This is an optimization exercise on Yosys and OpenROAD, whose aim is small area and a short achievable clock period, not a production implementation. RTL that was checked went through simulation tests only; none was proved equivalent to the original. The series may have gaps, and a smaller design here may also do less where the tests do not look. Function not checked in runs 5 and 6: the RTL went through the layout flow alone.

===== design/flow/design.v =====
module CPU(
    clk,
    rst_n,
    in_valid,
    instruction,
    out_valid,
    instruction_fail,
    out_0,
    out_1,
    out_2,
    out_3,
    out_4,
    out_5
);
input clk;
input rst_n;
input in_valid;
input [31:0] instruction;
output logic out_valid, instruction_fail;
output logic [15:0] out_0, out_1, out_2, out_3, out_4, out_5;
typedef enum logic [2:0] { 
    ADD, MULT, LS, RS, RELU, LRELU, ADDI, IDLE
} op_t;
op_t op;
logic [2:0] des_1, des_2, des_3;
logic [5:0] shamt;
logic signed [15:0] rs, rt;
logic [15:0] imm, ans, out;
logic signed [15:0][10:0] out_m;
logic  flag, shift, shift_2;
always_ff @(posedge clk or negedge rst_n) begin
    if (!rst_n) begin
        op <= IDLE;
        imm <= 0;
        des_1 <= 6;
        shamt <= 0;
        flag <= 0;
    end
    else if(in_valid) begin
        if(instruction[31:26] == 6'b001000) begin
            op <= ADDI;
            imm <= instruction[15:0];
            case (instruction[25:21])  
                5'b10001: rs <= out_0;
                5'b10010: rs <= out_1;
                5'b01000: rs <= out_2;
                5'b10111: rs <= out_3;
                5'b11111: rs <= out_4;
                5'b10000: rs <= out_5;
            endcase
            case (instruction[20:16])  
                5'b10001: des_1 <= 0;
                5'b10010: des_1 <= 1;
                5'b01000: des_1 <= 2;
                5'b10111: des_1 <= 3;
                5'b11111: des_1 <= 4;
                5'b10000: des_1 <= 5;
            endcase
        end
        else if(instruction[31:26] == 6'b0) begin
            case (instruction[5:0])  
                6'b100000: begin
                    op <= ADD;
                    flag <= 0;
                end
                6'b011000: begin
                    op <= MULT;
                    flag <= 0;
                end
                6'b000000: begin
                    op <= LS;
                    flag <= 0;
                end
                6'b000010: begin
                    op <= RS;
                    flag <= 0;
                end
                6'b110001: begin
                    op <= RELU;
                    flag <= 0;
                end
                6'b110010: begin
                    op <= LRELU;
                    flag <= 0;
                end
                default: begin
                    op <= IDLE;
                    des_1 <= 7;
                    flag <= 1;
                end
            endcase
            case (instruction[25:21])  
                5'b10001: rs <= out_0;
                5'b10010: rs <= out_1;
                5'b01000: rs <= out_2;
                5'b10111: rs <= out_3;
                5'b11111: rs <= out_4;
                5'b10000: rs <= out_5;
            endcase
            case (instruction[20:16])  
                5'b10001: rt <= out_0;
                5'b10010: rt <= out_1;
                5'b01000: rt <= out_2;
                5'b10111: rt <= out_3;
                5'b11111: rt <= out_4;
                5'b10000: rt <= out_5;
            endcase
            case (instruction[15:11])  
                5'b10001: des_1 <= 0;
                5'b10010: des_1 <= 1;
                5'b01000: des_1 <= 2;
                5'b10111: des_1 <= 3;
                5'b11111: des_1 <= 4;
                5'b10000: des_1 <= 5;
            endcase
            shamt <= instruction[10:6];
        end
        else begin
            op <= IDLE;
            flag <= 1;
        end
    end
    else begin
        op <= IDLE;
        flag <= 0;
    end
end
always_ff @(posedge clk or negedge rst_n) begin
    if (!rst_n) begin
        des_2 <= 6;
    end
    else begin
        case (op)
            IDLE: begin
                shift <= 0;
                if (flag)
                    des_2 <= 7;
                else
                    des_2 <= 6;
            end
            ADD: begin
                shift <= 0;
                out <= rs + rt;
                des_2 <= des_1;
            end
            MULT: begin
                shift <= 1;
                des_2 <= des_1;
                out_m[0] <= $signed({1'b0, rs[3:0]}) * $signed({1'b0, rt[3:0]});
                out_m[1] <= $signed({1'b0, rs[7:4]}) * $signed({1'b0, rt[3:0]});
                out_m[2] <= $signed({1'b0, rs[11:8]}) * $signed({1'b0, rt[3:0]});
                out_m[3] <= $signed(rs[15:12]) * $signed({1'b0, rt[3:0]});
                out_m[4] <= $signed({1'b0, rs[3:0]}) * $signed({1'b0, rt[7:4]});
                out_m[5] <= $signed({1'b0, rs[7:4]}) * $signed({1'b0, rt[7:4]});
                out_m[6] <= $signed({1'b0, rs[11:8]}) * $signed({1'b0, rt[7:4]});
                out_m[7] <= $signed(rs[15:12]) * $signed({1'b0, rt[7:4]});
                out_m[8] <= $signed({1'b0, rs[3:0]}) * $signed({1'b0, rt[11:8]});
                out_m[9] <= $signed({1'b0, rs[7:4]}) * $signed({1'b0, rt[11:8]});
                out_m[10] <= $signed({1'b0, rs[11:8]}) * $signed({1'b0, rt[11:8]});
                out_m[11] <= $signed(rs[15:12]) * $signed({1'b0, rt[11:8]});
                out_m[12] <= $signed({1'b0, rs[3:0]}) * $signed(rt[15:12]);
                out_m[13] <= $signed({1'b0, rs[7:4]}) * $signed(rt[15:12]);
                out_m[14] <= $signed({1'b0, rs[11:8]}) * $signed(rt[15:12]);
                out_m[15] <= $signed(rs[15:12]) * $signed(rt[15:12]);
            end
            LS: begin
                shift <= 0;
                out <= rt << shamt;
                des_2 <= des_1;
            end
            RS: begin
                shift <= 0;
                out <= rt >>> shamt;
                des_2 <= des_1;
            end
            RELU: begin
                shift <= 0;
                des_2 <= des_1;
                if (!rt[15]) 
                    out <= rt;
                else
                    out <= 0;
            end
            LRELU: begin
                if (rt[15]) begin
                    shift <= 1;
                    des_2 <= des_1;
                    out_m[0] <= $signed({1'b0, rs[3:0]}) * $signed({1'b0, rt[3:0]});
                    out_m[1] <= $signed({1'b0, rs[7:4]}) * $signed({1'b0, rt[3:0]});
                    out_m[2] <= $signed({1'b0, rs[11:8]}) * $signed({1'b0, rt[3:0]});
                    out_m[3] <= $signed(rs[15:12]) * $signed({1'b0, rt[3:0]});
                    out_m[4] <= $signed({1'b0, rs[3:0]}) * $signed({1'b0, rt[7:4]});
                    out_m[5] <= $signed({1'b0, rs[7:4]}) * $signed({1'b0, rt[7:4]});
                    out_m[6] <= $signed({1'b0, rs[11:8]}) * $signed({1'b0, rt[7:4]});
                    out_m[7] <= $signed(rs[15:12]) * $signed({1'b0, rt[7:4]});
                    out_m[8] <= $signed({1'b0, rs[3:0]}) * $signed({1'b0, rt[11:8]});
                    out_m[9] <= $signed({1'b0, rs[7:4]}) * $signed({1'b0, rt[11:8]});
                    out_m[10] <= $signed({1'b0, rs[11:8]}) * $signed({1'b0, rt[11:8]});
                    out_m[11] <= $signed(rs[15:12]) * $signed({1'b0, rt[11:8]});
                    out_m[12] <= $signed({1'b0, rs[3:0]}) * $signed(rt[15:12]);
                    out_m[13] <= $signed({1'b0, rs[7:4]}) * $signed(rt[15:12]);
                    out_m[14] <= $signed({1'b0, rs[11:8]}) * $signed(rt[15:12]);
                    out_m[15] <= $signed(rs[15:12]) * $signed(rt[15:12]);
                end
                else begin
                    shift <= 0;
                    out <= rt;
                    des_2 <= des_1;
                end
            end
            ADDI: begin
                shift <= 0;
                out <= rs + imm;
                des_2 <= des_1;
            end
        endcase
    end
end
logic signed [30:0] wb_0, wb_1, wb_2, wb_3, wb_4, wb_5, wb_6;
always_ff @(posedge clk or negedge rst_n) begin
    if (!rst_n) begin
        des_3 <= 6;
    end
    else begin
        if (shift) begin
            wb_0 <= out_m[0];
            wb_1 <= (out_m[1] + out_m[4]) << 4;
            wb_2 <= (out_m[2] + out_m[5] + out_m[8]) << 8;
            wb_3 <= $signed(out_m[3] + out_m[6] + out_m[9] + out_m[12]) << 12;
            wb_4 <= $signed(out_m[7] + out_m[10] + out_m[13]) << 16;
            wb_5 <= $signed(out_m[11] + out_m[14]) << 20;
            wb_6 <= $signed(out_m[15]) << 24;
        end
        else begin
            wb_0 <= out;
        end
        des_3 <= des_2;
        shift_2 <= shift;
    end
end
logic signed [30:0] sum1, sum2, sum3;
logic signed [15:0] wb;
always_ff @(posedge clk or negedge rst_n) begin
    if (!rst_n) begin
        out_0 <= 0;
        out_1 <= 0;
        out_2 <= 0;
        out_3 <= 0;
        out_4 <= 0;
        out_5 <= 0;
        out_valid <= 0;
        instruction_fail <= 0;
    end
    else begin
        if (des_3 == 6) begin
            out_valid <= 0;
            instruction_fail <= 0;
            out_0 <= 0;
            out_1 <= 0;
            out_2 <= 0;
            out_3 <= 0;
            out_4 <= 0;
            out_5 <= 0;
        end
        else if (des_3 == 7) begin
            out_valid <= 1;
            instruction_fail <= 1;
        end
        else begin
            out_valid <= 1;
            instruction_fail <= 0;
            case (des_3)
                0: out_0 <= wb;
                1: out_1 <= wb;
                2: out_2 <= wb;
                3: out_3 <= wb;
                4: out_4 <= wb;
                5: out_5 <= wb;
            endcase
        end
    end
end
always_comb begin
    sum1 = wb_0 + wb_1 + wb_2;
    sum2 = wb_3 + wb_4;
    sum3 = wb_5 + wb_6;
    if (shift_2) begin
        wb = (sum1 + sum2 + sum3) >>> 15;
    end
    else 
        wb = wb_0;
end
endmodule

===== design/flow/run.sh =====
#!/bin/bash
# synth_recipe.tcl (not shown) runs the flow's synth.tcl, then flattens the netlist and writes it again
# the make line also repeats each setting of config.mk as NAME=value (left out here)
make -C /OpenROAD-flow-scripts/flow DESIGN_CONFIG=/design/flow/config.mk WORK_HOME=/design/flow/orfs CLKGATE_MAP_FILE= SYNTH_SCRIPT=/design/flow/synth_recipe.tcl finish

===== design/flow/config.mk =====
export PLATFORM = sky130hd
export DESIGN_NAME = CPU
export DESIGN_NICKNAME = CPU
export VERILOG_FILES = /design/flow/design.v
export SDC_FILE = /design/flow/constraint.sdc
export NUM_CORES = 4
export LEC_CHECK = 0
export CAP_MARGIN = 20
export CORE_MARGIN = 2
export CORE_UTILIZATION = 40
export SLEW_MARGIN = 20

===== design/flow/constraint.sdc =====
create_clock -name core_clock -period 4.5 [get_ports {clk}]
set_input_delay 0.9000 -clock core_clock [delete_from_list [all_inputs] [get_ports {clk}]]
set_output_delay 0.9000 -clock core_clock [all_outputs]
set_load 0.01 [all_outputs]

==> notes.md, run 1 <==
status no timing/DRC/antenna violations; I/O pin total 133; Setup Viol. Count Final 0; max-slew violations 0; Core ar. ~75000 um2; most frequent cell after synthesis ha_1; signal arrival time at the worst endpoint 4.47 ns; Synth area leaders edfxtp_1 (26%), ha_1 (14%), dfrtp_1 (10%), fa_1 (9.3%), inv_1 (4.1%); Worst path top cell family by delay adder cells; top cell type by total area after synthesis edfxtp_1; Buf/Inv on CP 2; YS warnings 1; synthesis-stage register bit count 390; DR vias/cell 5.63; R2R Setup Slk 0.49 ns; Nets 3613; grt ovf 0; Fillers 6864; crit path launch wb_3[22]; Max stage delay on crit path 0.49 ns; placed cell count 4019; slew margin rel. ~31%; WL per Instance 23.0 um; crit path time final about 4 ns; async set-or-reset flop fraction in the synthesized netlist approximately a third; Worst Setup Start Kind flip-flop; post-CTS setup buffers 0; RSZ-0062 raised after global routing no; Synth Cell Area 30200 um2; Yosys top cell area share 25.7%; WP data required 4.95 ns; Worst Hold Class in -> async; worst r2r dst out_3[13]; worst setup margin approximately 0.49 ns; Final Wtd Congestion about 0.9; vias in the first global route 23400; CTS tree done; Post-CTS Hold Buffers 0; # DRC 0; Seq/Total Area, Yosys 36.7%; initial core utilization 40.4%; layout cell share with drive strength beyond 1 8.87%; Reg2Reg Depth 13; Fmax 0.249 GHz
[run 1: layer usage]
metal	global-route usage [%]	vias up	routed length, um	part of all wire (%)
met1	32.6	11500	40500	43
met5	0	-	14	0.015
met4	9.91	2	4250	4.5
li1	-	10600	-	-
met2	39.9	846	43700	46
met3	3.08	204	5940	6.3
[run 1: area by class of cell]
| type | count | share of cell area (%) |
|---|---|---|
| diodes | 1 | 0.00726 |
| clock buffers | 60 | 3.58 |
| clock inverters | 24 | 0.864 |
| inverters | 329 | 3.59 |
| multi-input cells | 2102 | 50.3 |
| flip-flops and latches | 390 | 32.1 |
| well taps | 969 | 3.52 |
| repair buffers | 229 | 6.06 |
[run 1: placed cells by master, fill, tap and decap left out, drive strengths merged, types with 64 or more instances in the layout]
| cell type | n |
|---|---|
| ha | 341 |
| inv | 330 |
| edfxtp | 258 |
| nand2 | 231 |
| a21oi | 194 |
| nor2 | 162 |
| o21ai | 160 |
| fa | 140 |
| and2 | 133 |
| clkdlybuf4s50 | 131 |
| dfrtp | 123 |
| buf | 98 |
| xnor2 | 97 |
| mux2i | 64 |
[run 1: registers in the layout, summed over array words and instances (netlist names), 5 cells and up]
name and flops:
wb_1 9, out_0 16, wb_5 11, wb_0 16, out 16, rt 16, wb_2 10, out_m 133
out_5 16, wb_3 11, out_3 16, imm 16, out_1 16, rs 16, out_4 16, wb_4 11
out_2 16, wb_6 7, shamt 5
[run 1: kinds of logic after synthesis]
| kind of cell | after synthesis | synth area share, % |
|---|---|---|
| multiplexers | 128 | 4.73 |
| adder cells (fa/ha/maj) | 481 | 23.4 |
| flip-flops | 390 | 36.7 |
| AND/OR/NAND/NOR | 717 | 11.5 |
| XOR/XNOR | 132 | 3.83 |
| buffers and inverters | 477 | 5.97 |
| AO/OA/AOI/OAI | 644 | 13.8 |
[run 1: through the flow]
stage	utilization [%]	area, um2	TNS, ns	hold WS [ns]
floorplan	-	30200	-140.02	0.331
global placement	44.2	32900	0	0.341
detailed placement	44.2	32900	0	0.343
CTS	46.2	34500	0	0.183
global route	46.2	34500	0	0.208
finish	46.2	34500	0	0.191
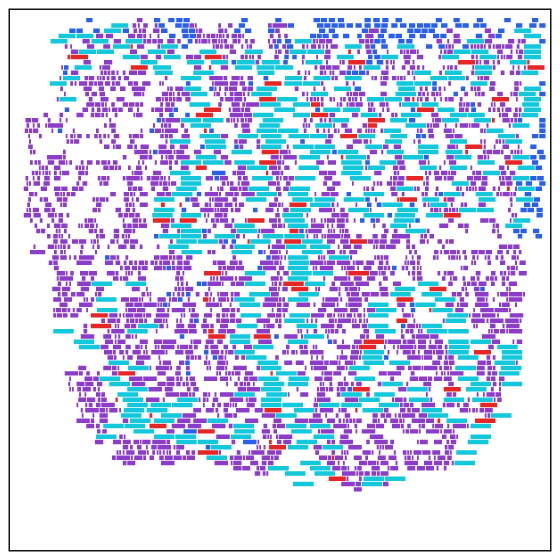
Fig. 1. Cells colored by class (run 1).
Key: clock drivers and dummy loads = red [cells 84]; remaining logic cells = purple [cells 2431]; remaining buffers and delay cells = blue [cells 229]; sequential cells = cyan [cells 390]

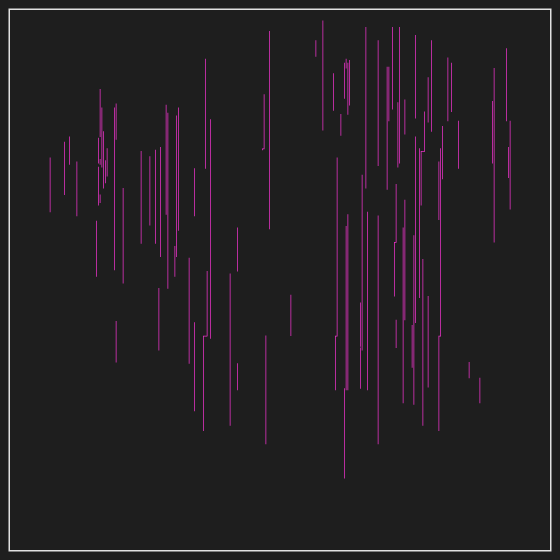
Fig. 2. Met4 routing (run 1).
The wires run mostly vertical. The layer carries 4250 um of wire. The longest straight run is 118 um. 67 nets have wire on it. The layer holds 4.5% of the routed length.
via count: 23100
Routed WL: 94400 um

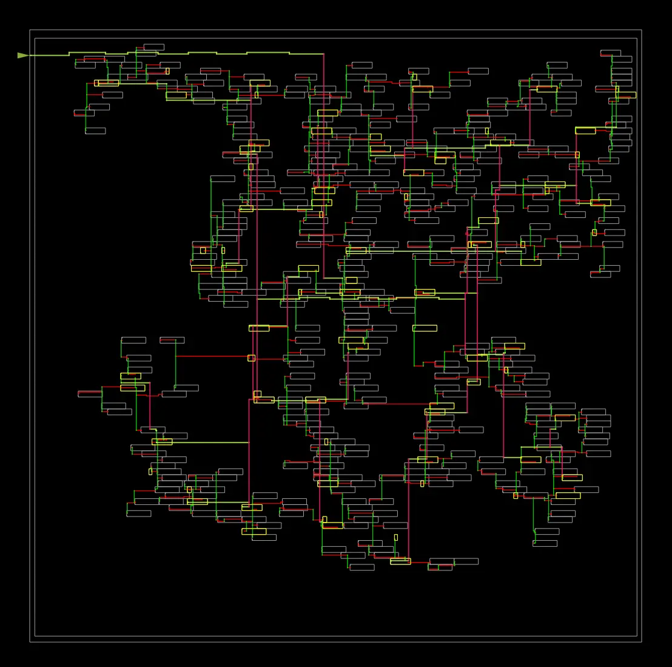
Fig. 3. Clock nets (run 1).
Clock Skews: 0.0368 ns
flip-flop and latch count: 390
Inserted Clock Buffers: 45

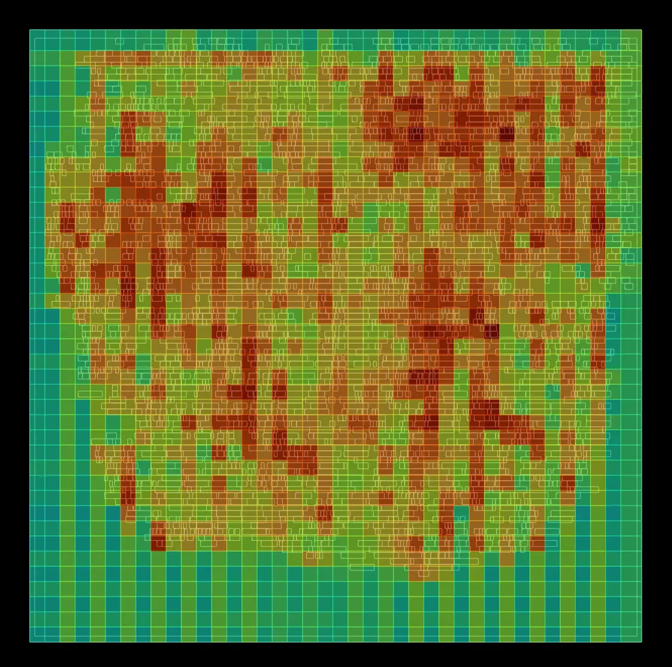
Fig. 4. Track usage over the die (run 1).
met2 Resource Use GR: 39.9%
grt met1 use: 32.6%
gr usage total: 24.3%
met3 usage: 3.08%

Fig. 5: run 1, M1 wires
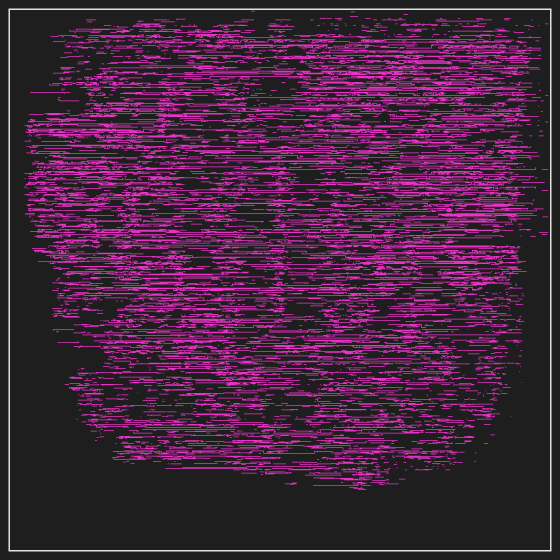

==> run 2: a larger rewrite; changed files in full <==
==> design/flow/design.v <==
module CPU(
    clk,
    rst_n,
    in_valid,
    instruction,
    out_valid,
    instruction_fail,
    out_0,
    out_1,
    out_2,
    out_3,
    out_4,
    out_5
);
input clk;
input rst_n;
input in_valid;
input [31:0] instruction;
output logic out_valid, instruction_fail;
output logic [15:0] out_0, out_1, out_2, out_3, out_4, out_5;
function automatic [5:0] regsel(input [4:0] c);
    regsel[0] =  c[0] & ~c[1];
    regsel[1] = ~c[0] &  c[1];
    regsel[2] = ~c[4];
    regsel[3] =  c[2] & ~c[3];
    regsel[4] =  c[2] &  c[3];
    regsel[5] =  c[4] & ~c[0] & ~c[1] & ~c[2];
endfunction
wire [5:0] opc = instruction[31:26];
wire [5:0] fn  = instruction[5:0];
wire is_r    = (opc == 6'b000000);
wire is_addi = (opc == 6'b001000);
wire f_add   = is_r & (fn == 6'b100000);
wire f_mult  = is_r & (fn == 6'b011000);
wire f_sll   = is_r & (fn == 6'b000000);
wire f_sra   = is_r & (fn == 6'b000010);
wire f_relu  = is_r & (fn == 6'b110001);
wire f_lrelu = is_r & (fn == 6'b110010);
wire supported = is_addi | f_add | f_mult | f_sll | f_sra | f_relu | f_lrelu;
wire [5:0] sa = regsel(instruction[25:21]);
wire [5:0] sb = regsel(instruction[20:16]);
wire [15:0] rs_v = ({16{sa[0]}} & out_0) | ({16{sa[1]}} & out_1) | ({16{sa[2]}} & out_2) |
                   ({16{sa[3]}} & out_3) | ({16{sa[4]}} & out_4) | ({16{sa[5]}} & out_5);
wire [15:0] rt_v = ({16{sb[0]}} & out_0) | ({16{sb[1]}} & out_1) | ({16{sb[2]}} & out_2) |
                   ({16{sb[3]}} & out_3) | ({16{sb[4]}} & out_4) | ({16{sb[5]}} & out_5);
wire [4:0] dcode = is_addi ? instruction[20:16] : instruction[15:11];
logic [15:0] a0, b0;
logic [4:0]  sh0;
logic        add0, mul0, lrelu0, relu0, sll0, sra0;
logic [2:0]  d0;
logic        v0, f0;
always_ff @(posedge clk) begin
    a0 <= rs_v;
    b0 <= is_addi ? instruction[15:0] : rt_v;
    sh0 <= instruction[10:6];
    add0 <= is_addi | f_add;
    mul0 <= f_mult;
    lrelu0 <= f_lrelu;
    relu0 <= f_relu;
    sll0 <= f_sll;
    sra0 <= f_sra;
    d0 <= {dcode[3], dcode[1], dcode[0]};
end
always_ff @(posedge clk or negedge rst_n) begin
    if (!rst_n) begin
        v0 <= 1'b0;
        f0 <= 1'b0;
    end else begin
        v0 <= in_valid;
        f0 <= in_valid & ~supported;
    end
end
wire m1_d = mul0 | (lrelu0 & b0[15]);
wire [17:0] add_b = m1_d ? {a0[15], a0, 1'b0} : {{2{b0[15]}}, b0};
wire [17:0] sum1 = {{2{a0[15]}}, a0} + add_b;
wire [15:0] shl = (sh0[4]) ? 16'd0 : (b0 << sh0[3:0]);
wire [15:0] shr = $signed(b0) >>> sh0;
wire [15:0] res1 = add0 ? sum1[15:0] :
                   sll0 ? shl :
                   sra0 ? shr :
                   (relu0 & b0[15]) ? 16'd0 : b0;
function automatic [4:0] booth8(input [3:0] g);  
    case (g)
        4'b0000: booth8 = 5'b0_0000;
        4'b0001: booth8 = 5'b0_0001;
        4'b0010: booth8 = 5'b0_0001;
        4'b0011: booth8 = 5'b0_0010;
        4'b0100: booth8 = 5'b0_0010;
        4'b0101: booth8 = 5'b0_0100;
        4'b0110: booth8 = 5'b0_0100;
        4'b0111: booth8 = 5'b0_1000;
        4'b1000: booth8 = 5'b1_1000;
        4'b1001: booth8 = 5'b1_0100;
        4'b1010: booth8 = 5'b1_0100;
        4'b1011: booth8 = 5'b1_0010;
        4'b1100: booth8 = 5'b1_0010;
        4'b1101: booth8 = 5'b1_0001;
        4'b1110: booth8 = 5'b1_0001;
        default: booth8 = 5'b0_0000;
    endcase
endfunction
wire [16:0] bx = {b0, 1'b0};
wire [4:0] g0 = booth8(bx[3:0]);
wire [4:0] g1 = booth8(bx[6:3]);
wire [4:0] g2 = booth8(bx[9:6]);
wire [4:0] g3 = booth8(bx[12:9]);
wire [4:0] g4 = booth8(bx[15:12]);
wire [15:0] neg_a = ~a0 + 16'd1;
wire [15:0] r5_d = !m1_d ? res1 :
                   (b0[15] & ~b0[14]) ? neg_a :
                   (~b0[15] & b0[14]) ? a0 : 16'd0;
logic [15:0] a1, r5;
logic [17:0] t1;
logic [24:0] dg1;
logic [2:0]  d1;
logic        v1, f1;
always_ff @(posedge clk) begin
    a1 <= a0;
    t1 <= sum1;
    r5 <= r5_d;
    dg1 <= m1_d ? {g4, g3, g2, g1, g0} : 25'd0;
    d1 <= d0;
end
always_ff @(posedge clk or negedge rst_n) begin
    if (!rst_n) begin
        v1 <= 1'b0;
        f1 <= 1'b0;
    end else begin
        v1 <= v0;
        f1 <= f0;
    end
end
wire [18:0] m1x = {{3{a1[15]}}, a1};
wire [18:0] m2x = {{2{a1[15]}}, a1, 1'b0};
wire [18:0] m3x = {t1[17], t1};
wire [18:0] m4x = {a1[15], a1, 2'b0};
function automatic [18:0] ppsel(input [4:0] g, input [18:0] x1, input [18:0] x2,
                                input [18:0] x3, input [18:0] x4);
    ppsel = ({19{g[0]}} & x1) | ({19{g[1]}} & x2) | ({19{g[2]}} & x3) | ({19{g[3]}} & x4);
    ppsel = ppsel ^ {19{g[4]}};
endfunction
wire [18:0] pp0 = ppsel(dg1[4:0],   m1x, m2x, m3x, m4x);
wire [18:0] pp1 = ppsel(dg1[9:5],   m1x, m2x, m3x, m4x);
wire [18:0] pp2 = ppsel(dg1[14:10], m1x, m2x, m3x, m4x);
wire [18:0] pp3 = ppsel(dg1[19:15], m1x, m2x, m3x, m4x);
wire [18:0] pp4 = ppsel(dg1[24:20], m1x, m2x, m3x, m4x);
wire [4:0]  ng  = {dg1[24], dg1[19], dg1[14], dg1[9], dg1[4]};
wire [30:0] tx, ty;
wire ts1, tc2, ts3, tc4, ts5, tc6, ts7, tc8, ts9, tc10, ts11, tc12, ts13, tc14, ts15, tc16, ts17, tc18, ts19, tc20, ts21, tc22, ts23, tc24, ts25, tc26, ts27, tc28, ts29, tc30, ts31, tc32, ts33, tc34, ts35, tc36, ts37, tc38, ts39, tc40, ts41, tc42, ts43, tc44, ts45, tc46, ts47, tc48, ts49, tc50, ts51, tc52, ts53, tc54, ts55, tc56, ts57, tc58, ts59, tc60, ts61, tc62, ts63, tc64, ts65, tc66, ts67, tc68, ts69, tc70, ts71, tc72, ts73, tc74, ts75, tc76, ts77, tc78, ts79, tc80, ts81, tc82, ts83, tc84, ts85, tc86, ts87, tc88, ts89, tc90, ts91, tc92, ts93, tc94, ts95, tc96, ts97, tc98, ts99, tc100, ts101, tc102, ts103, tc104, ts105, tc106, ts107, tc108, ts109, tc110, ts111, tc112, ts113, tc114, ts115, tc116, ts117, tc118, ts119, tc120, ts121, tc122, ts123, tc124, ts125, tc126, ts127, tc128, ts129, tc130, ts131, tc132, ts133, tc134, ts135, tc136, ts137, tc138, ts139, tc140, ts141, tc142, ts143, tc144, ts145, tc146, ts147, tc148, ts149, tc150, ts151, tc152, ts153, tc154, ts155, tc156, ts157, tc158, ts159, tc160, ts161, tc162, ts163, tc164, ts165, tc166;
assign ts1 = pp0[9] ^ pp1[6];
assign tc2 = pp0[9] & pp1[6];
assign ts3 = pp0[10] ^ pp1[7];
assign tc4 = pp0[10] & pp1[7];
assign ts5 = pp0[11] ^ pp1[8];
assign tc6 = pp0[11] & pp1[8];
assign ts7 = pp0[12] ^ pp1[9] ^ pp2[6];
assign tc8 = (pp0[12] & pp1[9]) | (pp0[12] & pp2[6]) | (pp1[9] & pp2[6]);
assign ts9 = pp3[3] ^ pp4[0];
assign tc10 = pp3[3] & pp4[0];
assign ts11 = pp0[13] ^ pp1[10] ^ pp2[7];
assign tc12 = (pp0[13] & pp1[10]) | (pp0[13] & pp2[7]) | (pp1[10] & pp2[7]);
assign ts13 = pp3[4] ^ pp4[1];
assign tc14 = pp3[4] & pp4[1];
assign ts15 = pp0[14] ^ pp1[11] ^ pp2[8];
assign tc16 = (pp0[14] & pp1[11]) | (pp0[14] & pp2[8]) | (pp1[11] & pp2[8]);
assign ts17 = pp3[5] ^ pp4[2];
assign tc18 = pp3[5] & pp4[2];
assign ts19 = pp0[15] ^ pp1[12] ^ pp2[9];
assign tc20 = (pp0[15] & pp1[12]) | (pp0[15] & pp2[9]) | (pp1[12] & pp2[9]);
assign ts21 = pp3[6] ^ pp4[3] ^ r5[0];
assign tc22 = (pp3[6] & pp4[3]) | (pp3[6] & r5[0]) | (pp4[3] & r5[0]);
assign ts23 = pp0[16] ^ pp1[13] ^ pp2[10];
assign tc24 = (pp0[16] & pp1[13]) | (pp0[16] & pp2[10]) | (pp1[13] & pp2[10]);
assign ts25 = pp3[7] ^ pp4[4] ^ r5[1];
assign tc26 = (pp3[7] & pp4[4]) | (pp3[7] & r5[1]) | (pp4[4] & r5[1]);
assign ts27 = pp0[17] ^ pp1[14] ^ pp2[11];
assign tc28 = (pp0[17] & pp1[14]) | (pp0[17] & pp2[11]) | (pp1[14] & pp2[11]);
assign ts29 = pp3[8] ^ pp4[5] ^ r5[2];
assign tc30 = (pp3[8] & pp4[5]) | (pp3[8] & r5[2]) | (pp4[5] & r5[2]);
assign ts31 = pp0[18] ^ pp1[15] ^ pp2[12];
assign tc32 = (pp0[18] & pp1[15]) | (pp0[18] & pp2[12]) | (pp1[15] & pp2[12]);
assign ts33 = pp3[9] ^ pp4[6] ^ r5[3];
assign tc34 = (pp3[9] & pp4[6]) | (pp3[9] & r5[3]) | (pp4[6] & r5[3]);
assign ts35 = pp0[18] ^ pp1[16] ^ pp2[13];
assign tc36 = (pp0[18] & pp1[16]) | (pp0[18] & pp2[13]) | (pp1[16] & pp2[13]);
assign ts37 = pp3[10] ^ pp4[7] ^ r5[4];
assign tc38 = (pp3[10] & pp4[7]) | (pp3[10] & r5[4]) | (pp4[7] & r5[4]);
assign ts39 = pp0[18] ^ pp1[17] ^ pp2[14];
assign tc40 = (pp0[18] & pp1[17]) | (pp0[18] & pp2[14]) | (pp1[17] & pp2[14]);
assign ts41 = pp3[11] ^ pp4[8] ^ r5[5];
assign tc42 = (pp3[11] & pp4[8]) | (pp3[11] & r5[5]) | (pp4[8] & r5[5]);
assign ts43 = ~pp0[18] ^ ~pp1[18] ^ pp2[15];
assign tc44 = (~pp0[18] & ~pp1[18]) | (~pp0[18] & pp2[15]) | (~pp1[18] & pp2[15]);
assign ts45 = pp3[12] ^ pp4[9] ^ r5[6];
assign tc46 = (pp3[12] & pp4[9]) | (pp3[12] & r5[6]) | (pp4[9] & r5[6]);
assign ts47 = pp2[16] ^ pp3[13] ^ pp4[10];
assign tc48 = (pp2[16] & pp3[13]) | (pp2[16] & pp4[10]) | (pp3[13] & pp4[10]);
assign ts49 = r5[7] ^ 1'b1;
assign tc50 = r5[7] & 1'b1;
assign ts51 = pp2[17] ^ pp3[14] ^ pp4[11];
assign tc52 = (pp2[17] & pp3[14]) | (pp2[17] & pp4[11]) | (pp3[14] & pp4[11]);
assign ts53 = r5[8] ^ 1'b1;
assign tc54 = r5[8] & 1'b1;
assign ts55 = ~pp2[18] ^ pp3[15] ^ pp4[12];
assign tc56 = (~pp2[18] & pp3[15]) | (~pp2[18] & pp4[12]) | (pp3[15] & pp4[12]);
assign ts57 = pp3[16] ^ pp4[13];
assign tc58 = pp3[16] & pp4[13];
assign ts59 = pp3[17] ^ pp4[14];
assign tc60 = pp3[17] & pp4[14];
assign ts61 = pp0[6] ^ pp1[3];
assign tc62 = pp0[6] & pp1[3];
assign ts63 = pp0[7] ^ pp1[4];
assign tc64 = pp0[7] & pp1[4];
assign ts65 = pp0[8] ^ pp1[5];
assign tc66 = pp0[8] & pp1[5];
assign ts67 = pp2[3] ^ pp3[0] ^ ng[3];
assign tc68 = (pp2[3] & pp3[0]) | (pp2[3] & ng[3]) | (pp3[0] & ng[3]);
assign ts69 = pp2[4] ^ pp3[1] ^ tc2;
assign tc70 = (pp2[4] & pp3[1]) | (pp2[4] & tc2) | (pp3[1] & tc2);
assign ts71 = pp2[5] ^ pp3[2] ^ tc4;
assign tc72 = (pp2[5] & pp3[2]) | (pp2[5] & tc4) | (pp3[2] & tc4);
assign ts73 = ng[4] ^ tc6 ^ ts7;
assign tc74 = (ng[4] & tc6) | (ng[4] & ts7) | (tc6 & ts7);
assign ts75 = tc8 ^ tc10 ^ ts11;
assign tc76 = (tc8 & tc10) | (tc8 & ts11) | (tc10 & ts11);
assign ts77 = tc12 ^ tc14 ^ ts15;
assign tc78 = (tc12 & tc14) | (tc12 & ts15) | (tc14 & ts15);
assign ts79 = tc16 ^ tc18 ^ ts19;
assign tc80 = (tc16 & tc18) | (tc16 & ts19) | (tc18 & ts19);
assign ts81 = tc20 ^ tc22 ^ ts23;
assign tc82 = (tc20 & tc22) | (tc20 & ts23) | (tc22 & ts23);
assign ts83 = tc24 ^ tc26 ^ ts27;
assign tc84 = (tc24 & tc26) | (tc24 & ts27) | (tc26 & ts27);
assign ts85 = tc28 ^ tc30 ^ ts31;
assign tc86 = (tc28 & tc30) | (tc28 & ts31) | (tc30 & ts31);
assign ts87 = tc32 ^ tc34 ^ ts35;
assign tc88 = (tc32 & tc34) | (tc32 & ts35) | (tc34 & ts35);
assign ts89 = tc36 ^ tc38 ^ ts39;
assign tc90 = (tc36 & tc38) | (tc36 & ts39) | (tc38 & ts39);
assign ts91 = tc40 ^ tc42 ^ ts43;
assign tc92 = (tc40 & tc42) | (tc40 & ts43) | (tc42 & ts43);
assign ts93 = tc44 ^ tc46 ^ ts47;
assign tc94 = (tc44 & tc46) | (tc44 & ts47) | (tc46 & ts47);
assign ts95 = tc48 ^ tc50 ^ ts51;
assign tc96 = (tc48 & tc50) | (tc48 & ts51) | (tc50 & ts51);
assign ts97 = r5[9] ^ tc52 ^ tc54;
assign tc98 = (r5[9] & tc52) | (r5[9] & tc54) | (tc52 & tc54);
assign ts99 = r5[10] ^ 1'b1 ^ tc56;
assign tc100 = (r5[10] & 1'b1) | (r5[10] & tc56) | (1'b1 & tc56);
assign ts101 = r5[11] ^ 1'b1 ^ tc58;
assign tc102 = (r5[11] & 1'b1) | (r5[11] & tc58) | (1'b1 & tc58);
assign ts103 = ~pp3[18] ^ pp4[15] ^ r5[12];
assign tc104 = (~pp3[18] & pp4[15]) | (~pp3[18] & r5[12]) | (pp4[15] & r5[12]);
assign ts105 = pp4[16] ^ r5[13];
assign tc106 = pp4[16] & r5[13];
assign ts107 = pp4[17] ^ r5[14];
assign tc108 = pp4[17] & r5[14];
assign ts109 = pp4[18] ^ r5[15];
assign tc110 = pp4[18] & r5[15];
assign ts111 = pp0[3] ^ pp1[0];
assign tc112 = pp0[3] & pp1[0];
assign ts113 = pp0[4] ^ pp1[1];
assign tc114 = pp0[4] & pp1[1];
assign ts115 = pp0[5] ^ pp1[2];
assign tc116 = pp0[5] & pp1[2];
assign ts117 = pp2[0] ^ ng[2] ^ ts61;
assign tc118 = (pp2[0] & ng[2]) | (pp2[0] & ts61) | (ng[2] & ts61);
assign ts119 = pp2[1] ^ tc62 ^ ts63;
assign tc120 = (pp2[1] & tc62) | (pp2[1] & ts63) | (tc62 & ts63);
assign ts121 = pp2[2] ^ tc64 ^ ts65;
assign tc122 = (pp2[2] & tc64) | (pp2[2] & ts65) | (tc64 & ts65);
assign ts123 = ts1 ^ tc66 ^ ts67;
assign tc124 = (ts1 & tc66) | (ts1 & ts67) | (tc66 & ts67);
assign ts125 = ts3 ^ tc68 ^ ts69;
assign tc126 = (ts3 & tc68) | (ts3 & ts69) | (tc68 & ts69);
assign ts127 = ts5 ^ tc70 ^ ts71;
assign tc128 = (ts5 & tc70) | (ts5 & ts71) | (tc70 & ts71);
assign ts129 = ts9 ^ tc72 ^ ts73;
assign tc130 = (ts9 & tc72) | (ts9 & ts73) | (tc72 & ts73);
assign ts131 = ts13 ^ tc74 ^ ts75;
assign tc132 = (ts13 & tc74) | (ts13 & ts75) | (tc74 & ts75);
assign ts133 = ts17 ^ tc76 ^ ts77;
assign tc134 = (ts17 & tc76) | (ts17 & ts77) | (tc76 & ts77);
assign ts135 = ts21 ^ tc78 ^ ts79;
assign tc136 = (ts21 & tc78) | (ts21 & ts79) | (tc78 & ts79);
assign ts137 = ts25 ^ tc80 ^ ts81;
assign tc138 = (ts25 & tc80) | (ts25 & ts81) | (tc80 & ts81);
assign ts139 = ts29 ^ tc82 ^ ts83;
assign tc140 = (ts29 & tc82) | (ts29 & ts83) | (tc82 & ts83);
assign ts141 = ts33 ^ tc84 ^ ts85;
assign tc142 = (ts33 & tc84) | (ts33 & ts85) | (tc84 & ts85);
assign ts143 = ts37 ^ tc86 ^ ts87;
assign tc144 = (ts37 & tc86) | (ts37 & ts87) | (tc86 & ts87);
assign ts145 = ts41 ^ tc88 ^ ts89;
assign tc146 = (ts41 & tc88) | (ts41 & ts89) | (tc88 & ts89);
assign ts147 = ts45 ^ tc90 ^ ts91;
assign tc148 = (ts45 & tc90) | (ts45 & ts91) | (tc90 & ts91);
assign ts149 = ts49 ^ tc92 ^ ts93;
assign tc150 = (ts49 & tc92) | (ts49 & ts93) | (tc92 & ts93);
assign ts151 = ts53 ^ tc94 ^ ts95;
assign tc152 = (ts53 & tc94) | (ts53 & ts95) | (tc94 & ts95);
assign ts153 = ts55 ^ tc96 ^ ts97;
assign tc154 = (ts55 & tc96) | (ts55 & ts97) | (tc96 & ts97);
assign ts155 = ts57 ^ tc98 ^ ts99;
assign tc156 = (ts57 & tc98) | (ts57 & ts99) | (tc98 & ts99);
assign ts157 = ts59 ^ tc100 ^ ts101;
assign tc158 = (ts59 & tc100) | (ts59 & ts101) | (tc100 & ts101);
assign ts159 = tc60 ^ tc102 ^ ts103;
assign tc160 = (tc60 & tc102) | (tc60 & ts103) | (tc102 & ts103);
assign ts161 = 1'b1 ^ tc104 ^ ts105;
assign tc162 = (1'b1 & tc104) | (1'b1 & ts105) | (tc104 & ts105);
assign ts163 = 1'b1 ^ tc106 ^ ts107;
assign tc164 = (1'b1 & tc106) | (1'b1 & ts107) | (tc106 & ts107);
assign ts165 = 1'b1 ^ tc108 ^ ts109;
assign tc166 = (1'b1 & tc108) | (1'b1 & ts109) | (tc108 & ts109);
assign tx[0] = pp0[0];
assign ty[0] = ng[0];
assign tx[1] = pp0[1];
assign ty[1] = 1'b0;
assign tx[2] = pp0[2];
assign ty[2] = 1'b0;
assign tx[3] = ng[1];
assign ty[3] = ts111;
assign tx[4] = tc112;
assign ty[4] = ts113;
assign tx[5] = tc114;
assign ty[5] = ts115;
assign tx[6] = tc116;
assign ty[6] = ts117;
assign tx[7] = tc118;
assign ty[7] = ts119;
assign tx[8] = tc120;
assign ty[8] = ts121;
assign tx[9] = tc122;
assign ty[9] = ts123;
assign tx[10] = tc124;
assign ty[10] = ts125;
assign tx[11] = tc126;
assign ty[11] = ts127;
assign tx[12] = tc128;
assign ty[12] = ts129;
assign tx[13] = tc130;
assign ty[13] = ts131;
assign tx[14] = tc132;
assign ty[14] = ts133;
assign tx[15] = tc134;
assign ty[15] = ts135;
assign tx[16] = tc136;
assign ty[16] = ts137;
assign tx[17] = tc138;
assign ty[17] = ts139;
assign tx[18] = tc140;
assign ty[18] = ts141;
assign tx[19] = tc142;
assign ty[19] = ts143;
assign tx[20] = tc144;
assign ty[20] = ts145;
assign tx[21] = tc146;
assign ty[21] = ts147;
assign tx[22] = tc148;
assign ty[22] = ts149;
assign tx[23] = tc150;
assign ty[23] = ts151;
assign tx[24] = tc152;
assign ty[24] = ts153;
assign tx[25] = tc154;
assign ty[25] = ts155;
assign tx[26] = tc156;
assign ty[26] = ts157;
assign tx[27] = tc158;
assign ty[27] = ts159;
assign tx[28] = tc160;
assign ty[28] = ts161;
assign tx[29] = tc162;
assign ty[29] = ts163;
assign tx[30] = tc164;
assign ty[30] = ts165;
wire [9:0] lo2 = {1'b0, tx[8:0]} + {1'b0, ty[8:0]};
logic [21:0] x2, y2;
logic        c2;
logic [2:0]  d2;
logic        v2, f2;
always_ff @(posedge clk) begin
    x2 <= tx[30:9];
    y2 <= ty[30:9];
    c2 <= lo2[9];
    d2 <= d1;
end
always_ff @(posedge clk or negedge rst_n) begin
    if (!rst_n) begin
        v2 <= 1'b0;
        f2 <= 1'b0;
    end else begin
        v2 <= v1;
        f2 <= f1;
    end
end
wire [21:0] sum3 = x2 + y2 + {21'd0, c2};
wire [15:0] wb = sum3[21:6];
wire wr = v2 & ~f2;
wire [5:0] we;
assign we[0] = wr & ~d2[2] & ~d2[1] &  d2[0];
assign we[1] = wr & ~d2[2] &  d2[1] & ~d2[0];
assign we[2] = wr &  d2[2] & ~d2[1];
assign we[3] = wr & ~d2[2] &  d2[1] &  d2[0];
assign we[4] = wr &  d2[2] &  d2[1];
assign we[5] = wr & ~d2[2] & ~d2[1] & ~d2[0];
always_ff @(posedge clk or negedge rst_n) begin
    if (!rst_n) begin
        out_valid <= 1'b0;
        instruction_fail <= 1'b0;
        out_0 <= 16'd0;
        out_1 <= 16'd0;
        out_2 <= 16'd0;
        out_3 <= 16'd0;
        out_4 <= 16'd0;
        out_5 <= 16'd0;
    end else begin
        out_valid <= v2;
        instruction_fail <= v2 & f2;
        out_0 <= !v2 ? 16'd0 : we[0] ? wb : out_0;
        out_1 <= !v2 ? 16'd0 : we[1] ? wb : out_1;
        out_2 <= !v2 ? 16'd0 : we[2] ? wb : out_2;
        out_3 <= !v2 ? 16'd0 : we[3] ? wb : out_3;
        out_4 <= !v2 ? 16'd0 : we[4] ? wb : out_4;
        out_5 <= !v2 ? 16'd0 : we[5] ? wb : out_5;
    end
end
endmodule
==> design/flow/config.mk <==
export PLATFORM = sky130hd
export DESIGN_NAME = CPU
export DESIGN_NICKNAME = CPU
export VERILOG_FILES = /design/flow/design.v
export SDC_FILE = /design/flow/constraint.sdc
export NUM_CORES = 4
export LEC_CHECK = 0
export CAP_MARGIN = 20
export CORE_MARGIN = 2
export CORE_UTILIZATION = 40
export SETUP_SLACK_MARGIN = 2.5
export SLEW_MARGIN = 20
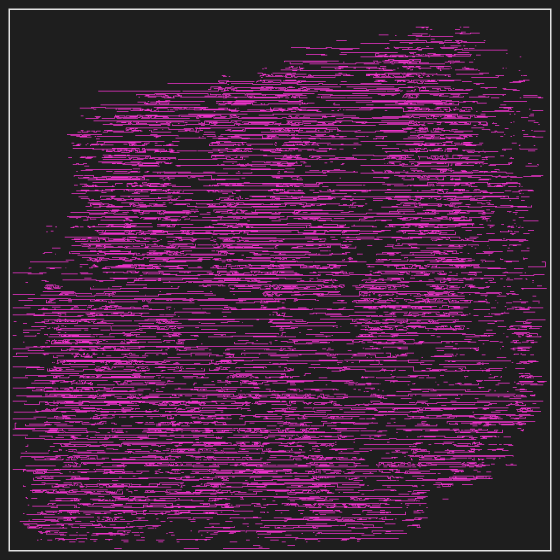
Fig. 6. M1 wires (run 2).
The layer holds 40% of the routed length. The longest straight run is 55.2 um. 2274 nets have wire on it. The layer carries 29.0 mm of wire. The wires run mostly horizontal.
Routed WL: 72100 um
grt met1 use: 39.6%
via count: 17600

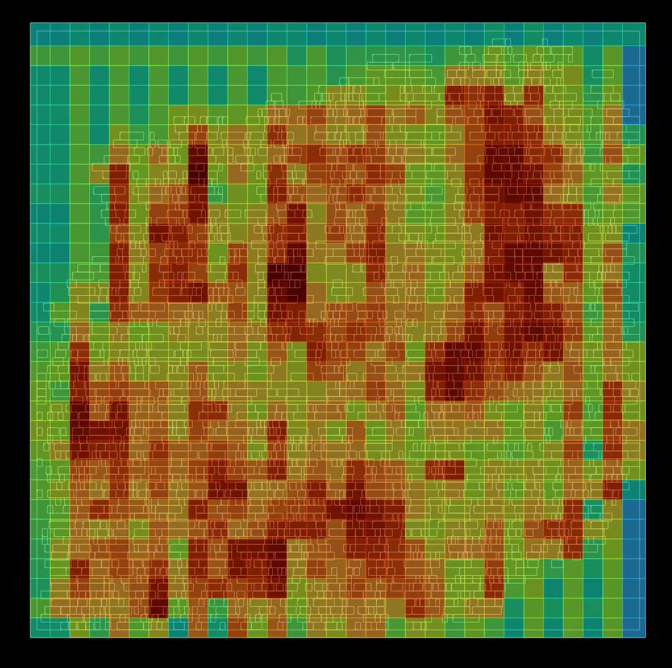
Fig. 7. Track usage over the die (run 2).
GR peak layer: met2
met3 usage: 4.49%
gr usage total: 29.6%
WL per Instance: 25.1 um
met2 Resource Use GR: 47.5%

==> notes.md, run 2 <==
async set-or-reset flop fraction in the synthesized netlist 37.7% (+3.8 points); # DRC 0 (unchanged); Syn Nets about 2100; Yosys top cell area share 19.3% (-6.4 points); Fin. Hold Viols 0; setup TNS 0 ns (unchanged); CTS tree done; I/O pin total 133 (unchanged); Seq/Total Area, Yosys 33.9% (-2.7 points); placed cell count 2539 (-37%); initial core utilization 40.4% (-0.066 points); largest net degree at the start of global routing 74; Core ar. 44100 um2 (-41%); DR vias/cell 6.16 (+9.4%); RSZ-0062 raised after global routing yes; slew margin rel. 28.1% (-3.1 points); # Max-Cap Violations 0; status no timing/DRC/antenna violations; Inserted Clock Buffers 31 (-31%); Area after DPL 20200 um2 (-39%); Buf/Inv on CP 4 (+2); layout cell share with drive strength beyond 1 42.8% (+34 points); finished layout cell area 25100 um2 (-27%); cells after synthesis 1928; biggest registers after layout dg1 x25, x2 x22, y2 x22; Synth Cell Area 17800 um2 (-41%); Final Wtd Congestion 0.902 (-1.8%); syn_area_per_cell approximately 9.2 um2; max reg flops 25 (-81%); Worst path top cell family by delay adder cells; critical path, cell by cell buf_12, or2_4, o21a_1, a21oi_2, xor2_2, fa_2, inv_1, fa_1, inv_1, fa_1, inv_1; Max stage delay on crit path 0.56 ns (+0.07 ns); vias in the first global route 17000 (-28%); signal arrival time at the worst endpoint 3.35 ns (-1.12 ns); max-slew violations 0 (unchanged); most frequent cell after synthesis nand2_1; Worst Setup Start Kind flip-flop; commonest non-fill, non-tap cell in the layout buf_4; Worst Hold Class reg -> reg; largest reg by FF count dg1; CTS clk-pin slew, worst paths 0.07 ns; Fmax 0.349 GHz (+40%); most frequent cells in the layout buf_4 (239), nand2_1 (173), inv_1 (98); Hold WS 0.327 ns (+0.136 ns); synthesis-stage register bit count 276 (-29%); post-place setup slack 1.14 ns; Nets 2413 (-33%); Setup Viol. Count Final 0 (unchanged); crit path time final 2.87 ns (-1.14 ns); final worst path period share 63.8%; YS warnings 1 (unchanged); grt ovf 0 (unchanged); Post-CTS Hold Buffers 0 (unchanged); Synth area leaders dfxtp_1 (19%), dfrtp_1 (15%), fa_1 (6.0%), ha_1 (5.4%), xnor2_1 (4.5%); WP data required 4.98 ns (+0.03 ns); top cell type by total area after synthesis dfxtp_1; worst setup margin 1.63 ns (+1.14 ns); Clock Skews 0.0239 ns (-0.0129 ns)
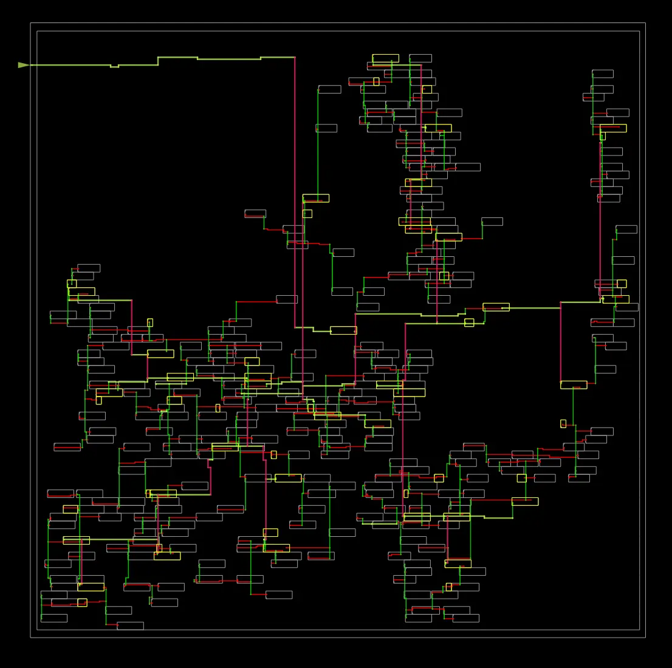
Fig. 8. Clock nets (run 2).
# clk buffers: 38
clk sinks: 276

run 2: cell count changes after synthesis, sizes merged, moves of 87 or more:
cell	delta
inv	-219
a21oi	-95
dfxtp	+172
fa	-87
ha	-264
and2	-122
edfxtp	-258
run 2: final timing paths:
| kind | cells after the start | endpoint | slack (ns) | startpoint |
|---|---|---|---|---|
| hold / removal | 0 | d2[1] | 0.33 | d1[1] |
| hold reg to reg | 0 | d2[1] | 0.33 | d1[1] |
| setup / recovery | 11 | y2[14] | 1.63 | dg1[10] |
| setup reg to reg | 11 | y2[14] | 1.63 | dg1[10] |
| min in group asynchronous | 1 | out_5[11] | 0.48 | rst_n |
| max in group asynchronous | 2 | out_4[3] | 2.96 | rst_n |
run 2: repair_timing:
action                     4_1_cts  5_1_grt
gates resized for setup        789      217
gates cloned                     2        2
buffers inserted               187       77
setup endpoints to repair      308      284
pin swaps                      125      125
run 2: per-stage QoR:
step / util (%)
2_1_floorplan: -
3_3_place_gp: 45.7
3_5_place_dp: 45.7
4_1_cts: 53.5
5_1_grt: 56.9
6_report: 56.9
run 2: per-layer routing:
metal	global-route usage, %	vias to the layer above	wire length [um]
li1	-	7669	-
met1	39.6	8758	29000
met4	13.0	2	3860
met2	47.5	978	33000
met3	4.49	237	6230
met5	0	-	18
run 2: cells by family (layout without fill, tap and decap cells):
family	after synthesis	after routing	synth area share, %
XOR/XNOR	133	133	6.54
other	0	1	0
flip-flops	276	276	33.9
adder cells (fa/ha/maj)	131	131	11.4
AND/OR/NAND/NOR	441	441	11.3
multiplexers	117	117	8.56
buffers and inverters	263	605	5.79
AO/OA/AOI/OAI	567	570	22.4
run 2: area by class of cell:
type | count | area (um2)
Sequential cell | 276 | 6240
Inverter | 110 | 419
Fill cell | 3860 | 19000
Antenna cell | 1 | 2.50
Multi-Input combinational cell | 1392 | 12900
Clock inverter | 20 | 184
Timing Repair Buffer | 437 | 3760
Clock buffer | 38 | 842
Tap cell | 592 | 741
Fig. 9: run 2, port wiring
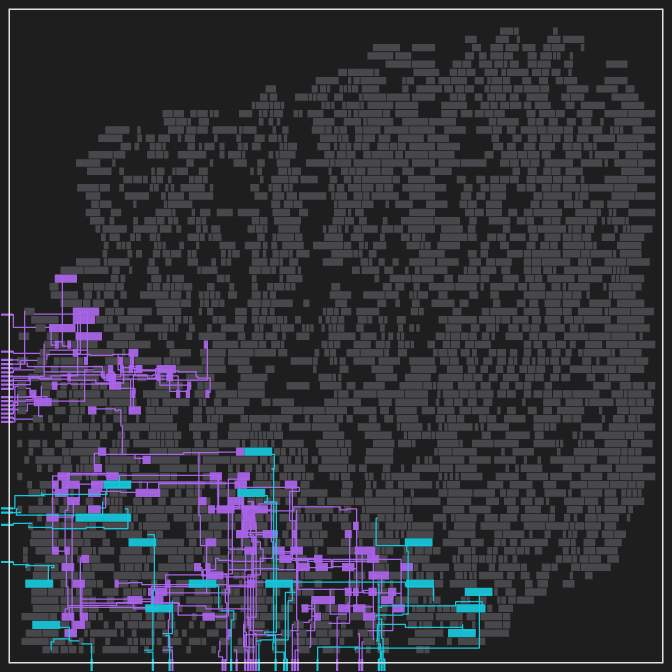

## Run 3: what changed since run 2
--- a/design/flow/config.mk
+++ b/design/flow/config.mk
@@ -8,5 +8,5 @@
 export CAP_MARGIN = 20
 export CORE_MARGIN = 2
 export CORE_UTILIZATION = 40
-export SETUP_SLACK_MARGIN = 2.5
+export SETUP_SLACK_MARGIN = 2.0
 export SLEW_MARGIN = 20
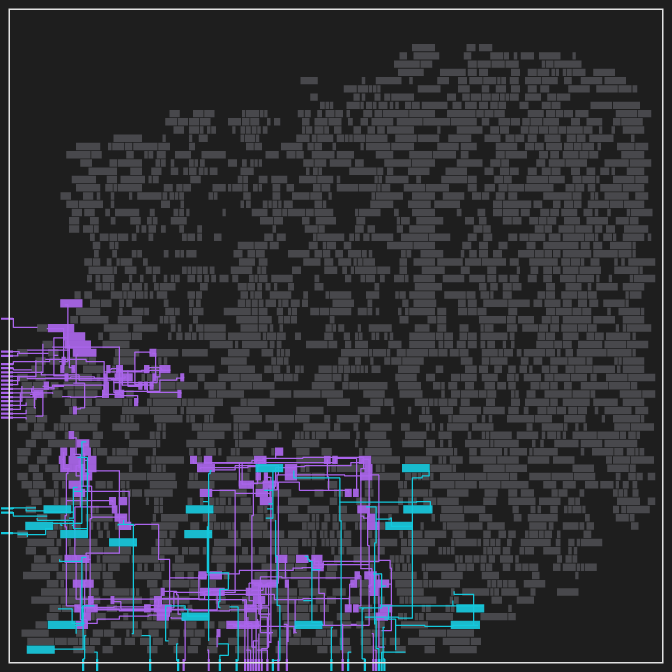
Fig. 10. Port wiring (run 3).
Key: out_4 = cyan [direction output, edge 13 south, 3 west, end cells 16, wire 1020 um]; instruction = purple [direction input, edge 17 west, 15 south, end cells 128, wire 2760 um]
I/O Buffers: 132
I/O pin total: 133

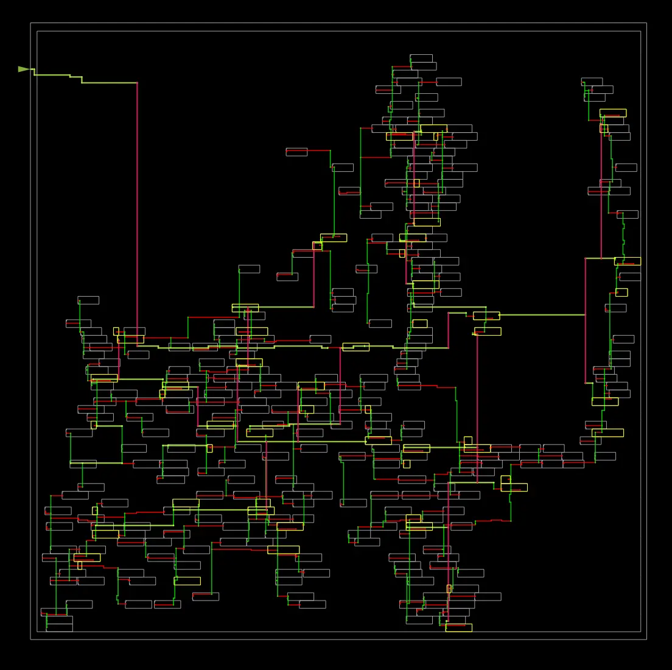
Fig. 11. Clock nets (run 3).
worst skew pair latency: 0.58 ns

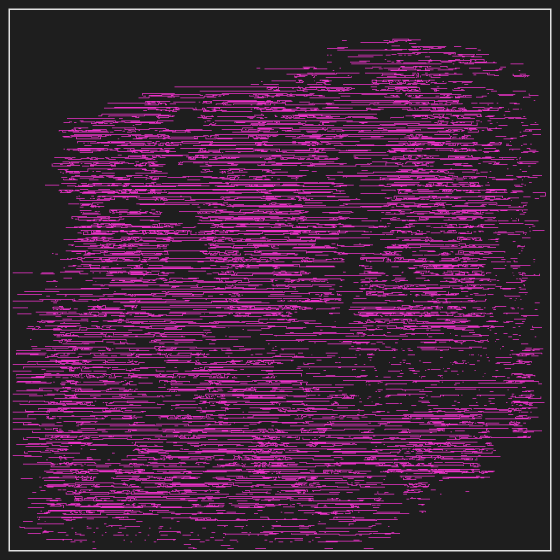
Fig. 12. M1 wires (run 3).
The layer carries 28.1 mm of wire. The layer holds 42% of the routed length. 2105 nets have wire on it. The wires run mostly horizontal. The longest straight run is 88.3 um.
grt met1 use: 38.4%
Routed WL: 67600 um
via count: 16500

==> notes.md, run 3 <==
status no timing/DRC/antenna violations; Syn Nets 2093 (unchanged); Worst Hold Class reg -> reg; WP data required 5.01 ns (+0.03 ns); # Max-Cap Violations 0 (unchanged); Worst Setup Start Kind flip-flop; post-cts repair resize count 199 (-75%); comb_multi_in 1392 (unchanged); Seq/Total Area, Yosys 33.9% (unchanged); Synth Cell Area 17800 um2 (unchanged); Signal buffers 261 (-40%); Ant. Diodes 0 (-1); post-place setup slack 1.27 ns (+0.127 ns); Final Wtd Congestion 0.924 (+2.4%); most frequent cells in the layout nand2_1 (179), dfxtp_1 (111), clkdlybuf4s50_1 (109); fraction of area in multi-input gates 52.2% (+0.81 points); Clock Skews 0.0189 ns (-0.00501 ns); finished layout cell area 22900 um2 (-8.7%); Fin. Hold Viols 0 (unchanged); largest net degree at the start of global routing 81 (+9.5%); area of the multi-input gates 12000 um2 (-7.2%); post-CTS setup buffers 56 (-70%); Inserted Clock Buffers 30 (-3.2%); biggest registers after layout dg1 x25, x2 x22, y2 x22; RSZ-0062 raised after global routing yes; Non-clock buffer share 11.0% (-4.0 points); async set-or-reset flop fraction in the synthesized netlist 37.7% (unchanged); initial core utilization 40.4% (unchanged); crit path time final 2.87 ns (-0.00134 ns); setup TNS 0 ns (unchanged); top cell type by total area after synthesis dfxtp_1
[run 3: cell types whose count changed in the layout (fill, tap and decap cells not counted), moves of 12 or more]
cell and delta:
a21oi_1 +15, a21oi_2 -12, buf_2 -64, buf_4 -138, buf_6 -63, clkdlybuf4s50_1 +86, dfxtp_1 +20, dfxtp_2 -17
dlymetal6s2s_1 +13, mux2_2 +18, mux2_4 -18, o21ai_0 +66, o21ai_1 -12, o21ai_2 -48
[run 3: layer usage]
layer	wire (um)	global-route usage [%]	vias up	share of wire, %
li1	-	-	7294	-
met1	28100	38.4	8157	41
met2	30600	44.0	878	45
met3	5630	4.73	185	8.3
met4	3330	11.9	0	4.9
met5	0	0	-	0
[run 3: logic make-up (layout without fill, tap and decap cells)]
logic type               count (synthesis)  in the layout  share of synthesized area, %
AO/OA/AOI/OAI                          567            570                          22.4
XOR/XNOR                               133            133                          6.54
adder cells (fa/ha/maj)                131            131                          11.4
buffers and inverters                  263            427                          5.79
flip-flops                             276            276                          33.9
multiplexers                           117            117                          8.56
AND/OR/NAND/NOR                        441            441                          11.3
[run 3: path summary, 6_finish.rpt]
path / slack (ns) / endpoint / cells past startpoint / start
min in group asynchronous: 0.37 / out_3[11] / 1 / rst_n
worst max-delay path: 1.63 / y2[7] / 7 / dg1[0]
worst min-delay path: 0.32 / d2[2] / 0 / d1[2]
max in group asynchronous: 3.27 / out_3[1] / 2 / rst_n
worst max register to register: 1.63 / y2[7] / 7 / dg1[0]
worst min register to register: 0.32 / d2[2] / 0 / d1[2]
[run 3: worst max-delay path, cell delays in order, from the launching register on]
cell and delay [ns]:
dfxtp_4 0.35, or2_4 0.27, a222oi_1 0.43, xor2_1 0.23, fa_2 0.47, fa_1 0.49
inv_1 0.05, fa_2 0.50
[run 3: per-stage QoR]
step,utilization [%],instances
detailed placement,45.0,2532
global route,51.9,2687
CTS,50.0,2648
finish,51.9,2687
floorplan,-,1928
global placement,45.0,2532
Fig. 13: run 3, met4 routing
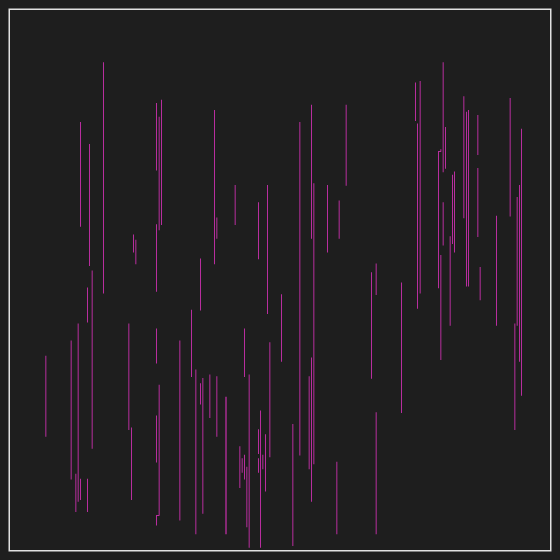

## Run 4: what changed since run 3
--- a/design/flow/config.mk
+++ b/design/flow/config.mk
@@ -8,5 +8,4 @@
 export CAP_MARGIN = 20
 export CORE_MARGIN = 2
 export CORE_UTILIZATION = 40
-export SETUP_SLACK_MARGIN = 2.0
 export SLEW_MARGIN = 20
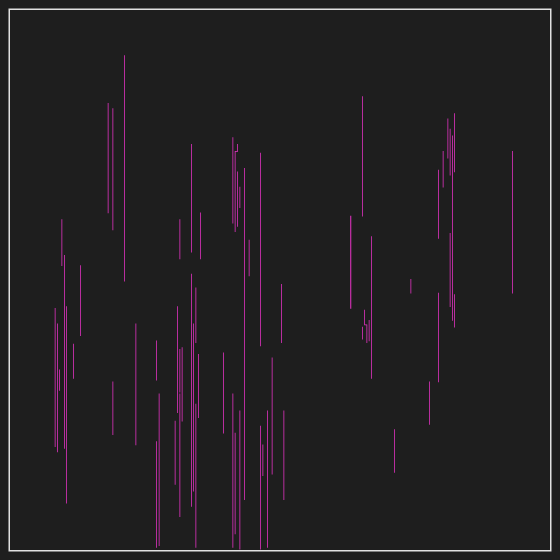
Fig. 14. Met4 routing (run 4).
The longest straight run is 132 um. The layer carries 2450 um of wire. The wires run mostly vertical. 51 nets have wire on it.
via count: 15800
Routed WL: 62400 um

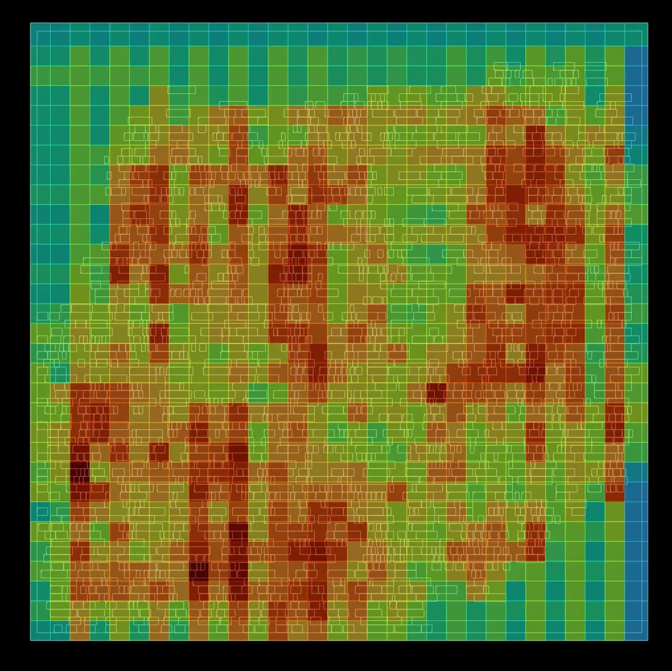
Fig. 15. Track usage over the die (run 4).
met3 usage: 3.85%
gr usage total: 26.2%

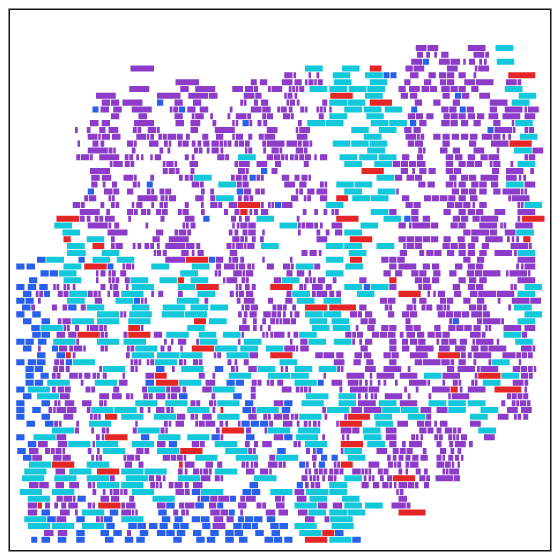
Fig. 16. Cells colored by class (run 4).
Key: remaining buffers and delay cells = blue [cells 174]; sequential cells = cyan [cells 276]; clock drivers and dummy loads = red [cells 57]; remaining logic cells = purple [cells 1499]
Core ar.: 44100 um2
row cnt: 77
finished layout cell area: 20800 um2
fraction of area in registers: 29.1%
post-layout util: 47.0%

==> notes.md, run 4 <==
layout cell share with drive strength beyond 1 10.7%; placed cell count 2541 (+0.36%); WP data required 4.93 ns (-0.08 ns); I/O pin total 133 (unchanged); Reg2Reg Depth 12 (+5); R2R Setup Slk 1.14 ns (-0.49 ns); Syn Nets 2093 (unchanged); Final Wtd Congestion 0.955 (+3.4%); crit path time final 3.36 ns (+0.494 ns); async set-or-reset flop fraction in the synthesized netlist 37.7% (unchanged); Nets 2147; worst skew pair latency 0.59 ns (about the same); Synth Cell Area 17800 um2 (unchanged); Clock Skews 0.0303 ns (+0.0114 ns); Worst Hold Class reg -> reg; chip width roughly 220 um; HP Start d0[1]; Seq/Total Area, Yosys 33.9% (unchanged); Final Non-Filler Cells 2599 (-3.3%); status no timing/DRC/antenna violations; initial core utilization 40.4% (unchanged); Fin. Hold Viols 0 (unchanged); Worst Setup Start Kind flip-flop; reg2reg start b0[15]; worst r2r dst r5[13]; die height 215 um; biggest registers after layout dg1 x25, x2 x22, y2 x22; critical path endpoint r5[13]; I/O Buffers 132 (unchanged); RSZ-0062 raised after global routing no; largest net degree at the start of global routing 70 (-14%); Synth area leaders dfxtp_1 (19%), dfrtp_1 (15%), fa_1 (6.0%), ha_1 (5.4%), xnor2_1 (4.5%); # Max-Cap Violations 0 (unchanged); post-cts repair resize count 0 (-100%); most frequent cells in the layout nand2_1 (182), dfxtp_1 (171), clkdlybuf4s50_1 (131); crit path launch b0[15]; top cell type by total area after synthesis dfxtp_1; Inserted Clock Buffers 31 (+3.3%); Post-CTS Hold Buffers 0; setup TNS 0 ns (unchanged)
-- run 4: cell counts after synthesis --
No cell type changed its count.
-- run 4: worst min-delay path by stage --
| stage | slack [ns] | endpoint | cells after the start |
|---|---|---|---|
| floorplan | 0.31 | d1[0] | 0 |
| global placement | 0.31 | d1[0] | 0 |
| detailed placement | 0.31 | d1[1] | 0 |
| CTS | 0.33 | d1[1] | 0 |
| global route | 0.33 | d1[0] | 0 |
| finish | 0.33 | d1[1] | 0 |
-- run 4: layout make-up --
class | instances | area, um2 | area share, %
antenna | 1 | 2.50 | 0.0121
clock buffer | 44 | 967 | 4.66
clock inverter | 13 | 188 | 0.904
inverter | 110 | 413 | 1.99
multi-input combinational | 1389 | 10800 | 51.9
sequential | 276 | 6050 | 29.1
tap | 592 | 741 | 3.57
timing repair buffer | 174 | 1630 | 7.87
-- run 4: cell families after synthesis --
kind of cell    synth area share, %
xor+xnor                       6.54
flops                          33.9
buf+inv                        5.79
fa+ha+maj                      11.4
mux                            8.56
compound gates                 22.4
simple gates                   11.3
-- run 4: layer usage --
metal / global-route usage, % / wire, um
met1: 37.3 / 27200
met2: 40.8 / 27600
met4: 9.01 / 2450
met5: 0 / 0
met3: 3.85 / 5140
-- run 4: worst max-delay path, stage by stage (launching register included) --
cell	delay [ns]
dfxtp_1	0.35
a21oi_2	0.53
buf_4	0.34
nand2_1	0.07
o21ai_0	0.10
ha_1	0.30
o21ai_0	0.22
o21ai_0	0.11
a31oi_1	0.41
o21bai_1	0.24
xor2_1	0.21
o221ai_1	0.19
o21ai_0	0.13
-- run 4: metrics by stage --
| stage | utilization [%] | instance area [um2] | worst slack (ns) | hold WS (ns) |
|---|---|---|---|---|
| 6_report | 47.0 | 20800 | 1.14 | 0.327 |
| 3_3_place_gp | 44.4 | 19600 | 1.23 | 0.312 |
| 2_1_floorplan | - | 17800 | 1.44 | 0.310 |
| 5_1_grt | 47.0 | 20800 | 0.862 | 0.332 |
| 3_5_place_dp | 44.4 | 19600 | 1.18 | 0.313 |
| 4_1_cts | 47.0 | 20800 | 1.14 | 0.328 |
Fig. 17: run 4, clock nets
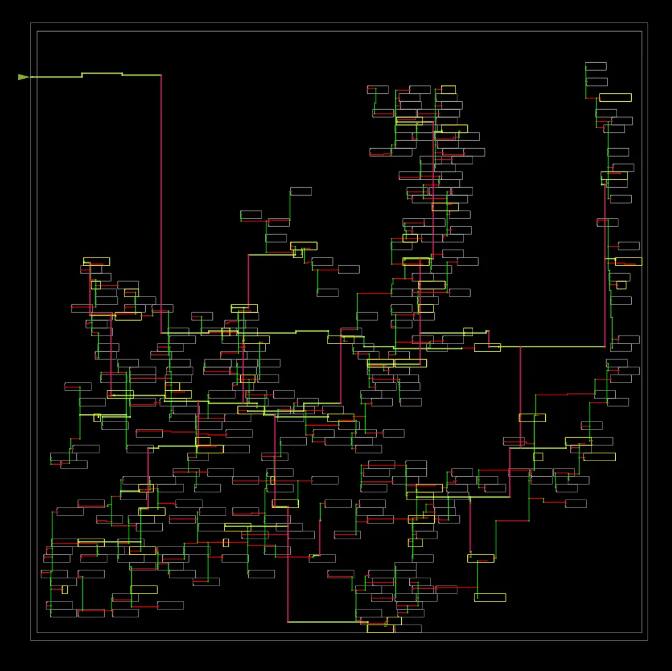

## Run 5: files that changed since run 4, shown whole
==> design/flow/design.v <==
module ks_add #(parameter W = 8) (
    input  [W-1:0] a,
    input  [W-1:0] b,
    input          cin,
    output [W-1:0] s,
    output         cout
);
    localparam L = $clog2(W);
    wire [W-1:0] p0;
    wire [W-1:0] gg [0:L];
    wire [W-1:0] pp [0:L];
    genvar i, l;
    for (i = 0; i < W; i = i + 1) begin : g_in
        assign p0[i] = a[i] ? ~b[i] : b[i];
        if (i == 0) begin : g_c
            assign gg[0][i] = p0[i] ? cin : a[i];
        end else begin : g_n
            assign gg[0][i] = a[i] & b[i];
        end
        assign pp[0][i] = p0[i];
    end
    for (l = 0; l < L; l = l + 1) begin : g_lv
        for (i = 0; i < W; i = i + 1) begin : g_b
            if (i >= (1 << l)) begin : g_m
                assign gg[l+1][i] = pp[l][i] ? gg[l][i - (1 << l)] : gg[l][i];
                assign pp[l+1][i] = pp[l][i] & pp[l][i - (1 << l)];
            end else begin : g_p
                assign gg[l+1][i] = gg[l][i];
                assign pp[l+1][i] = pp[l][i];
            end
        end
    end
    for (i = 0; i < W; i = i + 1) begin : g_s
        if (i == 0) begin : g_s0
            assign s[i] = p0[i] ? ~cin : cin;
        end else begin : g_sn
            assign s[i] = p0[i] ? ~gg[L][i-1] : gg[L][i-1];
        end
    end
    assign cout = gg[L][W-1];
endmodule
module CPU(
    clk,
    rst_n,
    in_valid,
    instruction,
    out_valid,
    instruction_fail,
    out_0,
    out_1,
    out_2,
    out_3,
    out_4,
    out_5
);
input clk;
input rst_n;
input in_valid;
input [31:0] instruction;
output logic out_valid, instruction_fail;
output logic [15:0] out_0, out_1, out_2, out_3, out_4, out_5;
function automatic [5:0] regsel(input [4:0] c);
    regsel[0] =  c[0] & ~c[1];
    regsel[1] = ~c[0] &  c[1];
    regsel[2] = ~c[4];
    regsel[3] =  c[2] & ~c[3];
    regsel[4] =  c[2] &  c[3];
    regsel[5] =  c[4] & ~c[0] & ~c[1] & ~c[2];
endfunction
wire [5:0] opc = instruction[31:26];
wire [5:0] fn  = instruction[5:0];
wire is_r    = (opc == 6'b000000);
wire is_addi = (opc == 6'b001000);
wire f_add   = is_r & (fn == 6'b100000);
wire f_mult  = is_r & (fn == 6'b011000);
wire f_sll   = is_r & (fn == 6'b000000);
wire f_sra   = is_r & (fn == 6'b000010);
wire f_relu  = is_r & (fn == 6'b110001);
wire f_lrelu = is_r & (fn == 6'b110010);
wire supported = is_addi | f_add | f_mult | f_sll | f_sra | f_relu | f_lrelu;
wire [5:0] sa = regsel(instruction[25:21]);
wire [5:0] sb = regsel(instruction[20:16]);
wire [15:0] rs_v = ({16{sa[0]}} & out_0) | ({16{sa[1]}} & out_1) | ({16{sa[2]}} & out_2) |
                   ({16{sa[3]}} & out_3) | ({16{sa[4]}} & out_4) | ({16{sa[5]}} & out_5);
wire [15:0] rt_v = ({16{sb[0]}} & out_0) | ({16{sb[1]}} & out_1) | ({16{sb[2]}} & out_2) |
                   ({16{sb[3]}} & out_3) | ({16{sb[4]}} & out_4) | ({16{sb[5]}} & out_5);
wire [4:0] dcode = is_addi ? instruction[20:16] : instruction[15:11];
logic [15:0] a0, b0;
logic [4:0]  sh0;
logic        add0, mul0, lrelu0, relu0, sll0, sra0;
logic [2:0]  d0;
logic        v0, f0;
always_ff @(posedge clk) begin
    a0 <= is_addi ? instruction[15:0] : rt_v;
    b0 <= rs_v;
    sh0 <= instruction[10:6];
    add0 <= is_addi | f_add;
    mul0 <= f_mult;
    lrelu0 <= f_lrelu;
    relu0 <= f_relu;
    sll0 <= f_sll;
    sra0 <= f_sra;
    d0 <= {dcode[3], dcode[1], dcode[0]};
end
always_ff @(posedge clk or negedge rst_n) begin
    if (!rst_n) begin
        v0 <= 1'b0;
        f0 <= 1'b0;
    end else begin
        v0 <= in_valid;
        f0 <= in_valid & ~supported;
    end
end
wire m1_d = mul0 | (lrelu0 & a0[15]);
wire [18:0] a0x = {{3{a0[15]}}, a0};
wire [18:0] tri_a;                       
ks_add #(.W(19)) u_tri (.a(a0x), .b({a0x[17:0], 1'b0}), .cin(1'b0), .s(tri_a), .cout());
wire [15:0] neg_a;                       
ks_add #(.W(16)) u_neg (.a(~a0), .b(16'd0), .cin(1'b1), .s(neg_a), .cout());
wire [15:0] shl = (sh0[4]) ? 16'd0 : (a0 << sh0[3:0]);
function automatic [4:0] booth8(input [3:0] g);
    logic [2:0] c;
    c = g[2:0] ^ {3{g[3]}};
    booth8[0] = ~c[2] & (c[1] ^ c[0]);
    booth8[1] = (~c[2] & c[1] & c[0]) | (c[2] & ~c[1] & ~c[0]);
    booth8[2] = c[2] & (c[1] ^ c[0]);
    booth8[3] = c[2] & c[1] & c[0];
    booth8[4] = g[3] & (c[2] | c[1] | c[0]);
endfunction
wire [16:0] bx = {b0, 1'b0};
wire [24:0] gm = {booth8(bx[15:12]), booth8(bx[12:9]), booth8(bx[9:6]),
                  booth8(bx[6:3]), booth8(bx[3:0])};
wire [3:0] sk = sh0[4] ? 4'd15 : sh0[3:0];    
wire [24:0] sd;
assign sd[0] = (sk == 4'd15);
assign sd[1] = (sk == 4'd14);
assign sd[2] = 1'b0;
assign sd[3] = (sk == 4'd13);
assign sd[4] = 1'b0;
assign sd[5] = (sk == 4'd12);
assign sd[6] = (sk == 4'd11);
assign sd[7] = 1'b0;
assign sd[8] = (sk == 4'd10);
assign sd[9] = 1'b0;
assign sd[10] = (sk == 4'd9);
assign sd[11] = (sk == 4'd8);
assign sd[12] = 1'b0;
assign sd[13] = (sk == 4'd7);
assign sd[14] = 1'b0;
assign sd[15] = (sk == 4'd6);
assign sd[16] = (sk == 4'd5);
assign sd[17] = 1'b0;
assign sd[18] = (sk == 4'd4);
assign sd[19] = 1'b0;
assign sd[20] = (sk == 4'd3);
assign sd[21] = (sk == 4'd2);
assign sd[22] = 1'b0;
assign sd[23] = (sk == 4'd1);
assign sd[24] = 1'b0;
wire [24:0] ad = 25'd1 << 22;
wire [15:0] r5_d = m1_d ? ((b0[15] & ~b0[14]) ? neg_a : (~b0[15] & b0[14]) ? a0 : 16'd0) :
                   add0 ? b0 :
                   sra0 ? ((sk == 4'd0) ? a0 : 16'd0) :
                   sll0 ? shl :
                   (relu0 & a0[15]) ? 16'd0 : a0;
logic [15:0] a1, r5;
logic [18:0] t1;
logic [24:0] dg1;
logic [2:0]  d1;
logic        v1, f1;
always_ff @(posedge clk) begin
    a1 <= a0;
    t1 <= m1_d ? tri_a : {a0, 3'b000};
    r5 <= r5_d;
    dg1 <= m1_d ? gm : sra0 ? sd : add0 ? ad : 25'd0;
    d1 <= d0;
end
always_ff @(posedge clk or negedge rst_n) begin
    if (!rst_n) begin
        v1 <= 1'b0;
        f1 <= 1'b0;
    end else begin
        v1 <= v0;
        f1 <= f0;
    end
end
wire [18:0] m1x = {{3{a1[15]}}, a1};
wire [18:0] m2x = {{2{a1[15]}}, a1, 1'b0};
wire [18:0] m3x = t1;
wire [18:0] m4x = {a1[15], a1, 2'b0};
function automatic [18:0] ppsel(input [4:0] g, input [18:0] x1, input [18:0] x2,
                                input [18:0] x3, input [18:0] x4);
    ppsel = ({19{g[0]}} & x1) | ({19{g[1]}} & x2) | ({19{g[2]}} & x3) | ({19{g[3]}} & x4);
    ppsel = ppsel ^ {19{g[4]}};
endfunction
wire [18:0] pp0 = ppsel(dg1[4:0],   m1x, m2x, m3x, m4x);
wire [18:0] pp1 = ppsel(dg1[9:5],   m1x, m2x, m3x, m4x);
wire [18:0] pp2 = ppsel(dg1[14:10], m1x, m2x, m3x, m4x);
wire [18:0] pp3 = ppsel(dg1[19:15], m1x, m2x, m3x, m4x);
wire [18:0] pp4 = ppsel(dg1[24:20], m1x, m2x, m3x, m4x);
wire [4:0]  ng  = {dg1[24], dg1[19], dg1[14], dg1[9], dg1[4]};
wire [30:0] tx, ty;
wire ts1, tc2, ts3, tc4, ts5, tc6, ts7, tc8, tp9, ts10, tc11, ts12, tc13, tp14, ts15, tc16, ts17, tc18, tp19, ts20, tc21, ts22, tc23, tp24, ts25, tc26, tp27, ts28, tc29, tp30, ts31, tc32, tp33, ts34, tc35, tp36, ts37, tc38, tp39, ts40, tc41, tp42, ts43, tc44, tp45, ts46, tc47, tp48, ts49, tc50, tp51, ts52, tc53, tp54, ts55, tc56, tp57, ts58, tc59, tp60, ts61, tc62, tp63, ts64, tc65, tp66, ts67, tc68, ts69, tc70, tp71, ts72, tc73, ts74, tc75, tp76, ts77, tc78, ts79, tc80, ts81, tc82, ts83, tc84, ts85, tc86, ts87, tc88, tp89, ts90, tc91, tp92, ts93, tc94, tp95, ts96, tc97, tp98, ts99, tc100, tp101, ts102, tc103, tp104, ts105, tc106, tp107, ts108, tc109, tp110, ts111, tc112, tp113, ts114, tc115, tp116, ts117, tc118, tp119, ts120, tc121, tp122, ts123, tc124, tp125, ts126, tc127, tp128, ts129, tc130, tp131, ts132, tc133, tp134, ts135, tc136, tp137, ts138, tc139, tp140, ts141, tc142, tp143, ts144, tc145, ts146, tc147, ts148, tc149, ts150, tc151, ts152, tc153, ts154, tc155, ts156, tc157, tp158, ts159, tc160, tp161, ts162, tc163, tp164, ts165, tc166, tp167, ts168, tc169, tp170, ts171, tc172, tp173, ts174, tc175, tp176, ts177, tc178, tp179, ts180, tc181, tp182, ts183, tc184, tp185, ts186, tc187, tp188, ts189, tc190, tp191, ts192, tc193, tp194, ts195, tc196, tp197, ts198, tc199, tp200, ts201, tc202, tp203, ts204, tc205, tp206, ts207, tc208, tp209, ts210, tc211, tp212, ts213, tc214, tp215, ts216, tc217, tp218, ts219, tc220, tp221, ts222, tc223, tp224, ts225, tc226, tp227, ts228, tc229, tp230;
assign ts1 = pp0[9] ? ~pp1[6] : pp1[6];
assign tc2 = pp0[9] & pp1[6];
assign ts3 = pp0[10] ? ~pp1[7] : pp1[7];
assign tc4 = pp0[10] & pp1[7];
assign ts5 = pp0[11] ? ~pp1[8] : pp1[8];
assign tc6 = pp0[11] & pp1[8];
assign tp9 = pp0[12] ? ~pp1[9] : pp1[9];
assign ts7 = tp9 ? ~pp2[6] : pp2[6];
assign tc8 = tp9 ? pp2[6] : pp0[12];
assign ts10 = pp3[3] ? ~pp4[0] : pp4[0];
assign tc11 = pp3[3] & pp4[0];
assign tp14 = pp0[13] ? ~pp1[10] : pp1[10];
assign ts12 = tp14 ? ~pp2[7] : pp2[7];
assign tc13 = tp14 ? pp2[7] : pp0[13];
assign ts15 = pp3[4] ? ~pp4[1] : pp4[1];
assign tc16 = pp3[4] & pp4[1];
assign tp19 = pp0[14] ? ~pp1[11] : pp1[11];
assign ts17 = tp19 ? ~pp2[8] : pp2[8];
assign tc18 = tp19 ? pp2[8] : pp0[14];
assign ts20 = pp3[5] ? ~pp4[2] : pp4[2];
assign tc21 = pp3[5] & pp4[2];
assign tp24 = pp0[15] ? ~pp1[12] : pp1[12];
assign ts22 = tp24 ? ~pp2[9] : pp2[9];
assign tc23 = tp24 ? pp2[9] : pp0[15];
assign tp27 = pp3[6] ? ~pp4[3] : pp4[3];
assign ts25 = tp27 ? ~r5[0] : r5[0];
assign tc26 = tp27 ? r5[0] : pp3[6];
assign tp30 = pp0[16] ? ~pp1[13] : pp1[13];
assign ts28 = tp30 ? ~pp2[10] : pp2[10];
assign tc29 = tp30 ? pp2[10] : pp0[16];
assign tp33 = pp3[7] ? ~pp4[4] : pp4[4];
assign ts31 = tp33 ? ~r5[1] : r5[1];
assign tc32 = tp33 ? r5[1] : pp3[7];
assign tp36 = pp0[17] ? ~pp1[14] : pp1[14];
assign ts34 = tp36 ? ~pp2[11] : pp2[11];
assign tc35 = tp36 ? pp2[11] : pp0[17];
assign tp39 = pp3[8] ? ~pp4[5] : pp4[5];
assign ts37 = tp39 ? ~r5[2] : r5[2];
assign tc38 = tp39 ? r5[2] : pp3[8];
assign tp42 = pp0[18] ? ~pp1[15] : pp1[15];
assign ts40 = tp42 ? ~pp2[12] : pp2[12];
assign tc41 = tp42 ? pp2[12] : pp0[18];
assign tp45 = pp3[9] ? ~pp4[6] : pp4[6];
assign ts43 = tp45 ? ~r5[3] : r5[3];
assign tc44 = tp45 ? r5[3] : pp3[9];
assign tp48 = pp0[18] ? ~pp1[16] : pp1[16];
assign ts46 = tp48 ? ~pp2[13] : pp2[13];
assign tc47 = tp48 ? pp2[13] : pp0[18];
assign tp51 = pp3[10] ? ~pp4[7] : pp4[7];
assign ts49 = tp51 ? ~r5[4] : r5[4];
assign tc50 = tp51 ? r5[4] : pp3[10];
assign tp54 = pp0[18] ? ~pp1[17] : pp1[17];
assign ts52 = tp54 ? ~pp2[14] : pp2[14];
assign tc53 = tp54 ? pp2[14] : pp0[18];
assign tp57 = pp3[11] ? ~pp4[8] : pp4[8];
assign ts55 = tp57 ? ~r5[5] : r5[5];
assign tc56 = tp57 ? r5[5] : pp3[11];
assign tp60 = ~pp0[18] ? ~~pp1[18] : ~pp1[18];
assign ts58 = tp60 ? ~pp2[15] : pp2[15];
assign tc59 = tp60 ? pp2[15] : ~pp0[18];
assign tp63 = pp3[12] ? ~pp4[9] : pp4[9];
assign ts61 = tp63 ? ~r5[6] : r5[6];
assign tc62 = tp63 ? r5[6] : pp3[12];
assign tp66 = pp2[16] ? ~pp3[13] : pp3[13];
assign ts64 = tp66 ? ~pp4[10] : pp4[10];
assign tc65 = tp66 ? pp4[10] : pp2[16];
assign ts67 = r5[7] ? ~1'b1 : 1'b1;
assign tc68 = r5[7] & 1'b1;
assign tp71 = pp2[17] ? ~pp3[14] : pp3[14];
assign ts69 = tp71 ? ~pp4[11] : pp4[11];
assign tc70 = tp71 ? pp4[11] : pp2[17];
assign ts72 = r5[8] ? ~1'b1 : 1'b1;
assign tc73 = r5[8] & 1'b1;
assign tp76 = ~pp2[18] ? ~pp3[15] : pp3[15];
assign ts74 = tp76 ? ~pp4[12] : pp4[12];
assign tc75 = tp76 ? pp4[12] : ~pp2[18];
assign ts77 = pp3[16] ? ~pp4[13] : pp4[13];
assign tc78 = pp3[16] & pp4[13];
assign ts79 = pp3[17] ? ~pp4[14] : pp4[14];
assign tc80 = pp3[17] & pp4[14];
assign ts81 = pp0[6] ? ~pp1[3] : pp1[3];
assign tc82 = pp0[6] & pp1[3];
assign ts83 = pp0[7] ? ~pp1[4] : pp1[4];
assign tc84 = pp0[7] & pp1[4];
assign ts85 = pp0[8] ? ~pp1[5] : pp1[5];
assign tc86 = pp0[8] & pp1[5];
assign tp89 = pp2[3] ? ~pp3[0] : pp3[0];
assign ts87 = tp89 ? ~ng[3] : ng[3];
assign tc88 = tp89 ? ng[3] : pp2[3];
assign tp92 = pp2[4] ? ~pp3[1] : pp3[1];
assign ts90 = tp92 ? ~tc2 : tc2;
assign tc91 = tp92 ? tc2 : pp2[4];
assign tp95 = pp2[5] ? ~pp3[2] : pp3[2];
assign ts93 = tp95 ? ~tc4 : tc4;
assign tc94 = tp95 ? tc4 : pp2[5];
assign tp98 = ng[4] ? ~tc6 : tc6;
assign ts96 = tp98 ? ~ts7 : ts7;
assign tc97 = tp98 ? ts7 : ng[4];
assign tp101 = tc8 ? ~tc11 : tc11;
assign ts99 = tp101 ? ~ts12 : ts12;
assign tc100 = tp101 ? ts12 : tc8;
assign tp104 = tc13 ? ~tc16 : tc16;
assign ts102 = tp104 ? ~ts17 : ts17;
assign tc103 = tp104 ? ts17 : tc13;
assign tp107 = tc18 ? ~tc21 : tc21;
assign ts105 = tp107 ? ~ts22 : ts22;
assign tc106 = tp107 ? ts22 : tc18;
assign tp110 = tc23 ? ~tc26 : tc26;
assign ts108 = tp110 ? ~ts28 : ts28;
assign tc109 = tp110 ? ts28 : tc23;
assign tp113 = tc29 ? ~tc32 : tc32;
assign ts111 = tp113 ? ~ts34 : ts34;
assign tc112 = tp113 ? ts34 : tc29;
assign tp116 = tc35 ? ~tc38 : tc38;
assign ts114 = tp116 ? ~ts40 : ts40;
assign tc115 = tp116 ? ts40 : tc35;
assign tp119 = tc41 ? ~tc44 : tc44;
assign ts117 = tp119 ? ~ts46 : ts46;
assign tc118 = tp119 ? ts46 : tc41;
assign tp122 = tc47 ? ~tc50 : tc50;
assign ts120 = tp122 ? ~ts52 : ts52;
assign tc121 = tp122 ? ts52 : tc47;
assign tp125 = tc53 ? ~tc56 : tc56;
assign ts123 = tp125 ? ~ts58 : ts58;
assign tc124 = tp125 ? ts58 : tc53;
assign tp128 = tc59 ? ~tc62 : tc62;
assign ts126 = tp128 ? ~ts64 : ts64;
assign tc127 = tp128 ? ts64 : tc59;
assign tp131 = tc65 ? ~tc68 : tc68;
assign ts129 = tp131 ? ~ts69 : ts69;
assign tc130 = tp131 ? ts69 : tc65;
assign tp134 = r5[9] ? ~tc70 : tc70;
assign ts132 = tp134 ? ~tc73 : tc73;
assign tc133 = tp134 ? tc73 : r5[9];
assign tp137 = r5[10] ? ~1'b1 : 1'b1;
assign ts135 = tp137 ? ~tc75 : tc75;
assign tc136 = tp137 ? tc75 : r5[10];
assign tp140 = r5[11] ? ~1'b1 : 1'b1;
assign ts138 = tp140 ? ~tc78 : tc78;
assign tc139 = tp140 ? tc78 : r5[11];
assign tp143 = ~pp3[18] ? ~pp4[15] : pp4[15];
assign ts141 = tp143 ? ~r5[12] : r5[12];
assign tc142 = tp143 ? r5[12] : ~pp3[18];
assign ts144 = pp4[16] ? ~r5[13] : r5[13];
assign tc145 = pp4[16] & r5[13];
assign ts146 = pp4[17] ? ~r5[14] : r5[14];
assign tc147 = pp4[17] & r5[14];
assign ts148 = pp4[18] ? ~r5[15] : r5[15];
assign tc149 = pp4[18] & r5[15];
assign ts150 = pp0[3] ? ~pp1[0] : pp1[0];
assign tc151 = pp0[3] & pp1[0];
assign ts152 = pp0[4] ? ~pp1[1] : pp1[1];
assign tc153 = pp0[4] & pp1[1];
assign ts154 = pp0[5] ? ~pp1[2] : pp1[2];
assign tc155 = pp0[5] & pp1[2];
assign tp158 = pp2[0] ? ~ng[2] : ng[2];
assign ts156 = tp158 ? ~ts81 : ts81;
assign tc157 = tp158 ? ts81 : pp2[0];
assign tp161 = pp2[1] ? ~tc82 : tc82;
assign ts159 = tp161 ? ~ts83 : ts83;
assign tc160 = tp161 ? ts83 : pp2[1];
assign tp164 = pp2[2] ? ~tc84 : tc84;
assign ts162 = tp164 ? ~ts85 : ts85;
assign tc163 = tp164 ? ts85 : pp2[2];
assign tp167 = ts1 ? ~tc86 : tc86;
assign ts165 = tp167 ? ~ts87 : ts87;
assign tc166 = tp167 ? ts87 : ts1;
assign tp170 = ts3 ? ~tc88 : tc88;
assign ts168 = tp170 ? ~ts90 : ts90;
assign tc169 = tp170 ? ts90 : ts3;
assign tp173 = ts5 ? ~tc91 : tc91;
assign ts171 = tp173 ? ~ts93 : ts93;
assign tc172 = tp173 ? ts93 : ts5;
assign tp176 = ts10 ? ~tc94 : tc94;
assign ts174 = tp176 ? ~ts96 : ts96;
assign tc175 = tp176 ? ts96 : ts10;
assign tp179 = ts15 ? ~tc97 : tc97;
assign ts177 = tp179 ? ~ts99 : ts99;
assign tc178 = tp179 ? ts99 : ts15;
assign tp182 = ts20 ? ~tc100 : tc100;
assign ts180 = tp182 ? ~ts102 : ts102;
assign tc181 = tp182 ? ts102 : ts20;
assign tp185 = ts25 ? ~tc103 : tc103;
assign ts183 = tp185 ? ~ts105 : ts105;
assign tc184 = tp185 ? ts105 : ts25;
assign tp188 = ts31 ? ~tc106 : tc106;
assign ts186 = tp188 ? ~ts108 : ts108;
assign tc187 = tp188 ? ts108 : ts31;
assign tp191 = ts37 ? ~tc109 : tc109;
assign ts189 = tp191 ? ~ts111 : ts111;
assign tc190 = tp191 ? ts111 : ts37;
assign tp194 = ts43 ? ~tc112 : tc112;
assign ts192 = tp194 ? ~ts114 : ts114;
assign tc193 = tp194 ? ts114 : ts43;
assign tp197 = ts49 ? ~tc115 : tc115;
assign ts195 = tp197 ? ~ts117 : ts117;
assign tc196 = tp197 ? ts117 : ts49;
assign tp200 = ts55 ? ~tc118 : tc118;
assign ts198 = tp200 ? ~ts120 : ts120;
assign tc199 = tp200 ? ts120 : ts55;
assign tp203 = ts61 ? ~tc121 : tc121;
assign ts201 = tp203 ? ~ts123 : ts123;
assign tc202 = tp203 ? ts123 : ts61;
assign tp206 = ts67 ? ~tc124 : tc124;
assign ts204 = tp206 ? ~ts126 : ts126;
assign tc205 = tp206 ? ts126 : ts67;
assign tp209 = ts72 ? ~tc127 : tc127;
assign ts207 = tp209 ? ~ts129 : ts129;
assign tc208 = tp209 ? ts129 : ts72;
assign tp212 = ts74 ? ~tc130 : tc130;
assign ts210 = tp212 ? ~ts132 : ts132;
assign tc211 = tp212 ? ts132 : ts74;
assign tp215 = ts77 ? ~tc133 : tc133;
assign ts213 = tp215 ? ~ts135 : ts135;
assign tc214 = tp215 ? ts135 : ts77;
assign tp218 = ts79 ? ~tc136 : tc136;
assign ts216 = tp218 ? ~ts138 : ts138;
assign tc217 = tp218 ? ts138 : ts79;
assign tp221 = tc80 ? ~tc139 : tc139;
assign ts219 = tp221 ? ~ts141 : ts141;
assign tc220 = tp221 ? ts141 : tc80;
assign tp224 = 1'b1 ? ~tc142 : tc142;
assign ts222 = tp224 ? ~ts144 : ts144;
assign tc223 = tp224 ? ts144 : 1'b1;
assign tp227 = 1'b1 ? ~tc145 : tc145;
assign ts225 = tp227 ? ~ts146 : ts146;
assign tc226 = tp227 ? ts146 : 1'b1;
assign tp230 = 1'b1 ? ~tc147 : tc147;
assign ts228 = tp230 ? ~ts148 : ts148;
assign tc229 = tp230 ? ts148 : 1'b1;
assign tx[0] = pp0[0];
assign ty[0] = ng[0];
assign tx[1] = pp0[1];
assign ty[1] = 1'b0;
assign tx[2] = pp0[2];
assign ty[2] = 1'b0;
assign tx[3] = ng[1];
assign ty[3] = ts150;
assign tx[4] = tc151;
assign ty[4] = ts152;
assign tx[5] = tc153;
assign ty[5] = ts154;
assign tx[6] = tc155;
assign ty[6] = ts156;
assign tx[7] = tc157;
assign ty[7] = ts159;
assign tx[8] = tc160;
assign ty[8] = ts162;
assign tx[9] = tc163;
assign ty[9] = ts165;
assign tx[10] = tc166;
assign ty[10] = ts168;
assign tx[11] = tc169;
assign ty[11] = ts171;
assign tx[12] = tc172;
assign ty[12] = ts174;
assign tx[13] = tc175;
assign ty[13] = ts177;
assign tx[14] = tc178;
assign ty[14] = ts180;
assign tx[15] = tc181;
assign ty[15] = ts183;
assign tx[16] = tc184;
assign ty[16] = ts186;
assign tx[17] = tc187;
assign ty[17] = ts189;
assign tx[18] = tc190;
assign ty[18] = ts192;
assign tx[19] = tc193;
assign ty[19] = ts195;
assign tx[20] = tc196;
assign ty[20] = ts198;
assign tx[21] = tc199;
assign ty[21] = ts201;
assign tx[22] = tc202;
assign ty[22] = ts204;
assign tx[23] = tc205;
assign ty[23] = ts207;
assign tx[24] = tc208;
assign ty[24] = ts210;
assign tx[25] = tc211;
assign ty[25] = ts213;
assign tx[26] = tc214;
assign ty[26] = ts216;
assign tx[27] = tc217;
assign ty[27] = ts219;
assign tx[28] = tc220;
assign ty[28] = ts222;
assign tx[29] = tc223;
assign ty[29] = ts225;
assign tx[30] = tc226;
assign ty[30] = ts228;
wire c9;
ks_add #(.W(9)) u_lo (.a(tx[8:0]), .b(ty[8:0]), .cin(1'b0), .s(), .cout(c9));
logic [21:0] x2, y2;
logic        c2;
logic [2:0]  d2;
logic        v2, f2;
always_ff @(posedge clk) begin
    x2 <= tx[30:9];
    y2 <= ty[30:9];
    c2 <= c9;
    d2 <= d1;
end
always_ff @(posedge clk or negedge rst_n) begin
    if (!rst_n) begin
        v2 <= 1'b0;
        f2 <= 1'b0;
    end else begin
        v2 <= v1;
        f2 <= f1;
    end
end
wire [21:0] sum3;
ks_add #(.W(22)) u_fin (.a(x2), .b(y2), .cin(c2), .s(sum3), .cout());
wire [15:0] wb = sum3[21:6];
wire [15:0] wd = v2 ? wb : 16'd0;
wire [5:0] we;
assign we[0] = ~v2 | (~f2 & ~d2[2] & ~d2[1] &  d2[0]);
assign we[1] = ~v2 | (~f2 & ~d2[2] &  d2[1] & ~d2[0]);
assign we[2] = ~v2 | (~f2 &  d2[2] & ~d2[1]);
assign we[3] = ~v2 | (~f2 & ~d2[2] &  d2[1] &  d2[0]);
assign we[4] = ~v2 | (~f2 &  d2[2] &  d2[1]);
assign we[5] = ~v2 | (~f2 & ~d2[2] & ~d2[1] & ~d2[0]);
always_ff @(posedge clk or negedge rst_n) begin
    if (!rst_n) begin
        out_valid <= 1'b0;
        instruction_fail <= 1'b0;
        out_0 <= 16'd0;
        out_1 <= 16'd0;
        out_2 <= 16'd0;
        out_3 <= 16'd0;
        out_4 <= 16'd0;
        out_5 <= 16'd0;
    end else begin
        out_valid <= v2;
        instruction_fail <= v2 & f2;
        if (we[0]) out_0 <= wd;
        if (we[1]) out_1 <= wd;
        if (we[2]) out_2 <= wd;
        if (we[3]) out_3 <= wd;
        if (we[4]) out_4 <= wd;
        if (we[5]) out_5 <= wd;
    end
end
endmodule
==> design/flow/config.mk <==
export PLATFORM = sky130hd
export DESIGN_NAME = CPU
export DESIGN_NICKNAME = CPU
export VERILOG_FILES = /design/flow/design.v
export SDC_FILE = /design/flow/constraint.sdc
export NUM_CORES = 4
export LEC_CHECK = 0
export CAP_MARGIN = 20
export CORE_MARGIN = 2
export CORE_UTILIZATION = 40
export SETUP_SLACK_MARGIN = 2.0
export SLEW_MARGIN = 20
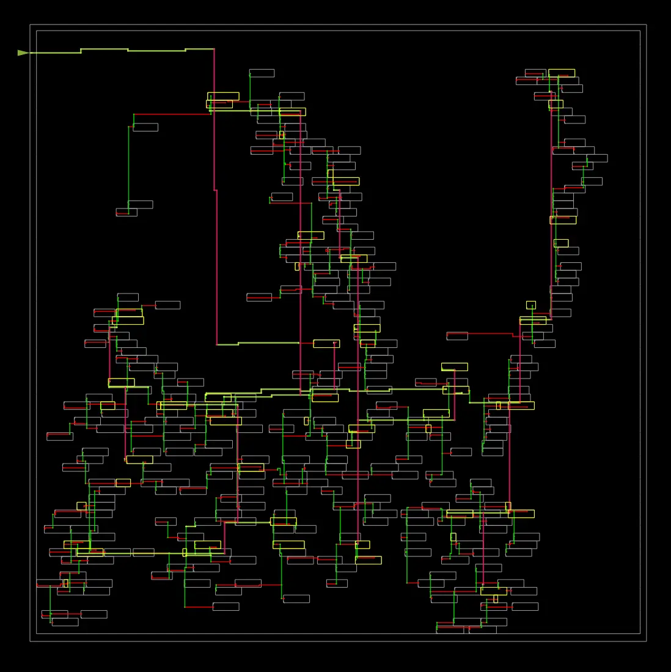
Fig. 18. Clock nets (run 5).
Inserted Clock Buffers: 30
# clk buffers: 46
flip-flop and latch count: 276

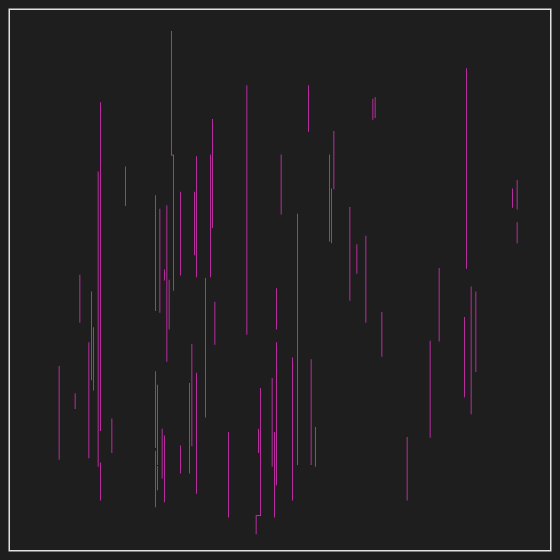
Fig. 19. Met4 routing (run 5).
Routed WL: 63200 um
via count: 16500

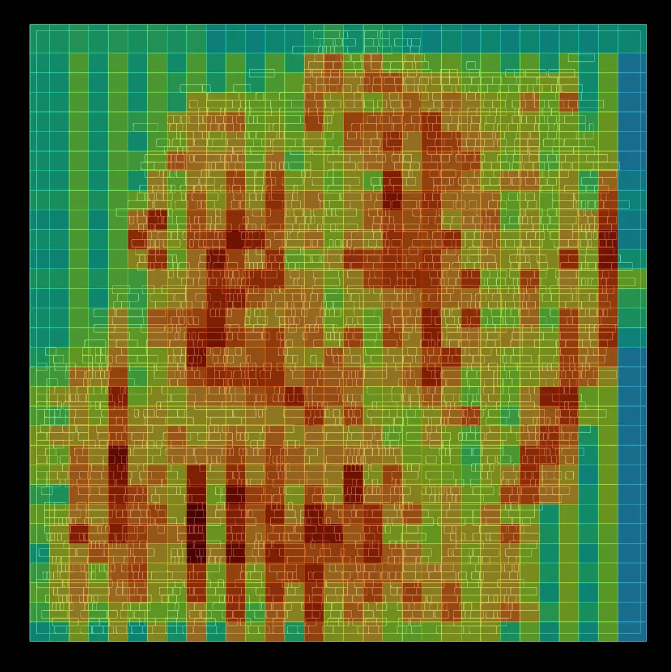
Fig. 20. Track usage over the die (run 5).
met3 usage: 3.77%
met2 Resource Use GR: 40.6%
post-layout util: 50.1%

==> notes.md, run 5 <==
Core ar. 45100 um2 (+2.2%); Fin. Hold Viols 0 (unchanged); critical path, cell by cell buf_4, or3_4, o21ai_4, xor2_4, or3_1, o21ai_2, xor3_1, maj3_2; wire length on met2 28900 um (+4.4%); wire length on met1 27500 um (+1.2%); Levels on crit path 8 (-4); initial core utilization 40.3% (-0.11 points); Nets 2241 (+4.4%); Clock Skews 0.0108 ns (-0.0195 ns); met3 wire len 4420 um (-14%); Buf/Inv on CP 1 (unchanged); Worst Hold Depth 0 (unchanged); setup TNS 0 ns (unchanged); chip width 217 um (+0.93%); Reg2Reg Depth 8 (-4); uppermost routed layer met4; WP data required 4.95 ns (+0.02 ns); Synth Cell Area 18200 um2 (+1.9%); HP Start d0[0]; die height 217 um (+0.93%); Max stage delay on crit path 0.42 ns (-0.11 ns); # Max-Cap Violations 0 (unchanged); Worst path slowest cell or3_1; total area of sequential cells 6220 um2 (+2.8%); Worst Setup Start Kind flip-flop; reg2reg start dg1[3]; Worst Hold Class reg -> reg; Ant. Diodes 0 (-1); most frequent cells in the layout nand2_1 (254), xnor2_1 (180), clkdlybuf4s50_1 (120); worst setup margin 1.98 ns (+0.837 ns); status no timing/DRC/antenna violations; top cell type by total area after synthesis dfxtp_1; Final Wtd Congestion 0.912 (-4.6%); area of the multi-input gates 12300 um2 (+14%); RSZ-0062 raised after global routing yes; Synth area leaders dfxtp_1 (19%), dfrtp_1 (14%), xnor2_1 (9.4%), nand2_1 (5.3%), ha_1 (5.0%); crit path launch dg1[3]; I/O Buffers 132 (unchanged); post-place setup slack 1.42 ns (+0.243 ns); layout cell share with drive strength beyond 1 21.3% (+11 points); async set-or-reset flop fraction in the synthesized netlist 37.7% (unchanged); row cnt 78 (+1.3%); worst skew pair latency 0.57 ns (-0.02 ns); biggest registers after layout dg1 x25, x2 x22, y2 x22; Syn Nets 2151 (+2.8%); I/O pin total 133 (unchanged); crit path time final 2.52 ns (-0.837 ns)
-- run 5: repair_timing --
| action | CTS | global route |
|---|---|---|
| resized for setup | 161 | 144 |
| setup endpoints to repair | 167 | 139 |
| pin swaps | 24 | 43 |
| buffers inserted | 22 | 37 |
-- run 5: final cells by class --
type	instances	area share, %
multi-input combinational	1557	54.5
timing repair buffer	220	9.07
inverter	47	0.832
tap	600	3.33
clock buffer	46	4.00
clock inverter	10	0.698
sequential	276	27.5
-- run 5: metrics by stage --
step | cell area (um2) | utilization [%] | hold slack (ns) | instances
5_1_grt | 22600 | 50.1 | 0.331 | 2756
6_report | 22600 | 50.1 | 0.323 | 2756
4_1_cts | 21600 | 47.8 | 0.316 | 2718
3_3_place_gp | 19800 | 43.8 | 0.312 | 2640
2_1_floorplan | 18200 | - | 0.310 | 2042
3_5_place_dp | 19800 | 43.8 | 0.312 | 2640
-- run 5: path summary, 6_finish.rpt --
check	to	slack [ns]
worst min-delay path	d1[0]	0.32
worst max register to register	x2[11]	1.98
worst min register to register	d1[0]	0.32
max in group asynchronous	out_4[8]	3.20
min in group asynchronous	out_4[1]	0.34
worst max-delay path	x2[11]	1.98
-- run 5: cell families after synthesis --
| family | synth area share, % |
|---|---|
| XOR/XNOR | 12.9 |
| buffers and inverters | 4.93 |
| flip-flops | 33.3 |
| adder cells (fa/ha/maj) | 7.74 |
| multiplexers | 5.33 |
| AO/OA/AOI/OAI | 22.4 |
| AND/OR/NAND/NOR | 13.3 |
-- run 5: metal layers --
layer	up-vias	global-route usage (%)
li1	7573	-
met1	8078	35.8
met2	733	40.6
met3	144	3.77
met4	0	9.11
met5	-	0
Fig. 21: run 5, port wiring
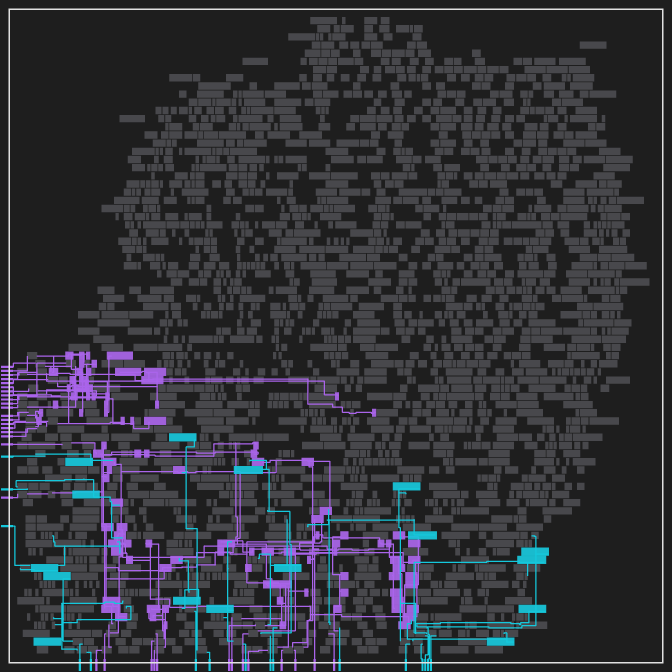

## Run 6: what changed since run 5
--- a/design/flow/config.mk
+++ b/design/flow/config.mk
@@ -8,5 +8,5 @@
 export CAP_MARGIN = 20
 export CORE_MARGIN = 2
 export CORE_UTILIZATION = 40
-export SETUP_SLACK_MARGIN = 2.0
+export SETUP_SLACK_MARGIN = 2.6
 export SLEW_MARGIN = 20
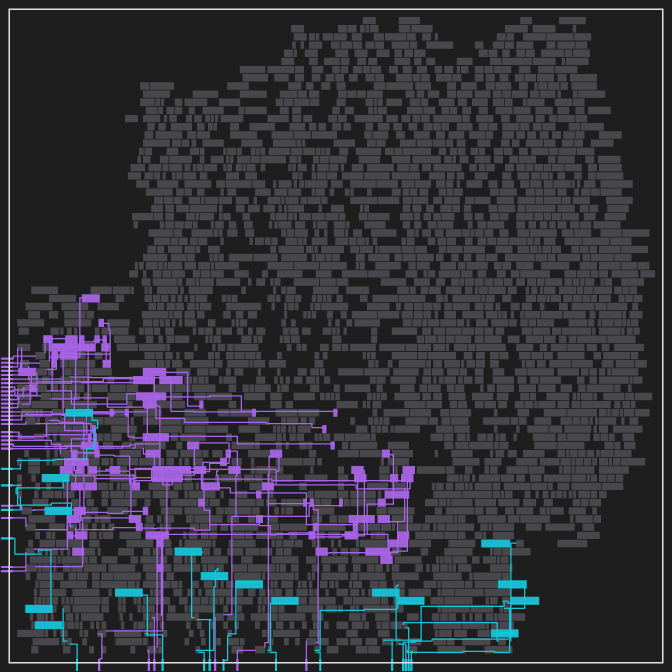
Fig. 22. Port wiring (run 6).
Key: instruction = purple [direction input, edge 26 west, 6 south, end cells 113, wire 2860 um]; out_4 = cyan [direction output, edge 12 south, 4 west, end cells 16, wire 719 um]

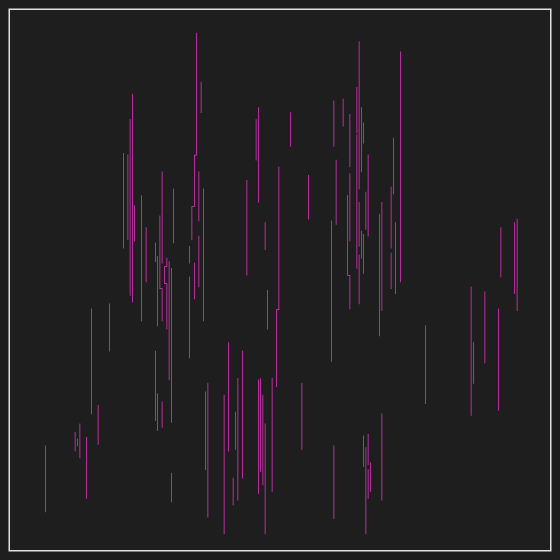
Fig. 23. Met4 routing (run 6).
The wires run mostly vertical. The layer carries 2990 um of wire.
via count: 18300
Routed WL: 72500 um

==> notes.md, run 6 <==
status no timing/DRC/antenna violations; critical path endpoint x2[11]; die height 217 um (unchanged); DR vias/cell 6.04; worst r2r dst x2[11]; R2R Setup Slk 2.05 ns (+0.07 ns); I/O pin total 133 (unchanged); Inserted Clock Buffers 31 (+3.3%); Clock Skews 0.0161 ns (+0.00531 ns); Nets 2513 (+12%); chip width 217 um (unchanged); Core ar. 45100 um2 (unchanged); critical path, cell by cell buf_4, or3_4, buf_6, a22oi_2, xnor2_2, maj3_2, maj3_2, maj3_2; WP data required 4.99 ns (+0.04 ns); total area of sequential cells 6310 um2 (+1.5%); # Max-Cap Violations 0 (unchanged); most frequent cell after synthesis nand2_1; Max stage delay on crit path 0.37 ns (-0.05 ns); Worst path slowest cell dfxtp_4; row cnt 78 (unchanged); Ant. Diodes 0 (unchanged); Synth Cell Area 18200 um2 (unchanged); Synth area leaders dfxtp_1 (19%), dfrtp_1 (14%), xnor2_1 (9.4%), nand2_1 (5.3%), ha_1 (5.0%); I/O Buffers 132 (unchanged); biggest registers after layout dg1 x25, x2 x22, y2 x22; async set-or-reset flop fraction in the synthesized netlist 37.7% (unchanged); crit path time final 2.45 ns (-0.0723 ns); setup TNS 0 ns (unchanged); layout cell share with drive strength beyond 1 47.3% (+26 points); RSZ-0062 raised after global routing yes; Worst Setup Start Kind flip-flop; Final Wtd Congestion 0.937 (+2.8%); Reg2Reg Depth 8 (unchanged); worst skew pair latency 0.61 ns (+0.04 ns); Worst Hold Class in -> async
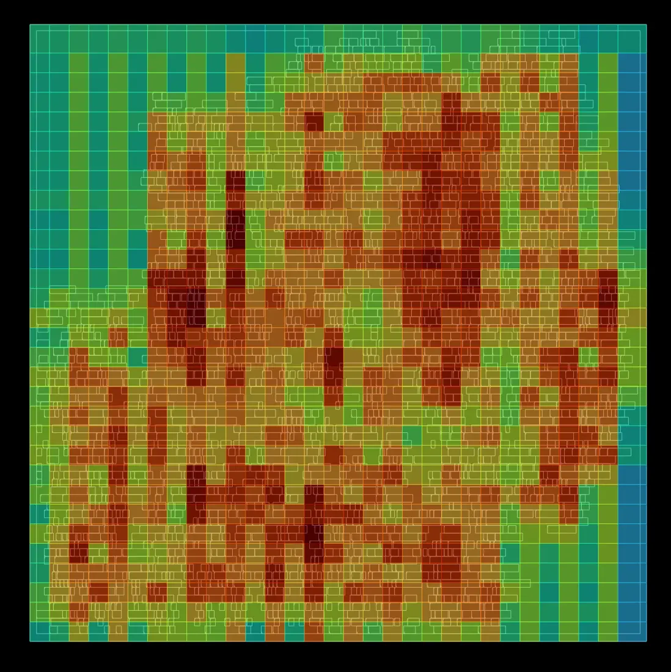
Fig. 24. Track usage over the die (run 6).
post-layout util: 59.2%
met3 usage: 5.13%
gr usage total: 29.1%

[run 6: through the flow]
| stage | cells | area (um2) | util, % | hold WS, ns | setup slack, ns |
|---|---|---|---|---|---|
| floorplan | 2042 | 19000 | - | 0.310 | 2.10 |
| global placement | 2635 | 20200 | 44.9 | 0.312 | 1.32 |
| detailed placement | 2635 | 20200 | 44.9 | 0.312 | 1.22 |
| CTS | 2949 | 24900 | 55.2 | 0.262 | 2.04 |
| global route | 3028 | 26700 | 59.2 | 0.285 | 1.90 |
| finish | 3028 | 26700 | 59.2 | 0.268 | 2.05 |
[run 6: cell families after synthesis]
kind of cell	count (synthesis)	share of synthesized area (%)
muxes	80	5.33
adders and majority gates	119	7.74
and+or+nand+nor	541	13.3
buffers and inverters	209	4.93
xor gates and xnor gates	263	12.9
DFF	276	33.3
AOI/OAI and AO/OA	554	22.4
[run 6: worst min path at each step]
stage,startpoint,to,depth (start not counted)
after global routing,rst_n,f1,1
after detailed placement,d0[1],d1[1],0
after global placement,d0[2],d1[2],0
final,rst_n,out_3[1],1
after floorplan,d0[0],d1[0],0
after CTS,rst_n,f1,1
[run 6: routing by layer]
layer	vias up	wire length, um	GRT usage [%]	part of all wire (%)
li1	8139	-	-	-
met5	-	0	0	0
met2	996	33900	47.8	47
met4	0	2990	10.8	4.1
met1	8937	29000	38.2	40
met3	219	6600	5.13	9.1
[run 6: layout make-up]
class                      instances  area share (%)
clock buffer                      45            3.52
clock inverter                    12           0.427
inverter                          47           0.755
multi-input combinational       1558            53.2
sequential                       276            23.6
tap                              600            2.81
timing repair buffer             490            15.6
[run 6: critical path, delay by kind of cell (launching register included)]
kind | cells | cell delay [ns]
fa+ha+maj | 3 | 0.99
flops | 1 | 0.37
simple gates | 1 | 0.36
buf+inv | 2 | 0.29
compound gates | 1 | 0.22
xor+xnor | 1 | 0.10
[run 6: what timing repair did]
action | 4_1_cts | 5_1_grt
gates cloned | 2 | 1
buffers inserted | 255 | 78
endpoints found under the setup margin | 331 | 301
pin swaps | 201 | 186
resized for setup | 893 | 258
Fig. 25: run 6, cells colored by class
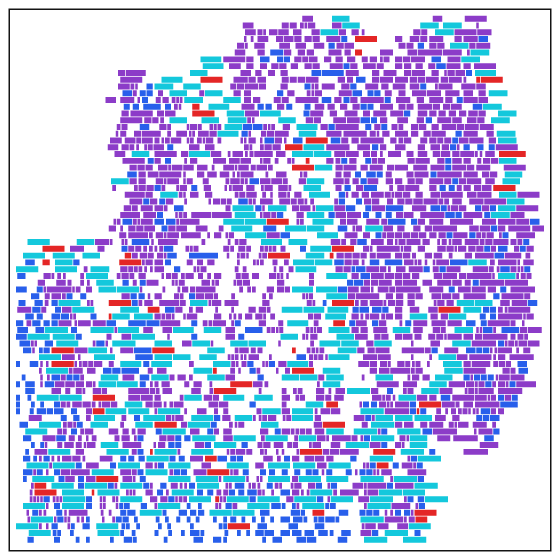

## Run 7: what changed since run 6
--- a/design/flow/design.v
+++ b/design/flow/design.v
@@ -1,11 +1,10 @@
-module ks_add #(parameter W = 8) (
+module ks_add #(parameter W = 8, parameter L = 3) (   
     input  [W-1:0] a,
     input  [W-1:0] b,
     input          cin,
     output [W-1:0] s,
     output         cout
 );
-    localparam L = $clog2(W);
     wire [W-1:0] p0;
     wire [W-1:0] gg [0:L];
     wire [W-1:0] pp [0:L];
@@ -114,9 +113,9 @@
 wire m1_d = mul0 | (lrelu0 & a0[15]);
 wire [18:0] a0x = {{3{a0[15]}}, a0};
 wire [18:0] tri_a;                       
-ks_add #(.W(19)) u_tri (.a(a0x), .b({a0x[17:0], 1'b0}), .cin(1'b0), .s(tri_a), .cout());
+ks_add #(.W(19), .L(5)) u_tri (.a(a0x), .b({a0x[17:0], 1'b0}), .cin(1'b0), .s(tri_a), .cout());
 wire [15:0] neg_a;                       
-ks_add #(.W(16)) u_neg (.a(~a0), .b(16'd0), .cin(1'b1), .s(neg_a), .cout());
+ks_add #(.W(16), .L(4)) u_neg (.a(~a0), .b(16'd0), .cin(1'b1), .s(neg_a), .cout());
 wire [15:0] shl = (sh0[4]) ? 16'd0 : (a0 << sh0[3:0]);
 function automatic [4:0] booth8(input [3:0] g);
     logic [2:0] c;
@@ -494,7 +493,7 @@
 assign tx[30] = tc226;
 assign ty[30] = ts228;
 wire c9;
-ks_add #(.W(9)) u_lo (.a(tx[8:0]), .b(ty[8:0]), .cin(1'b0), .s(), .cout(c9));
+ks_add #(.W(9), .L(4)) u_lo (.a(tx[8:0]), .b(ty[8:0]), .cin(1'b0), .s(), .cout(c9));
 logic [21:0] x2, y2;
 logic        c2;
 logic [2:0]  d2;
@@ -515,7 +514,7 @@
     end
 end
 wire [21:0] sum3;
-ks_add #(.W(22)) u_fin (.a(x2), .b(y2), .cin(c2), .s(sum3), .cout());
+ks_add #(.W(22), .L(5)) u_fin (.a(x2), .b(y2), .cin(c2), .s(sum3), .cout());
 wire [15:0] wb = sum3[21:6];
 wire [15:0] wd = v2 ? wb : 16'd0;
 wire [5:0] we;
--- a/design/flow/config.mk
+++ b/design/flow/config.mk
@@ -7,6 +7,7 @@
 export LEC_CHECK = 0
 export CAP_MARGIN = 20
 export CORE_MARGIN = 2
-export CORE_UTILIZATION = 40
-export SETUP_SLACK_MARGIN = 2.6
+export CORE_UTILIZATION = 45
+export CTS_BUF_LIST = sky130_fd_sc_hd__clkbuf_4 sky130_fd_sc_hd__clkbuf_8
+export SETUP_SLACK_MARGIN = 2.0
 export SLEW_MARGIN = 20
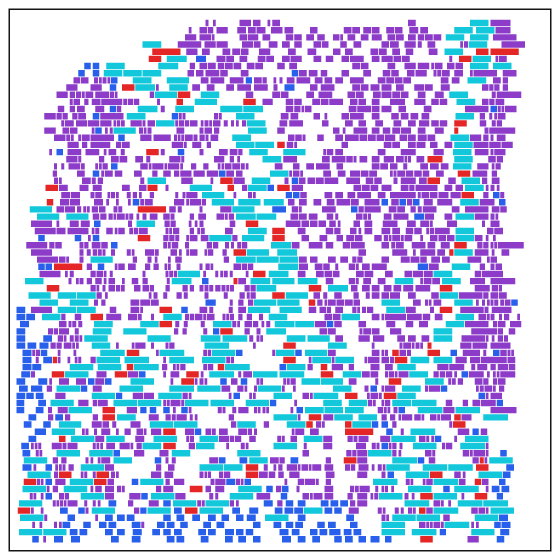
Fig. 26. Cells colored by class (run 7).
fraction of area in registers: 27.8%
Core ar.: 39800 um2

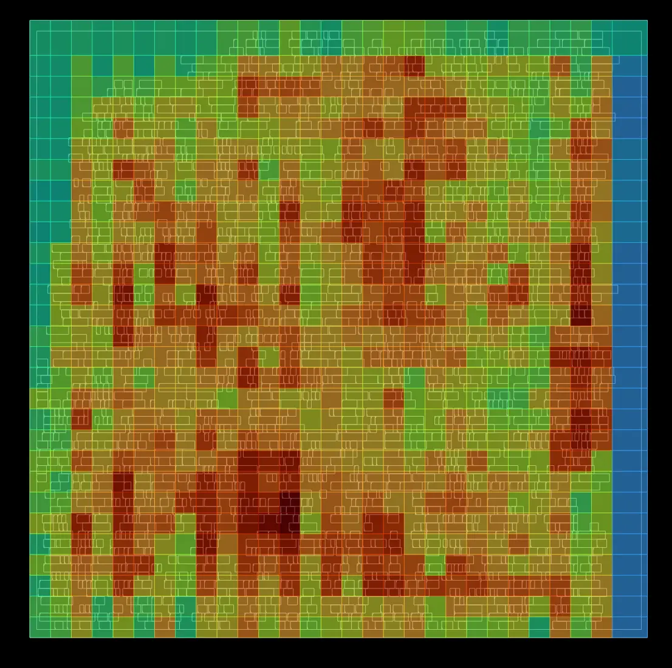
Fig. 27. Track usage over the die (run 7).
WL per Instance: 23.7 um
met3 usage: 5.90%
met2 Resource Use GR: 46.1%
gr usage total: 30.3%
post-layout util: 56.2%

==> notes.md, run 7 <==
status no timing/DRC/antenna violations; Clock Skews 0.0472 ns (+0.0311 ns); die height 205 um (-5.6%); GR peak layer met2; Syn Nets 2151; Hold WS 0.327 ns (+0.0591 ns); Final Non-Filler Cells 2734 (-9.7%); grt met1 use 42.5% (+4.3 points); worst r2r dst c2; DR vias/cell 6.13 (+1.5%); most frequent cell after synthesis nand2_1; hold worst-path end d2[2]; Fillers approximately 3600; DP Wirelength between 40000 and 50000 um; post-CTS setup buffers 56 (-78%); Area after DPL 19700 um2 (-2.7%); I/O pin total 133 (unchanged); Worst Hold Depth 0; biggest registers after layout dg1 x25, x2 x22, y2 x22; I/O Buffers 132 (unchanged); layout cell share with drive strength beyond 1 23.0% (-24 points); row cnt 73 (-6.4%); placed cell count 2568 (-2.5%); final worst path period share between 50% and 60%; finished layout cell area 22400 um2 (-16%); crit path time final 2.53 ns (+0.0817 ns); Reg2Reg Depth 11 (+3); Inserted Clock Buffers 50 (+61%); CTS max path bufs 3; chip width 205 um (-5.6%); Final Wtd Congestion 0.946 (+0.93%); async set-or-reset flop fraction in the synthesized netlist 37.7% (unchanged); via count 16800 (-8.3%); post-place setup slack 1.34 ns (+0.128 ns); Routed WL 64700 um (-11%); post-cts repair resize count 253 (-72%); Yosys top cell area share 19.0%; Synth area leaders dfxtp_1 (19%), dfrtp_1 (14%), xnor2_1 (9.4%), nand2_1 (5.3%), ha_1 (5.0%); max-slew violations 0; Synth Cell Area 18200 um2 (unchanged); worst skew pair latency 0.65 ns (+0.04 ns); YS warnings 5; WP data required 5.02 ns (+0.03 ns); Worst Hold Class reg -> reg; # Max-Cap Violations 0 (unchanged); cells after synthesis ~2000; Worst Setup Start Kind flip-flop
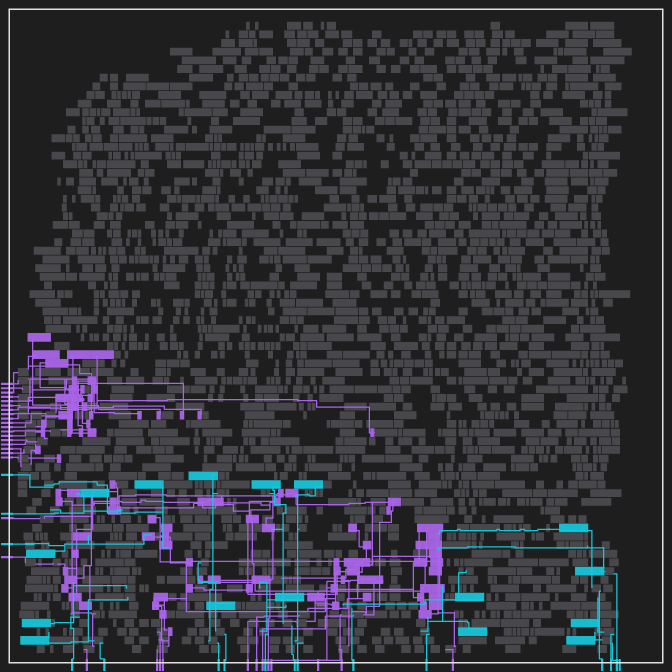
Fig. 28. Port wiring (run 7).

==> run 7: changes by cell type in the layout (fill, tap and decap cells not counted), sizes merged <==
cell / change
bufbuf: -1
a21oi: -1
dlymetal6s2s: -1
clkdlybuf4s15: -1
clkdlybuf4s50: +16
buf: -349
clkbuf: +30
bufinv: +4
clkinv: +1
dlygate4sd2: +85
clkinvlp: -3
inv: +1
==> run 7: routing by layer <==
| metal | vias up | share of wire, % |
|---|---|---|
| li1 | 7661 | - |
| met1 | 8042 | 43 |
| met2 | 886 | 44 |
| met3 | 171 | 9.6 |
| met4 | 6 | 3.5 |
| met5 | - | 0.060 |
==> run 7: cells by family (layout without fill, tap and decap cells) <==
group           after synthesis  count (layout)  synth area share [%]
xor+xnor                    263             263                  12.9
fa+ha+maj                   119             119                  7.74
simple gates                541             541                  13.3
mux                          80              80                  5.33
buf+inv                     209             376                  4.93
flops                       276             276                  33.3
compound gates              554             554                  22.4
==> run 7: layout make-up <==
type / instances / area, um2 / area share (%)
clock buffer: 77 / 978 / 4.37
clock inverter: 15 / 224 / 1.00
inverter: 47 / 179 / 0.799
multi-input combinational: 1557 / 12100 / 54.0
sequential: 276 / 6230 / 27.8
tap: 525 / 657 / 2.93
timing repair buffer: 237 / 2030 / 9.07
==> run 7: worst max path at each step <==
stage / cells after the start / end / slack, ns / startpoint
after floorplan: 13 / c2 / 1.98 / dg1[2]
after global placement: 4 / a0[0] / 1.38 / instruction[19]
after detailed placement: 9 / out_4[13] / 1.34 / y2[1]
after CTS: 6 / x2[12] / 1.94 / dg1[14]
after global routing: 11 / c2 / 1.84 / dg1[3]
final: 11 / c2 / 1.97 / t1[3]
==> run 7: critical path: stages, from the launching register on <==
cell and delay (ns):
dfxtp_1 0.40, a22o_1 0.23, a221oi_2 0.19, xnor2_1 0.11, ha_1 0.34, ha_4 0.23
nor2b_1 0.11, a41oi_1 0.06, a211o_1 0.29, a31oi_1 0.14, mux2i_1 0.12, a21oi_2 0.23

## Gallery

M1 wires.
Plate I
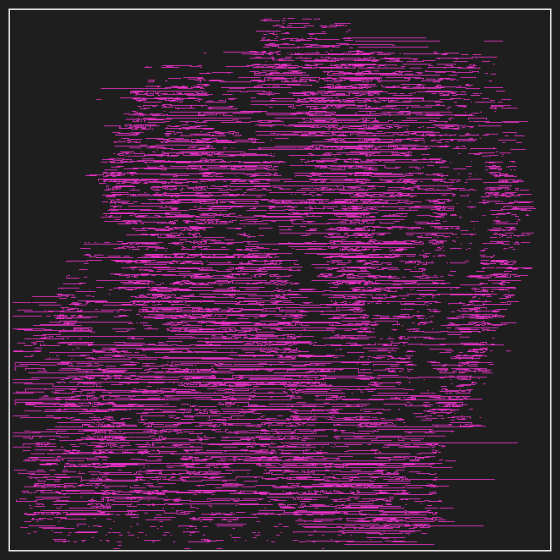
Plate II
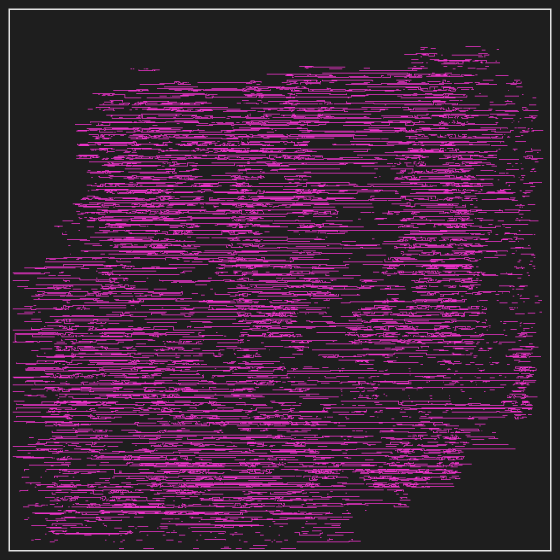
- run 5 = Plate I
- run 4 = Plate II

Key to Plate I:
2123 nets have wire on it. The layer holds 44% of the routed length.

## re-timing with driven ports
How much do the figures lean on ideal ports? The routed layouts below were timed once more, with nothing changed but the port constraints. Step 1, drivers: a clkbuf_16 drives clk and a buf_2 each remaining input, both assumed. Step 2 times the ports against the registers' clock, not the clock port: input delays grow and output delays shrink by t, the midpoint of the rising clock arrivals with the driver on. a / b / c = ideal ports / drivers / drivers and shift; a / b = the first two.
run | t (ns) | setup slack, ns | pins driven straight from the clock port
run 1 | 0.648 | 0.487 / 0.487 / 0.487 | 1
run 2 | 0.631 | 1.631 / 1.631 / 1.631 | 1
run 3 | 0.628 | 1.632 / 1.632 / 1.431 | 1
run 4 | 0.627 | 1.138 / 1.138 / 1.138 | 1
run 5 | 0.619 | 1.975 / 1.966 / 1.538 | 1
run 6 | 0.661 | 2.048 / 2.048 / 1.999 | 1
run 7 | 0.673 | 1.966 / 1.966 / 1.491 | 1
After both steps every run listed still meets setup and hold. The setup slack of run 7, which loses most, moves by 0.000 ns with the drivers and by -0.475 ns with both steps.
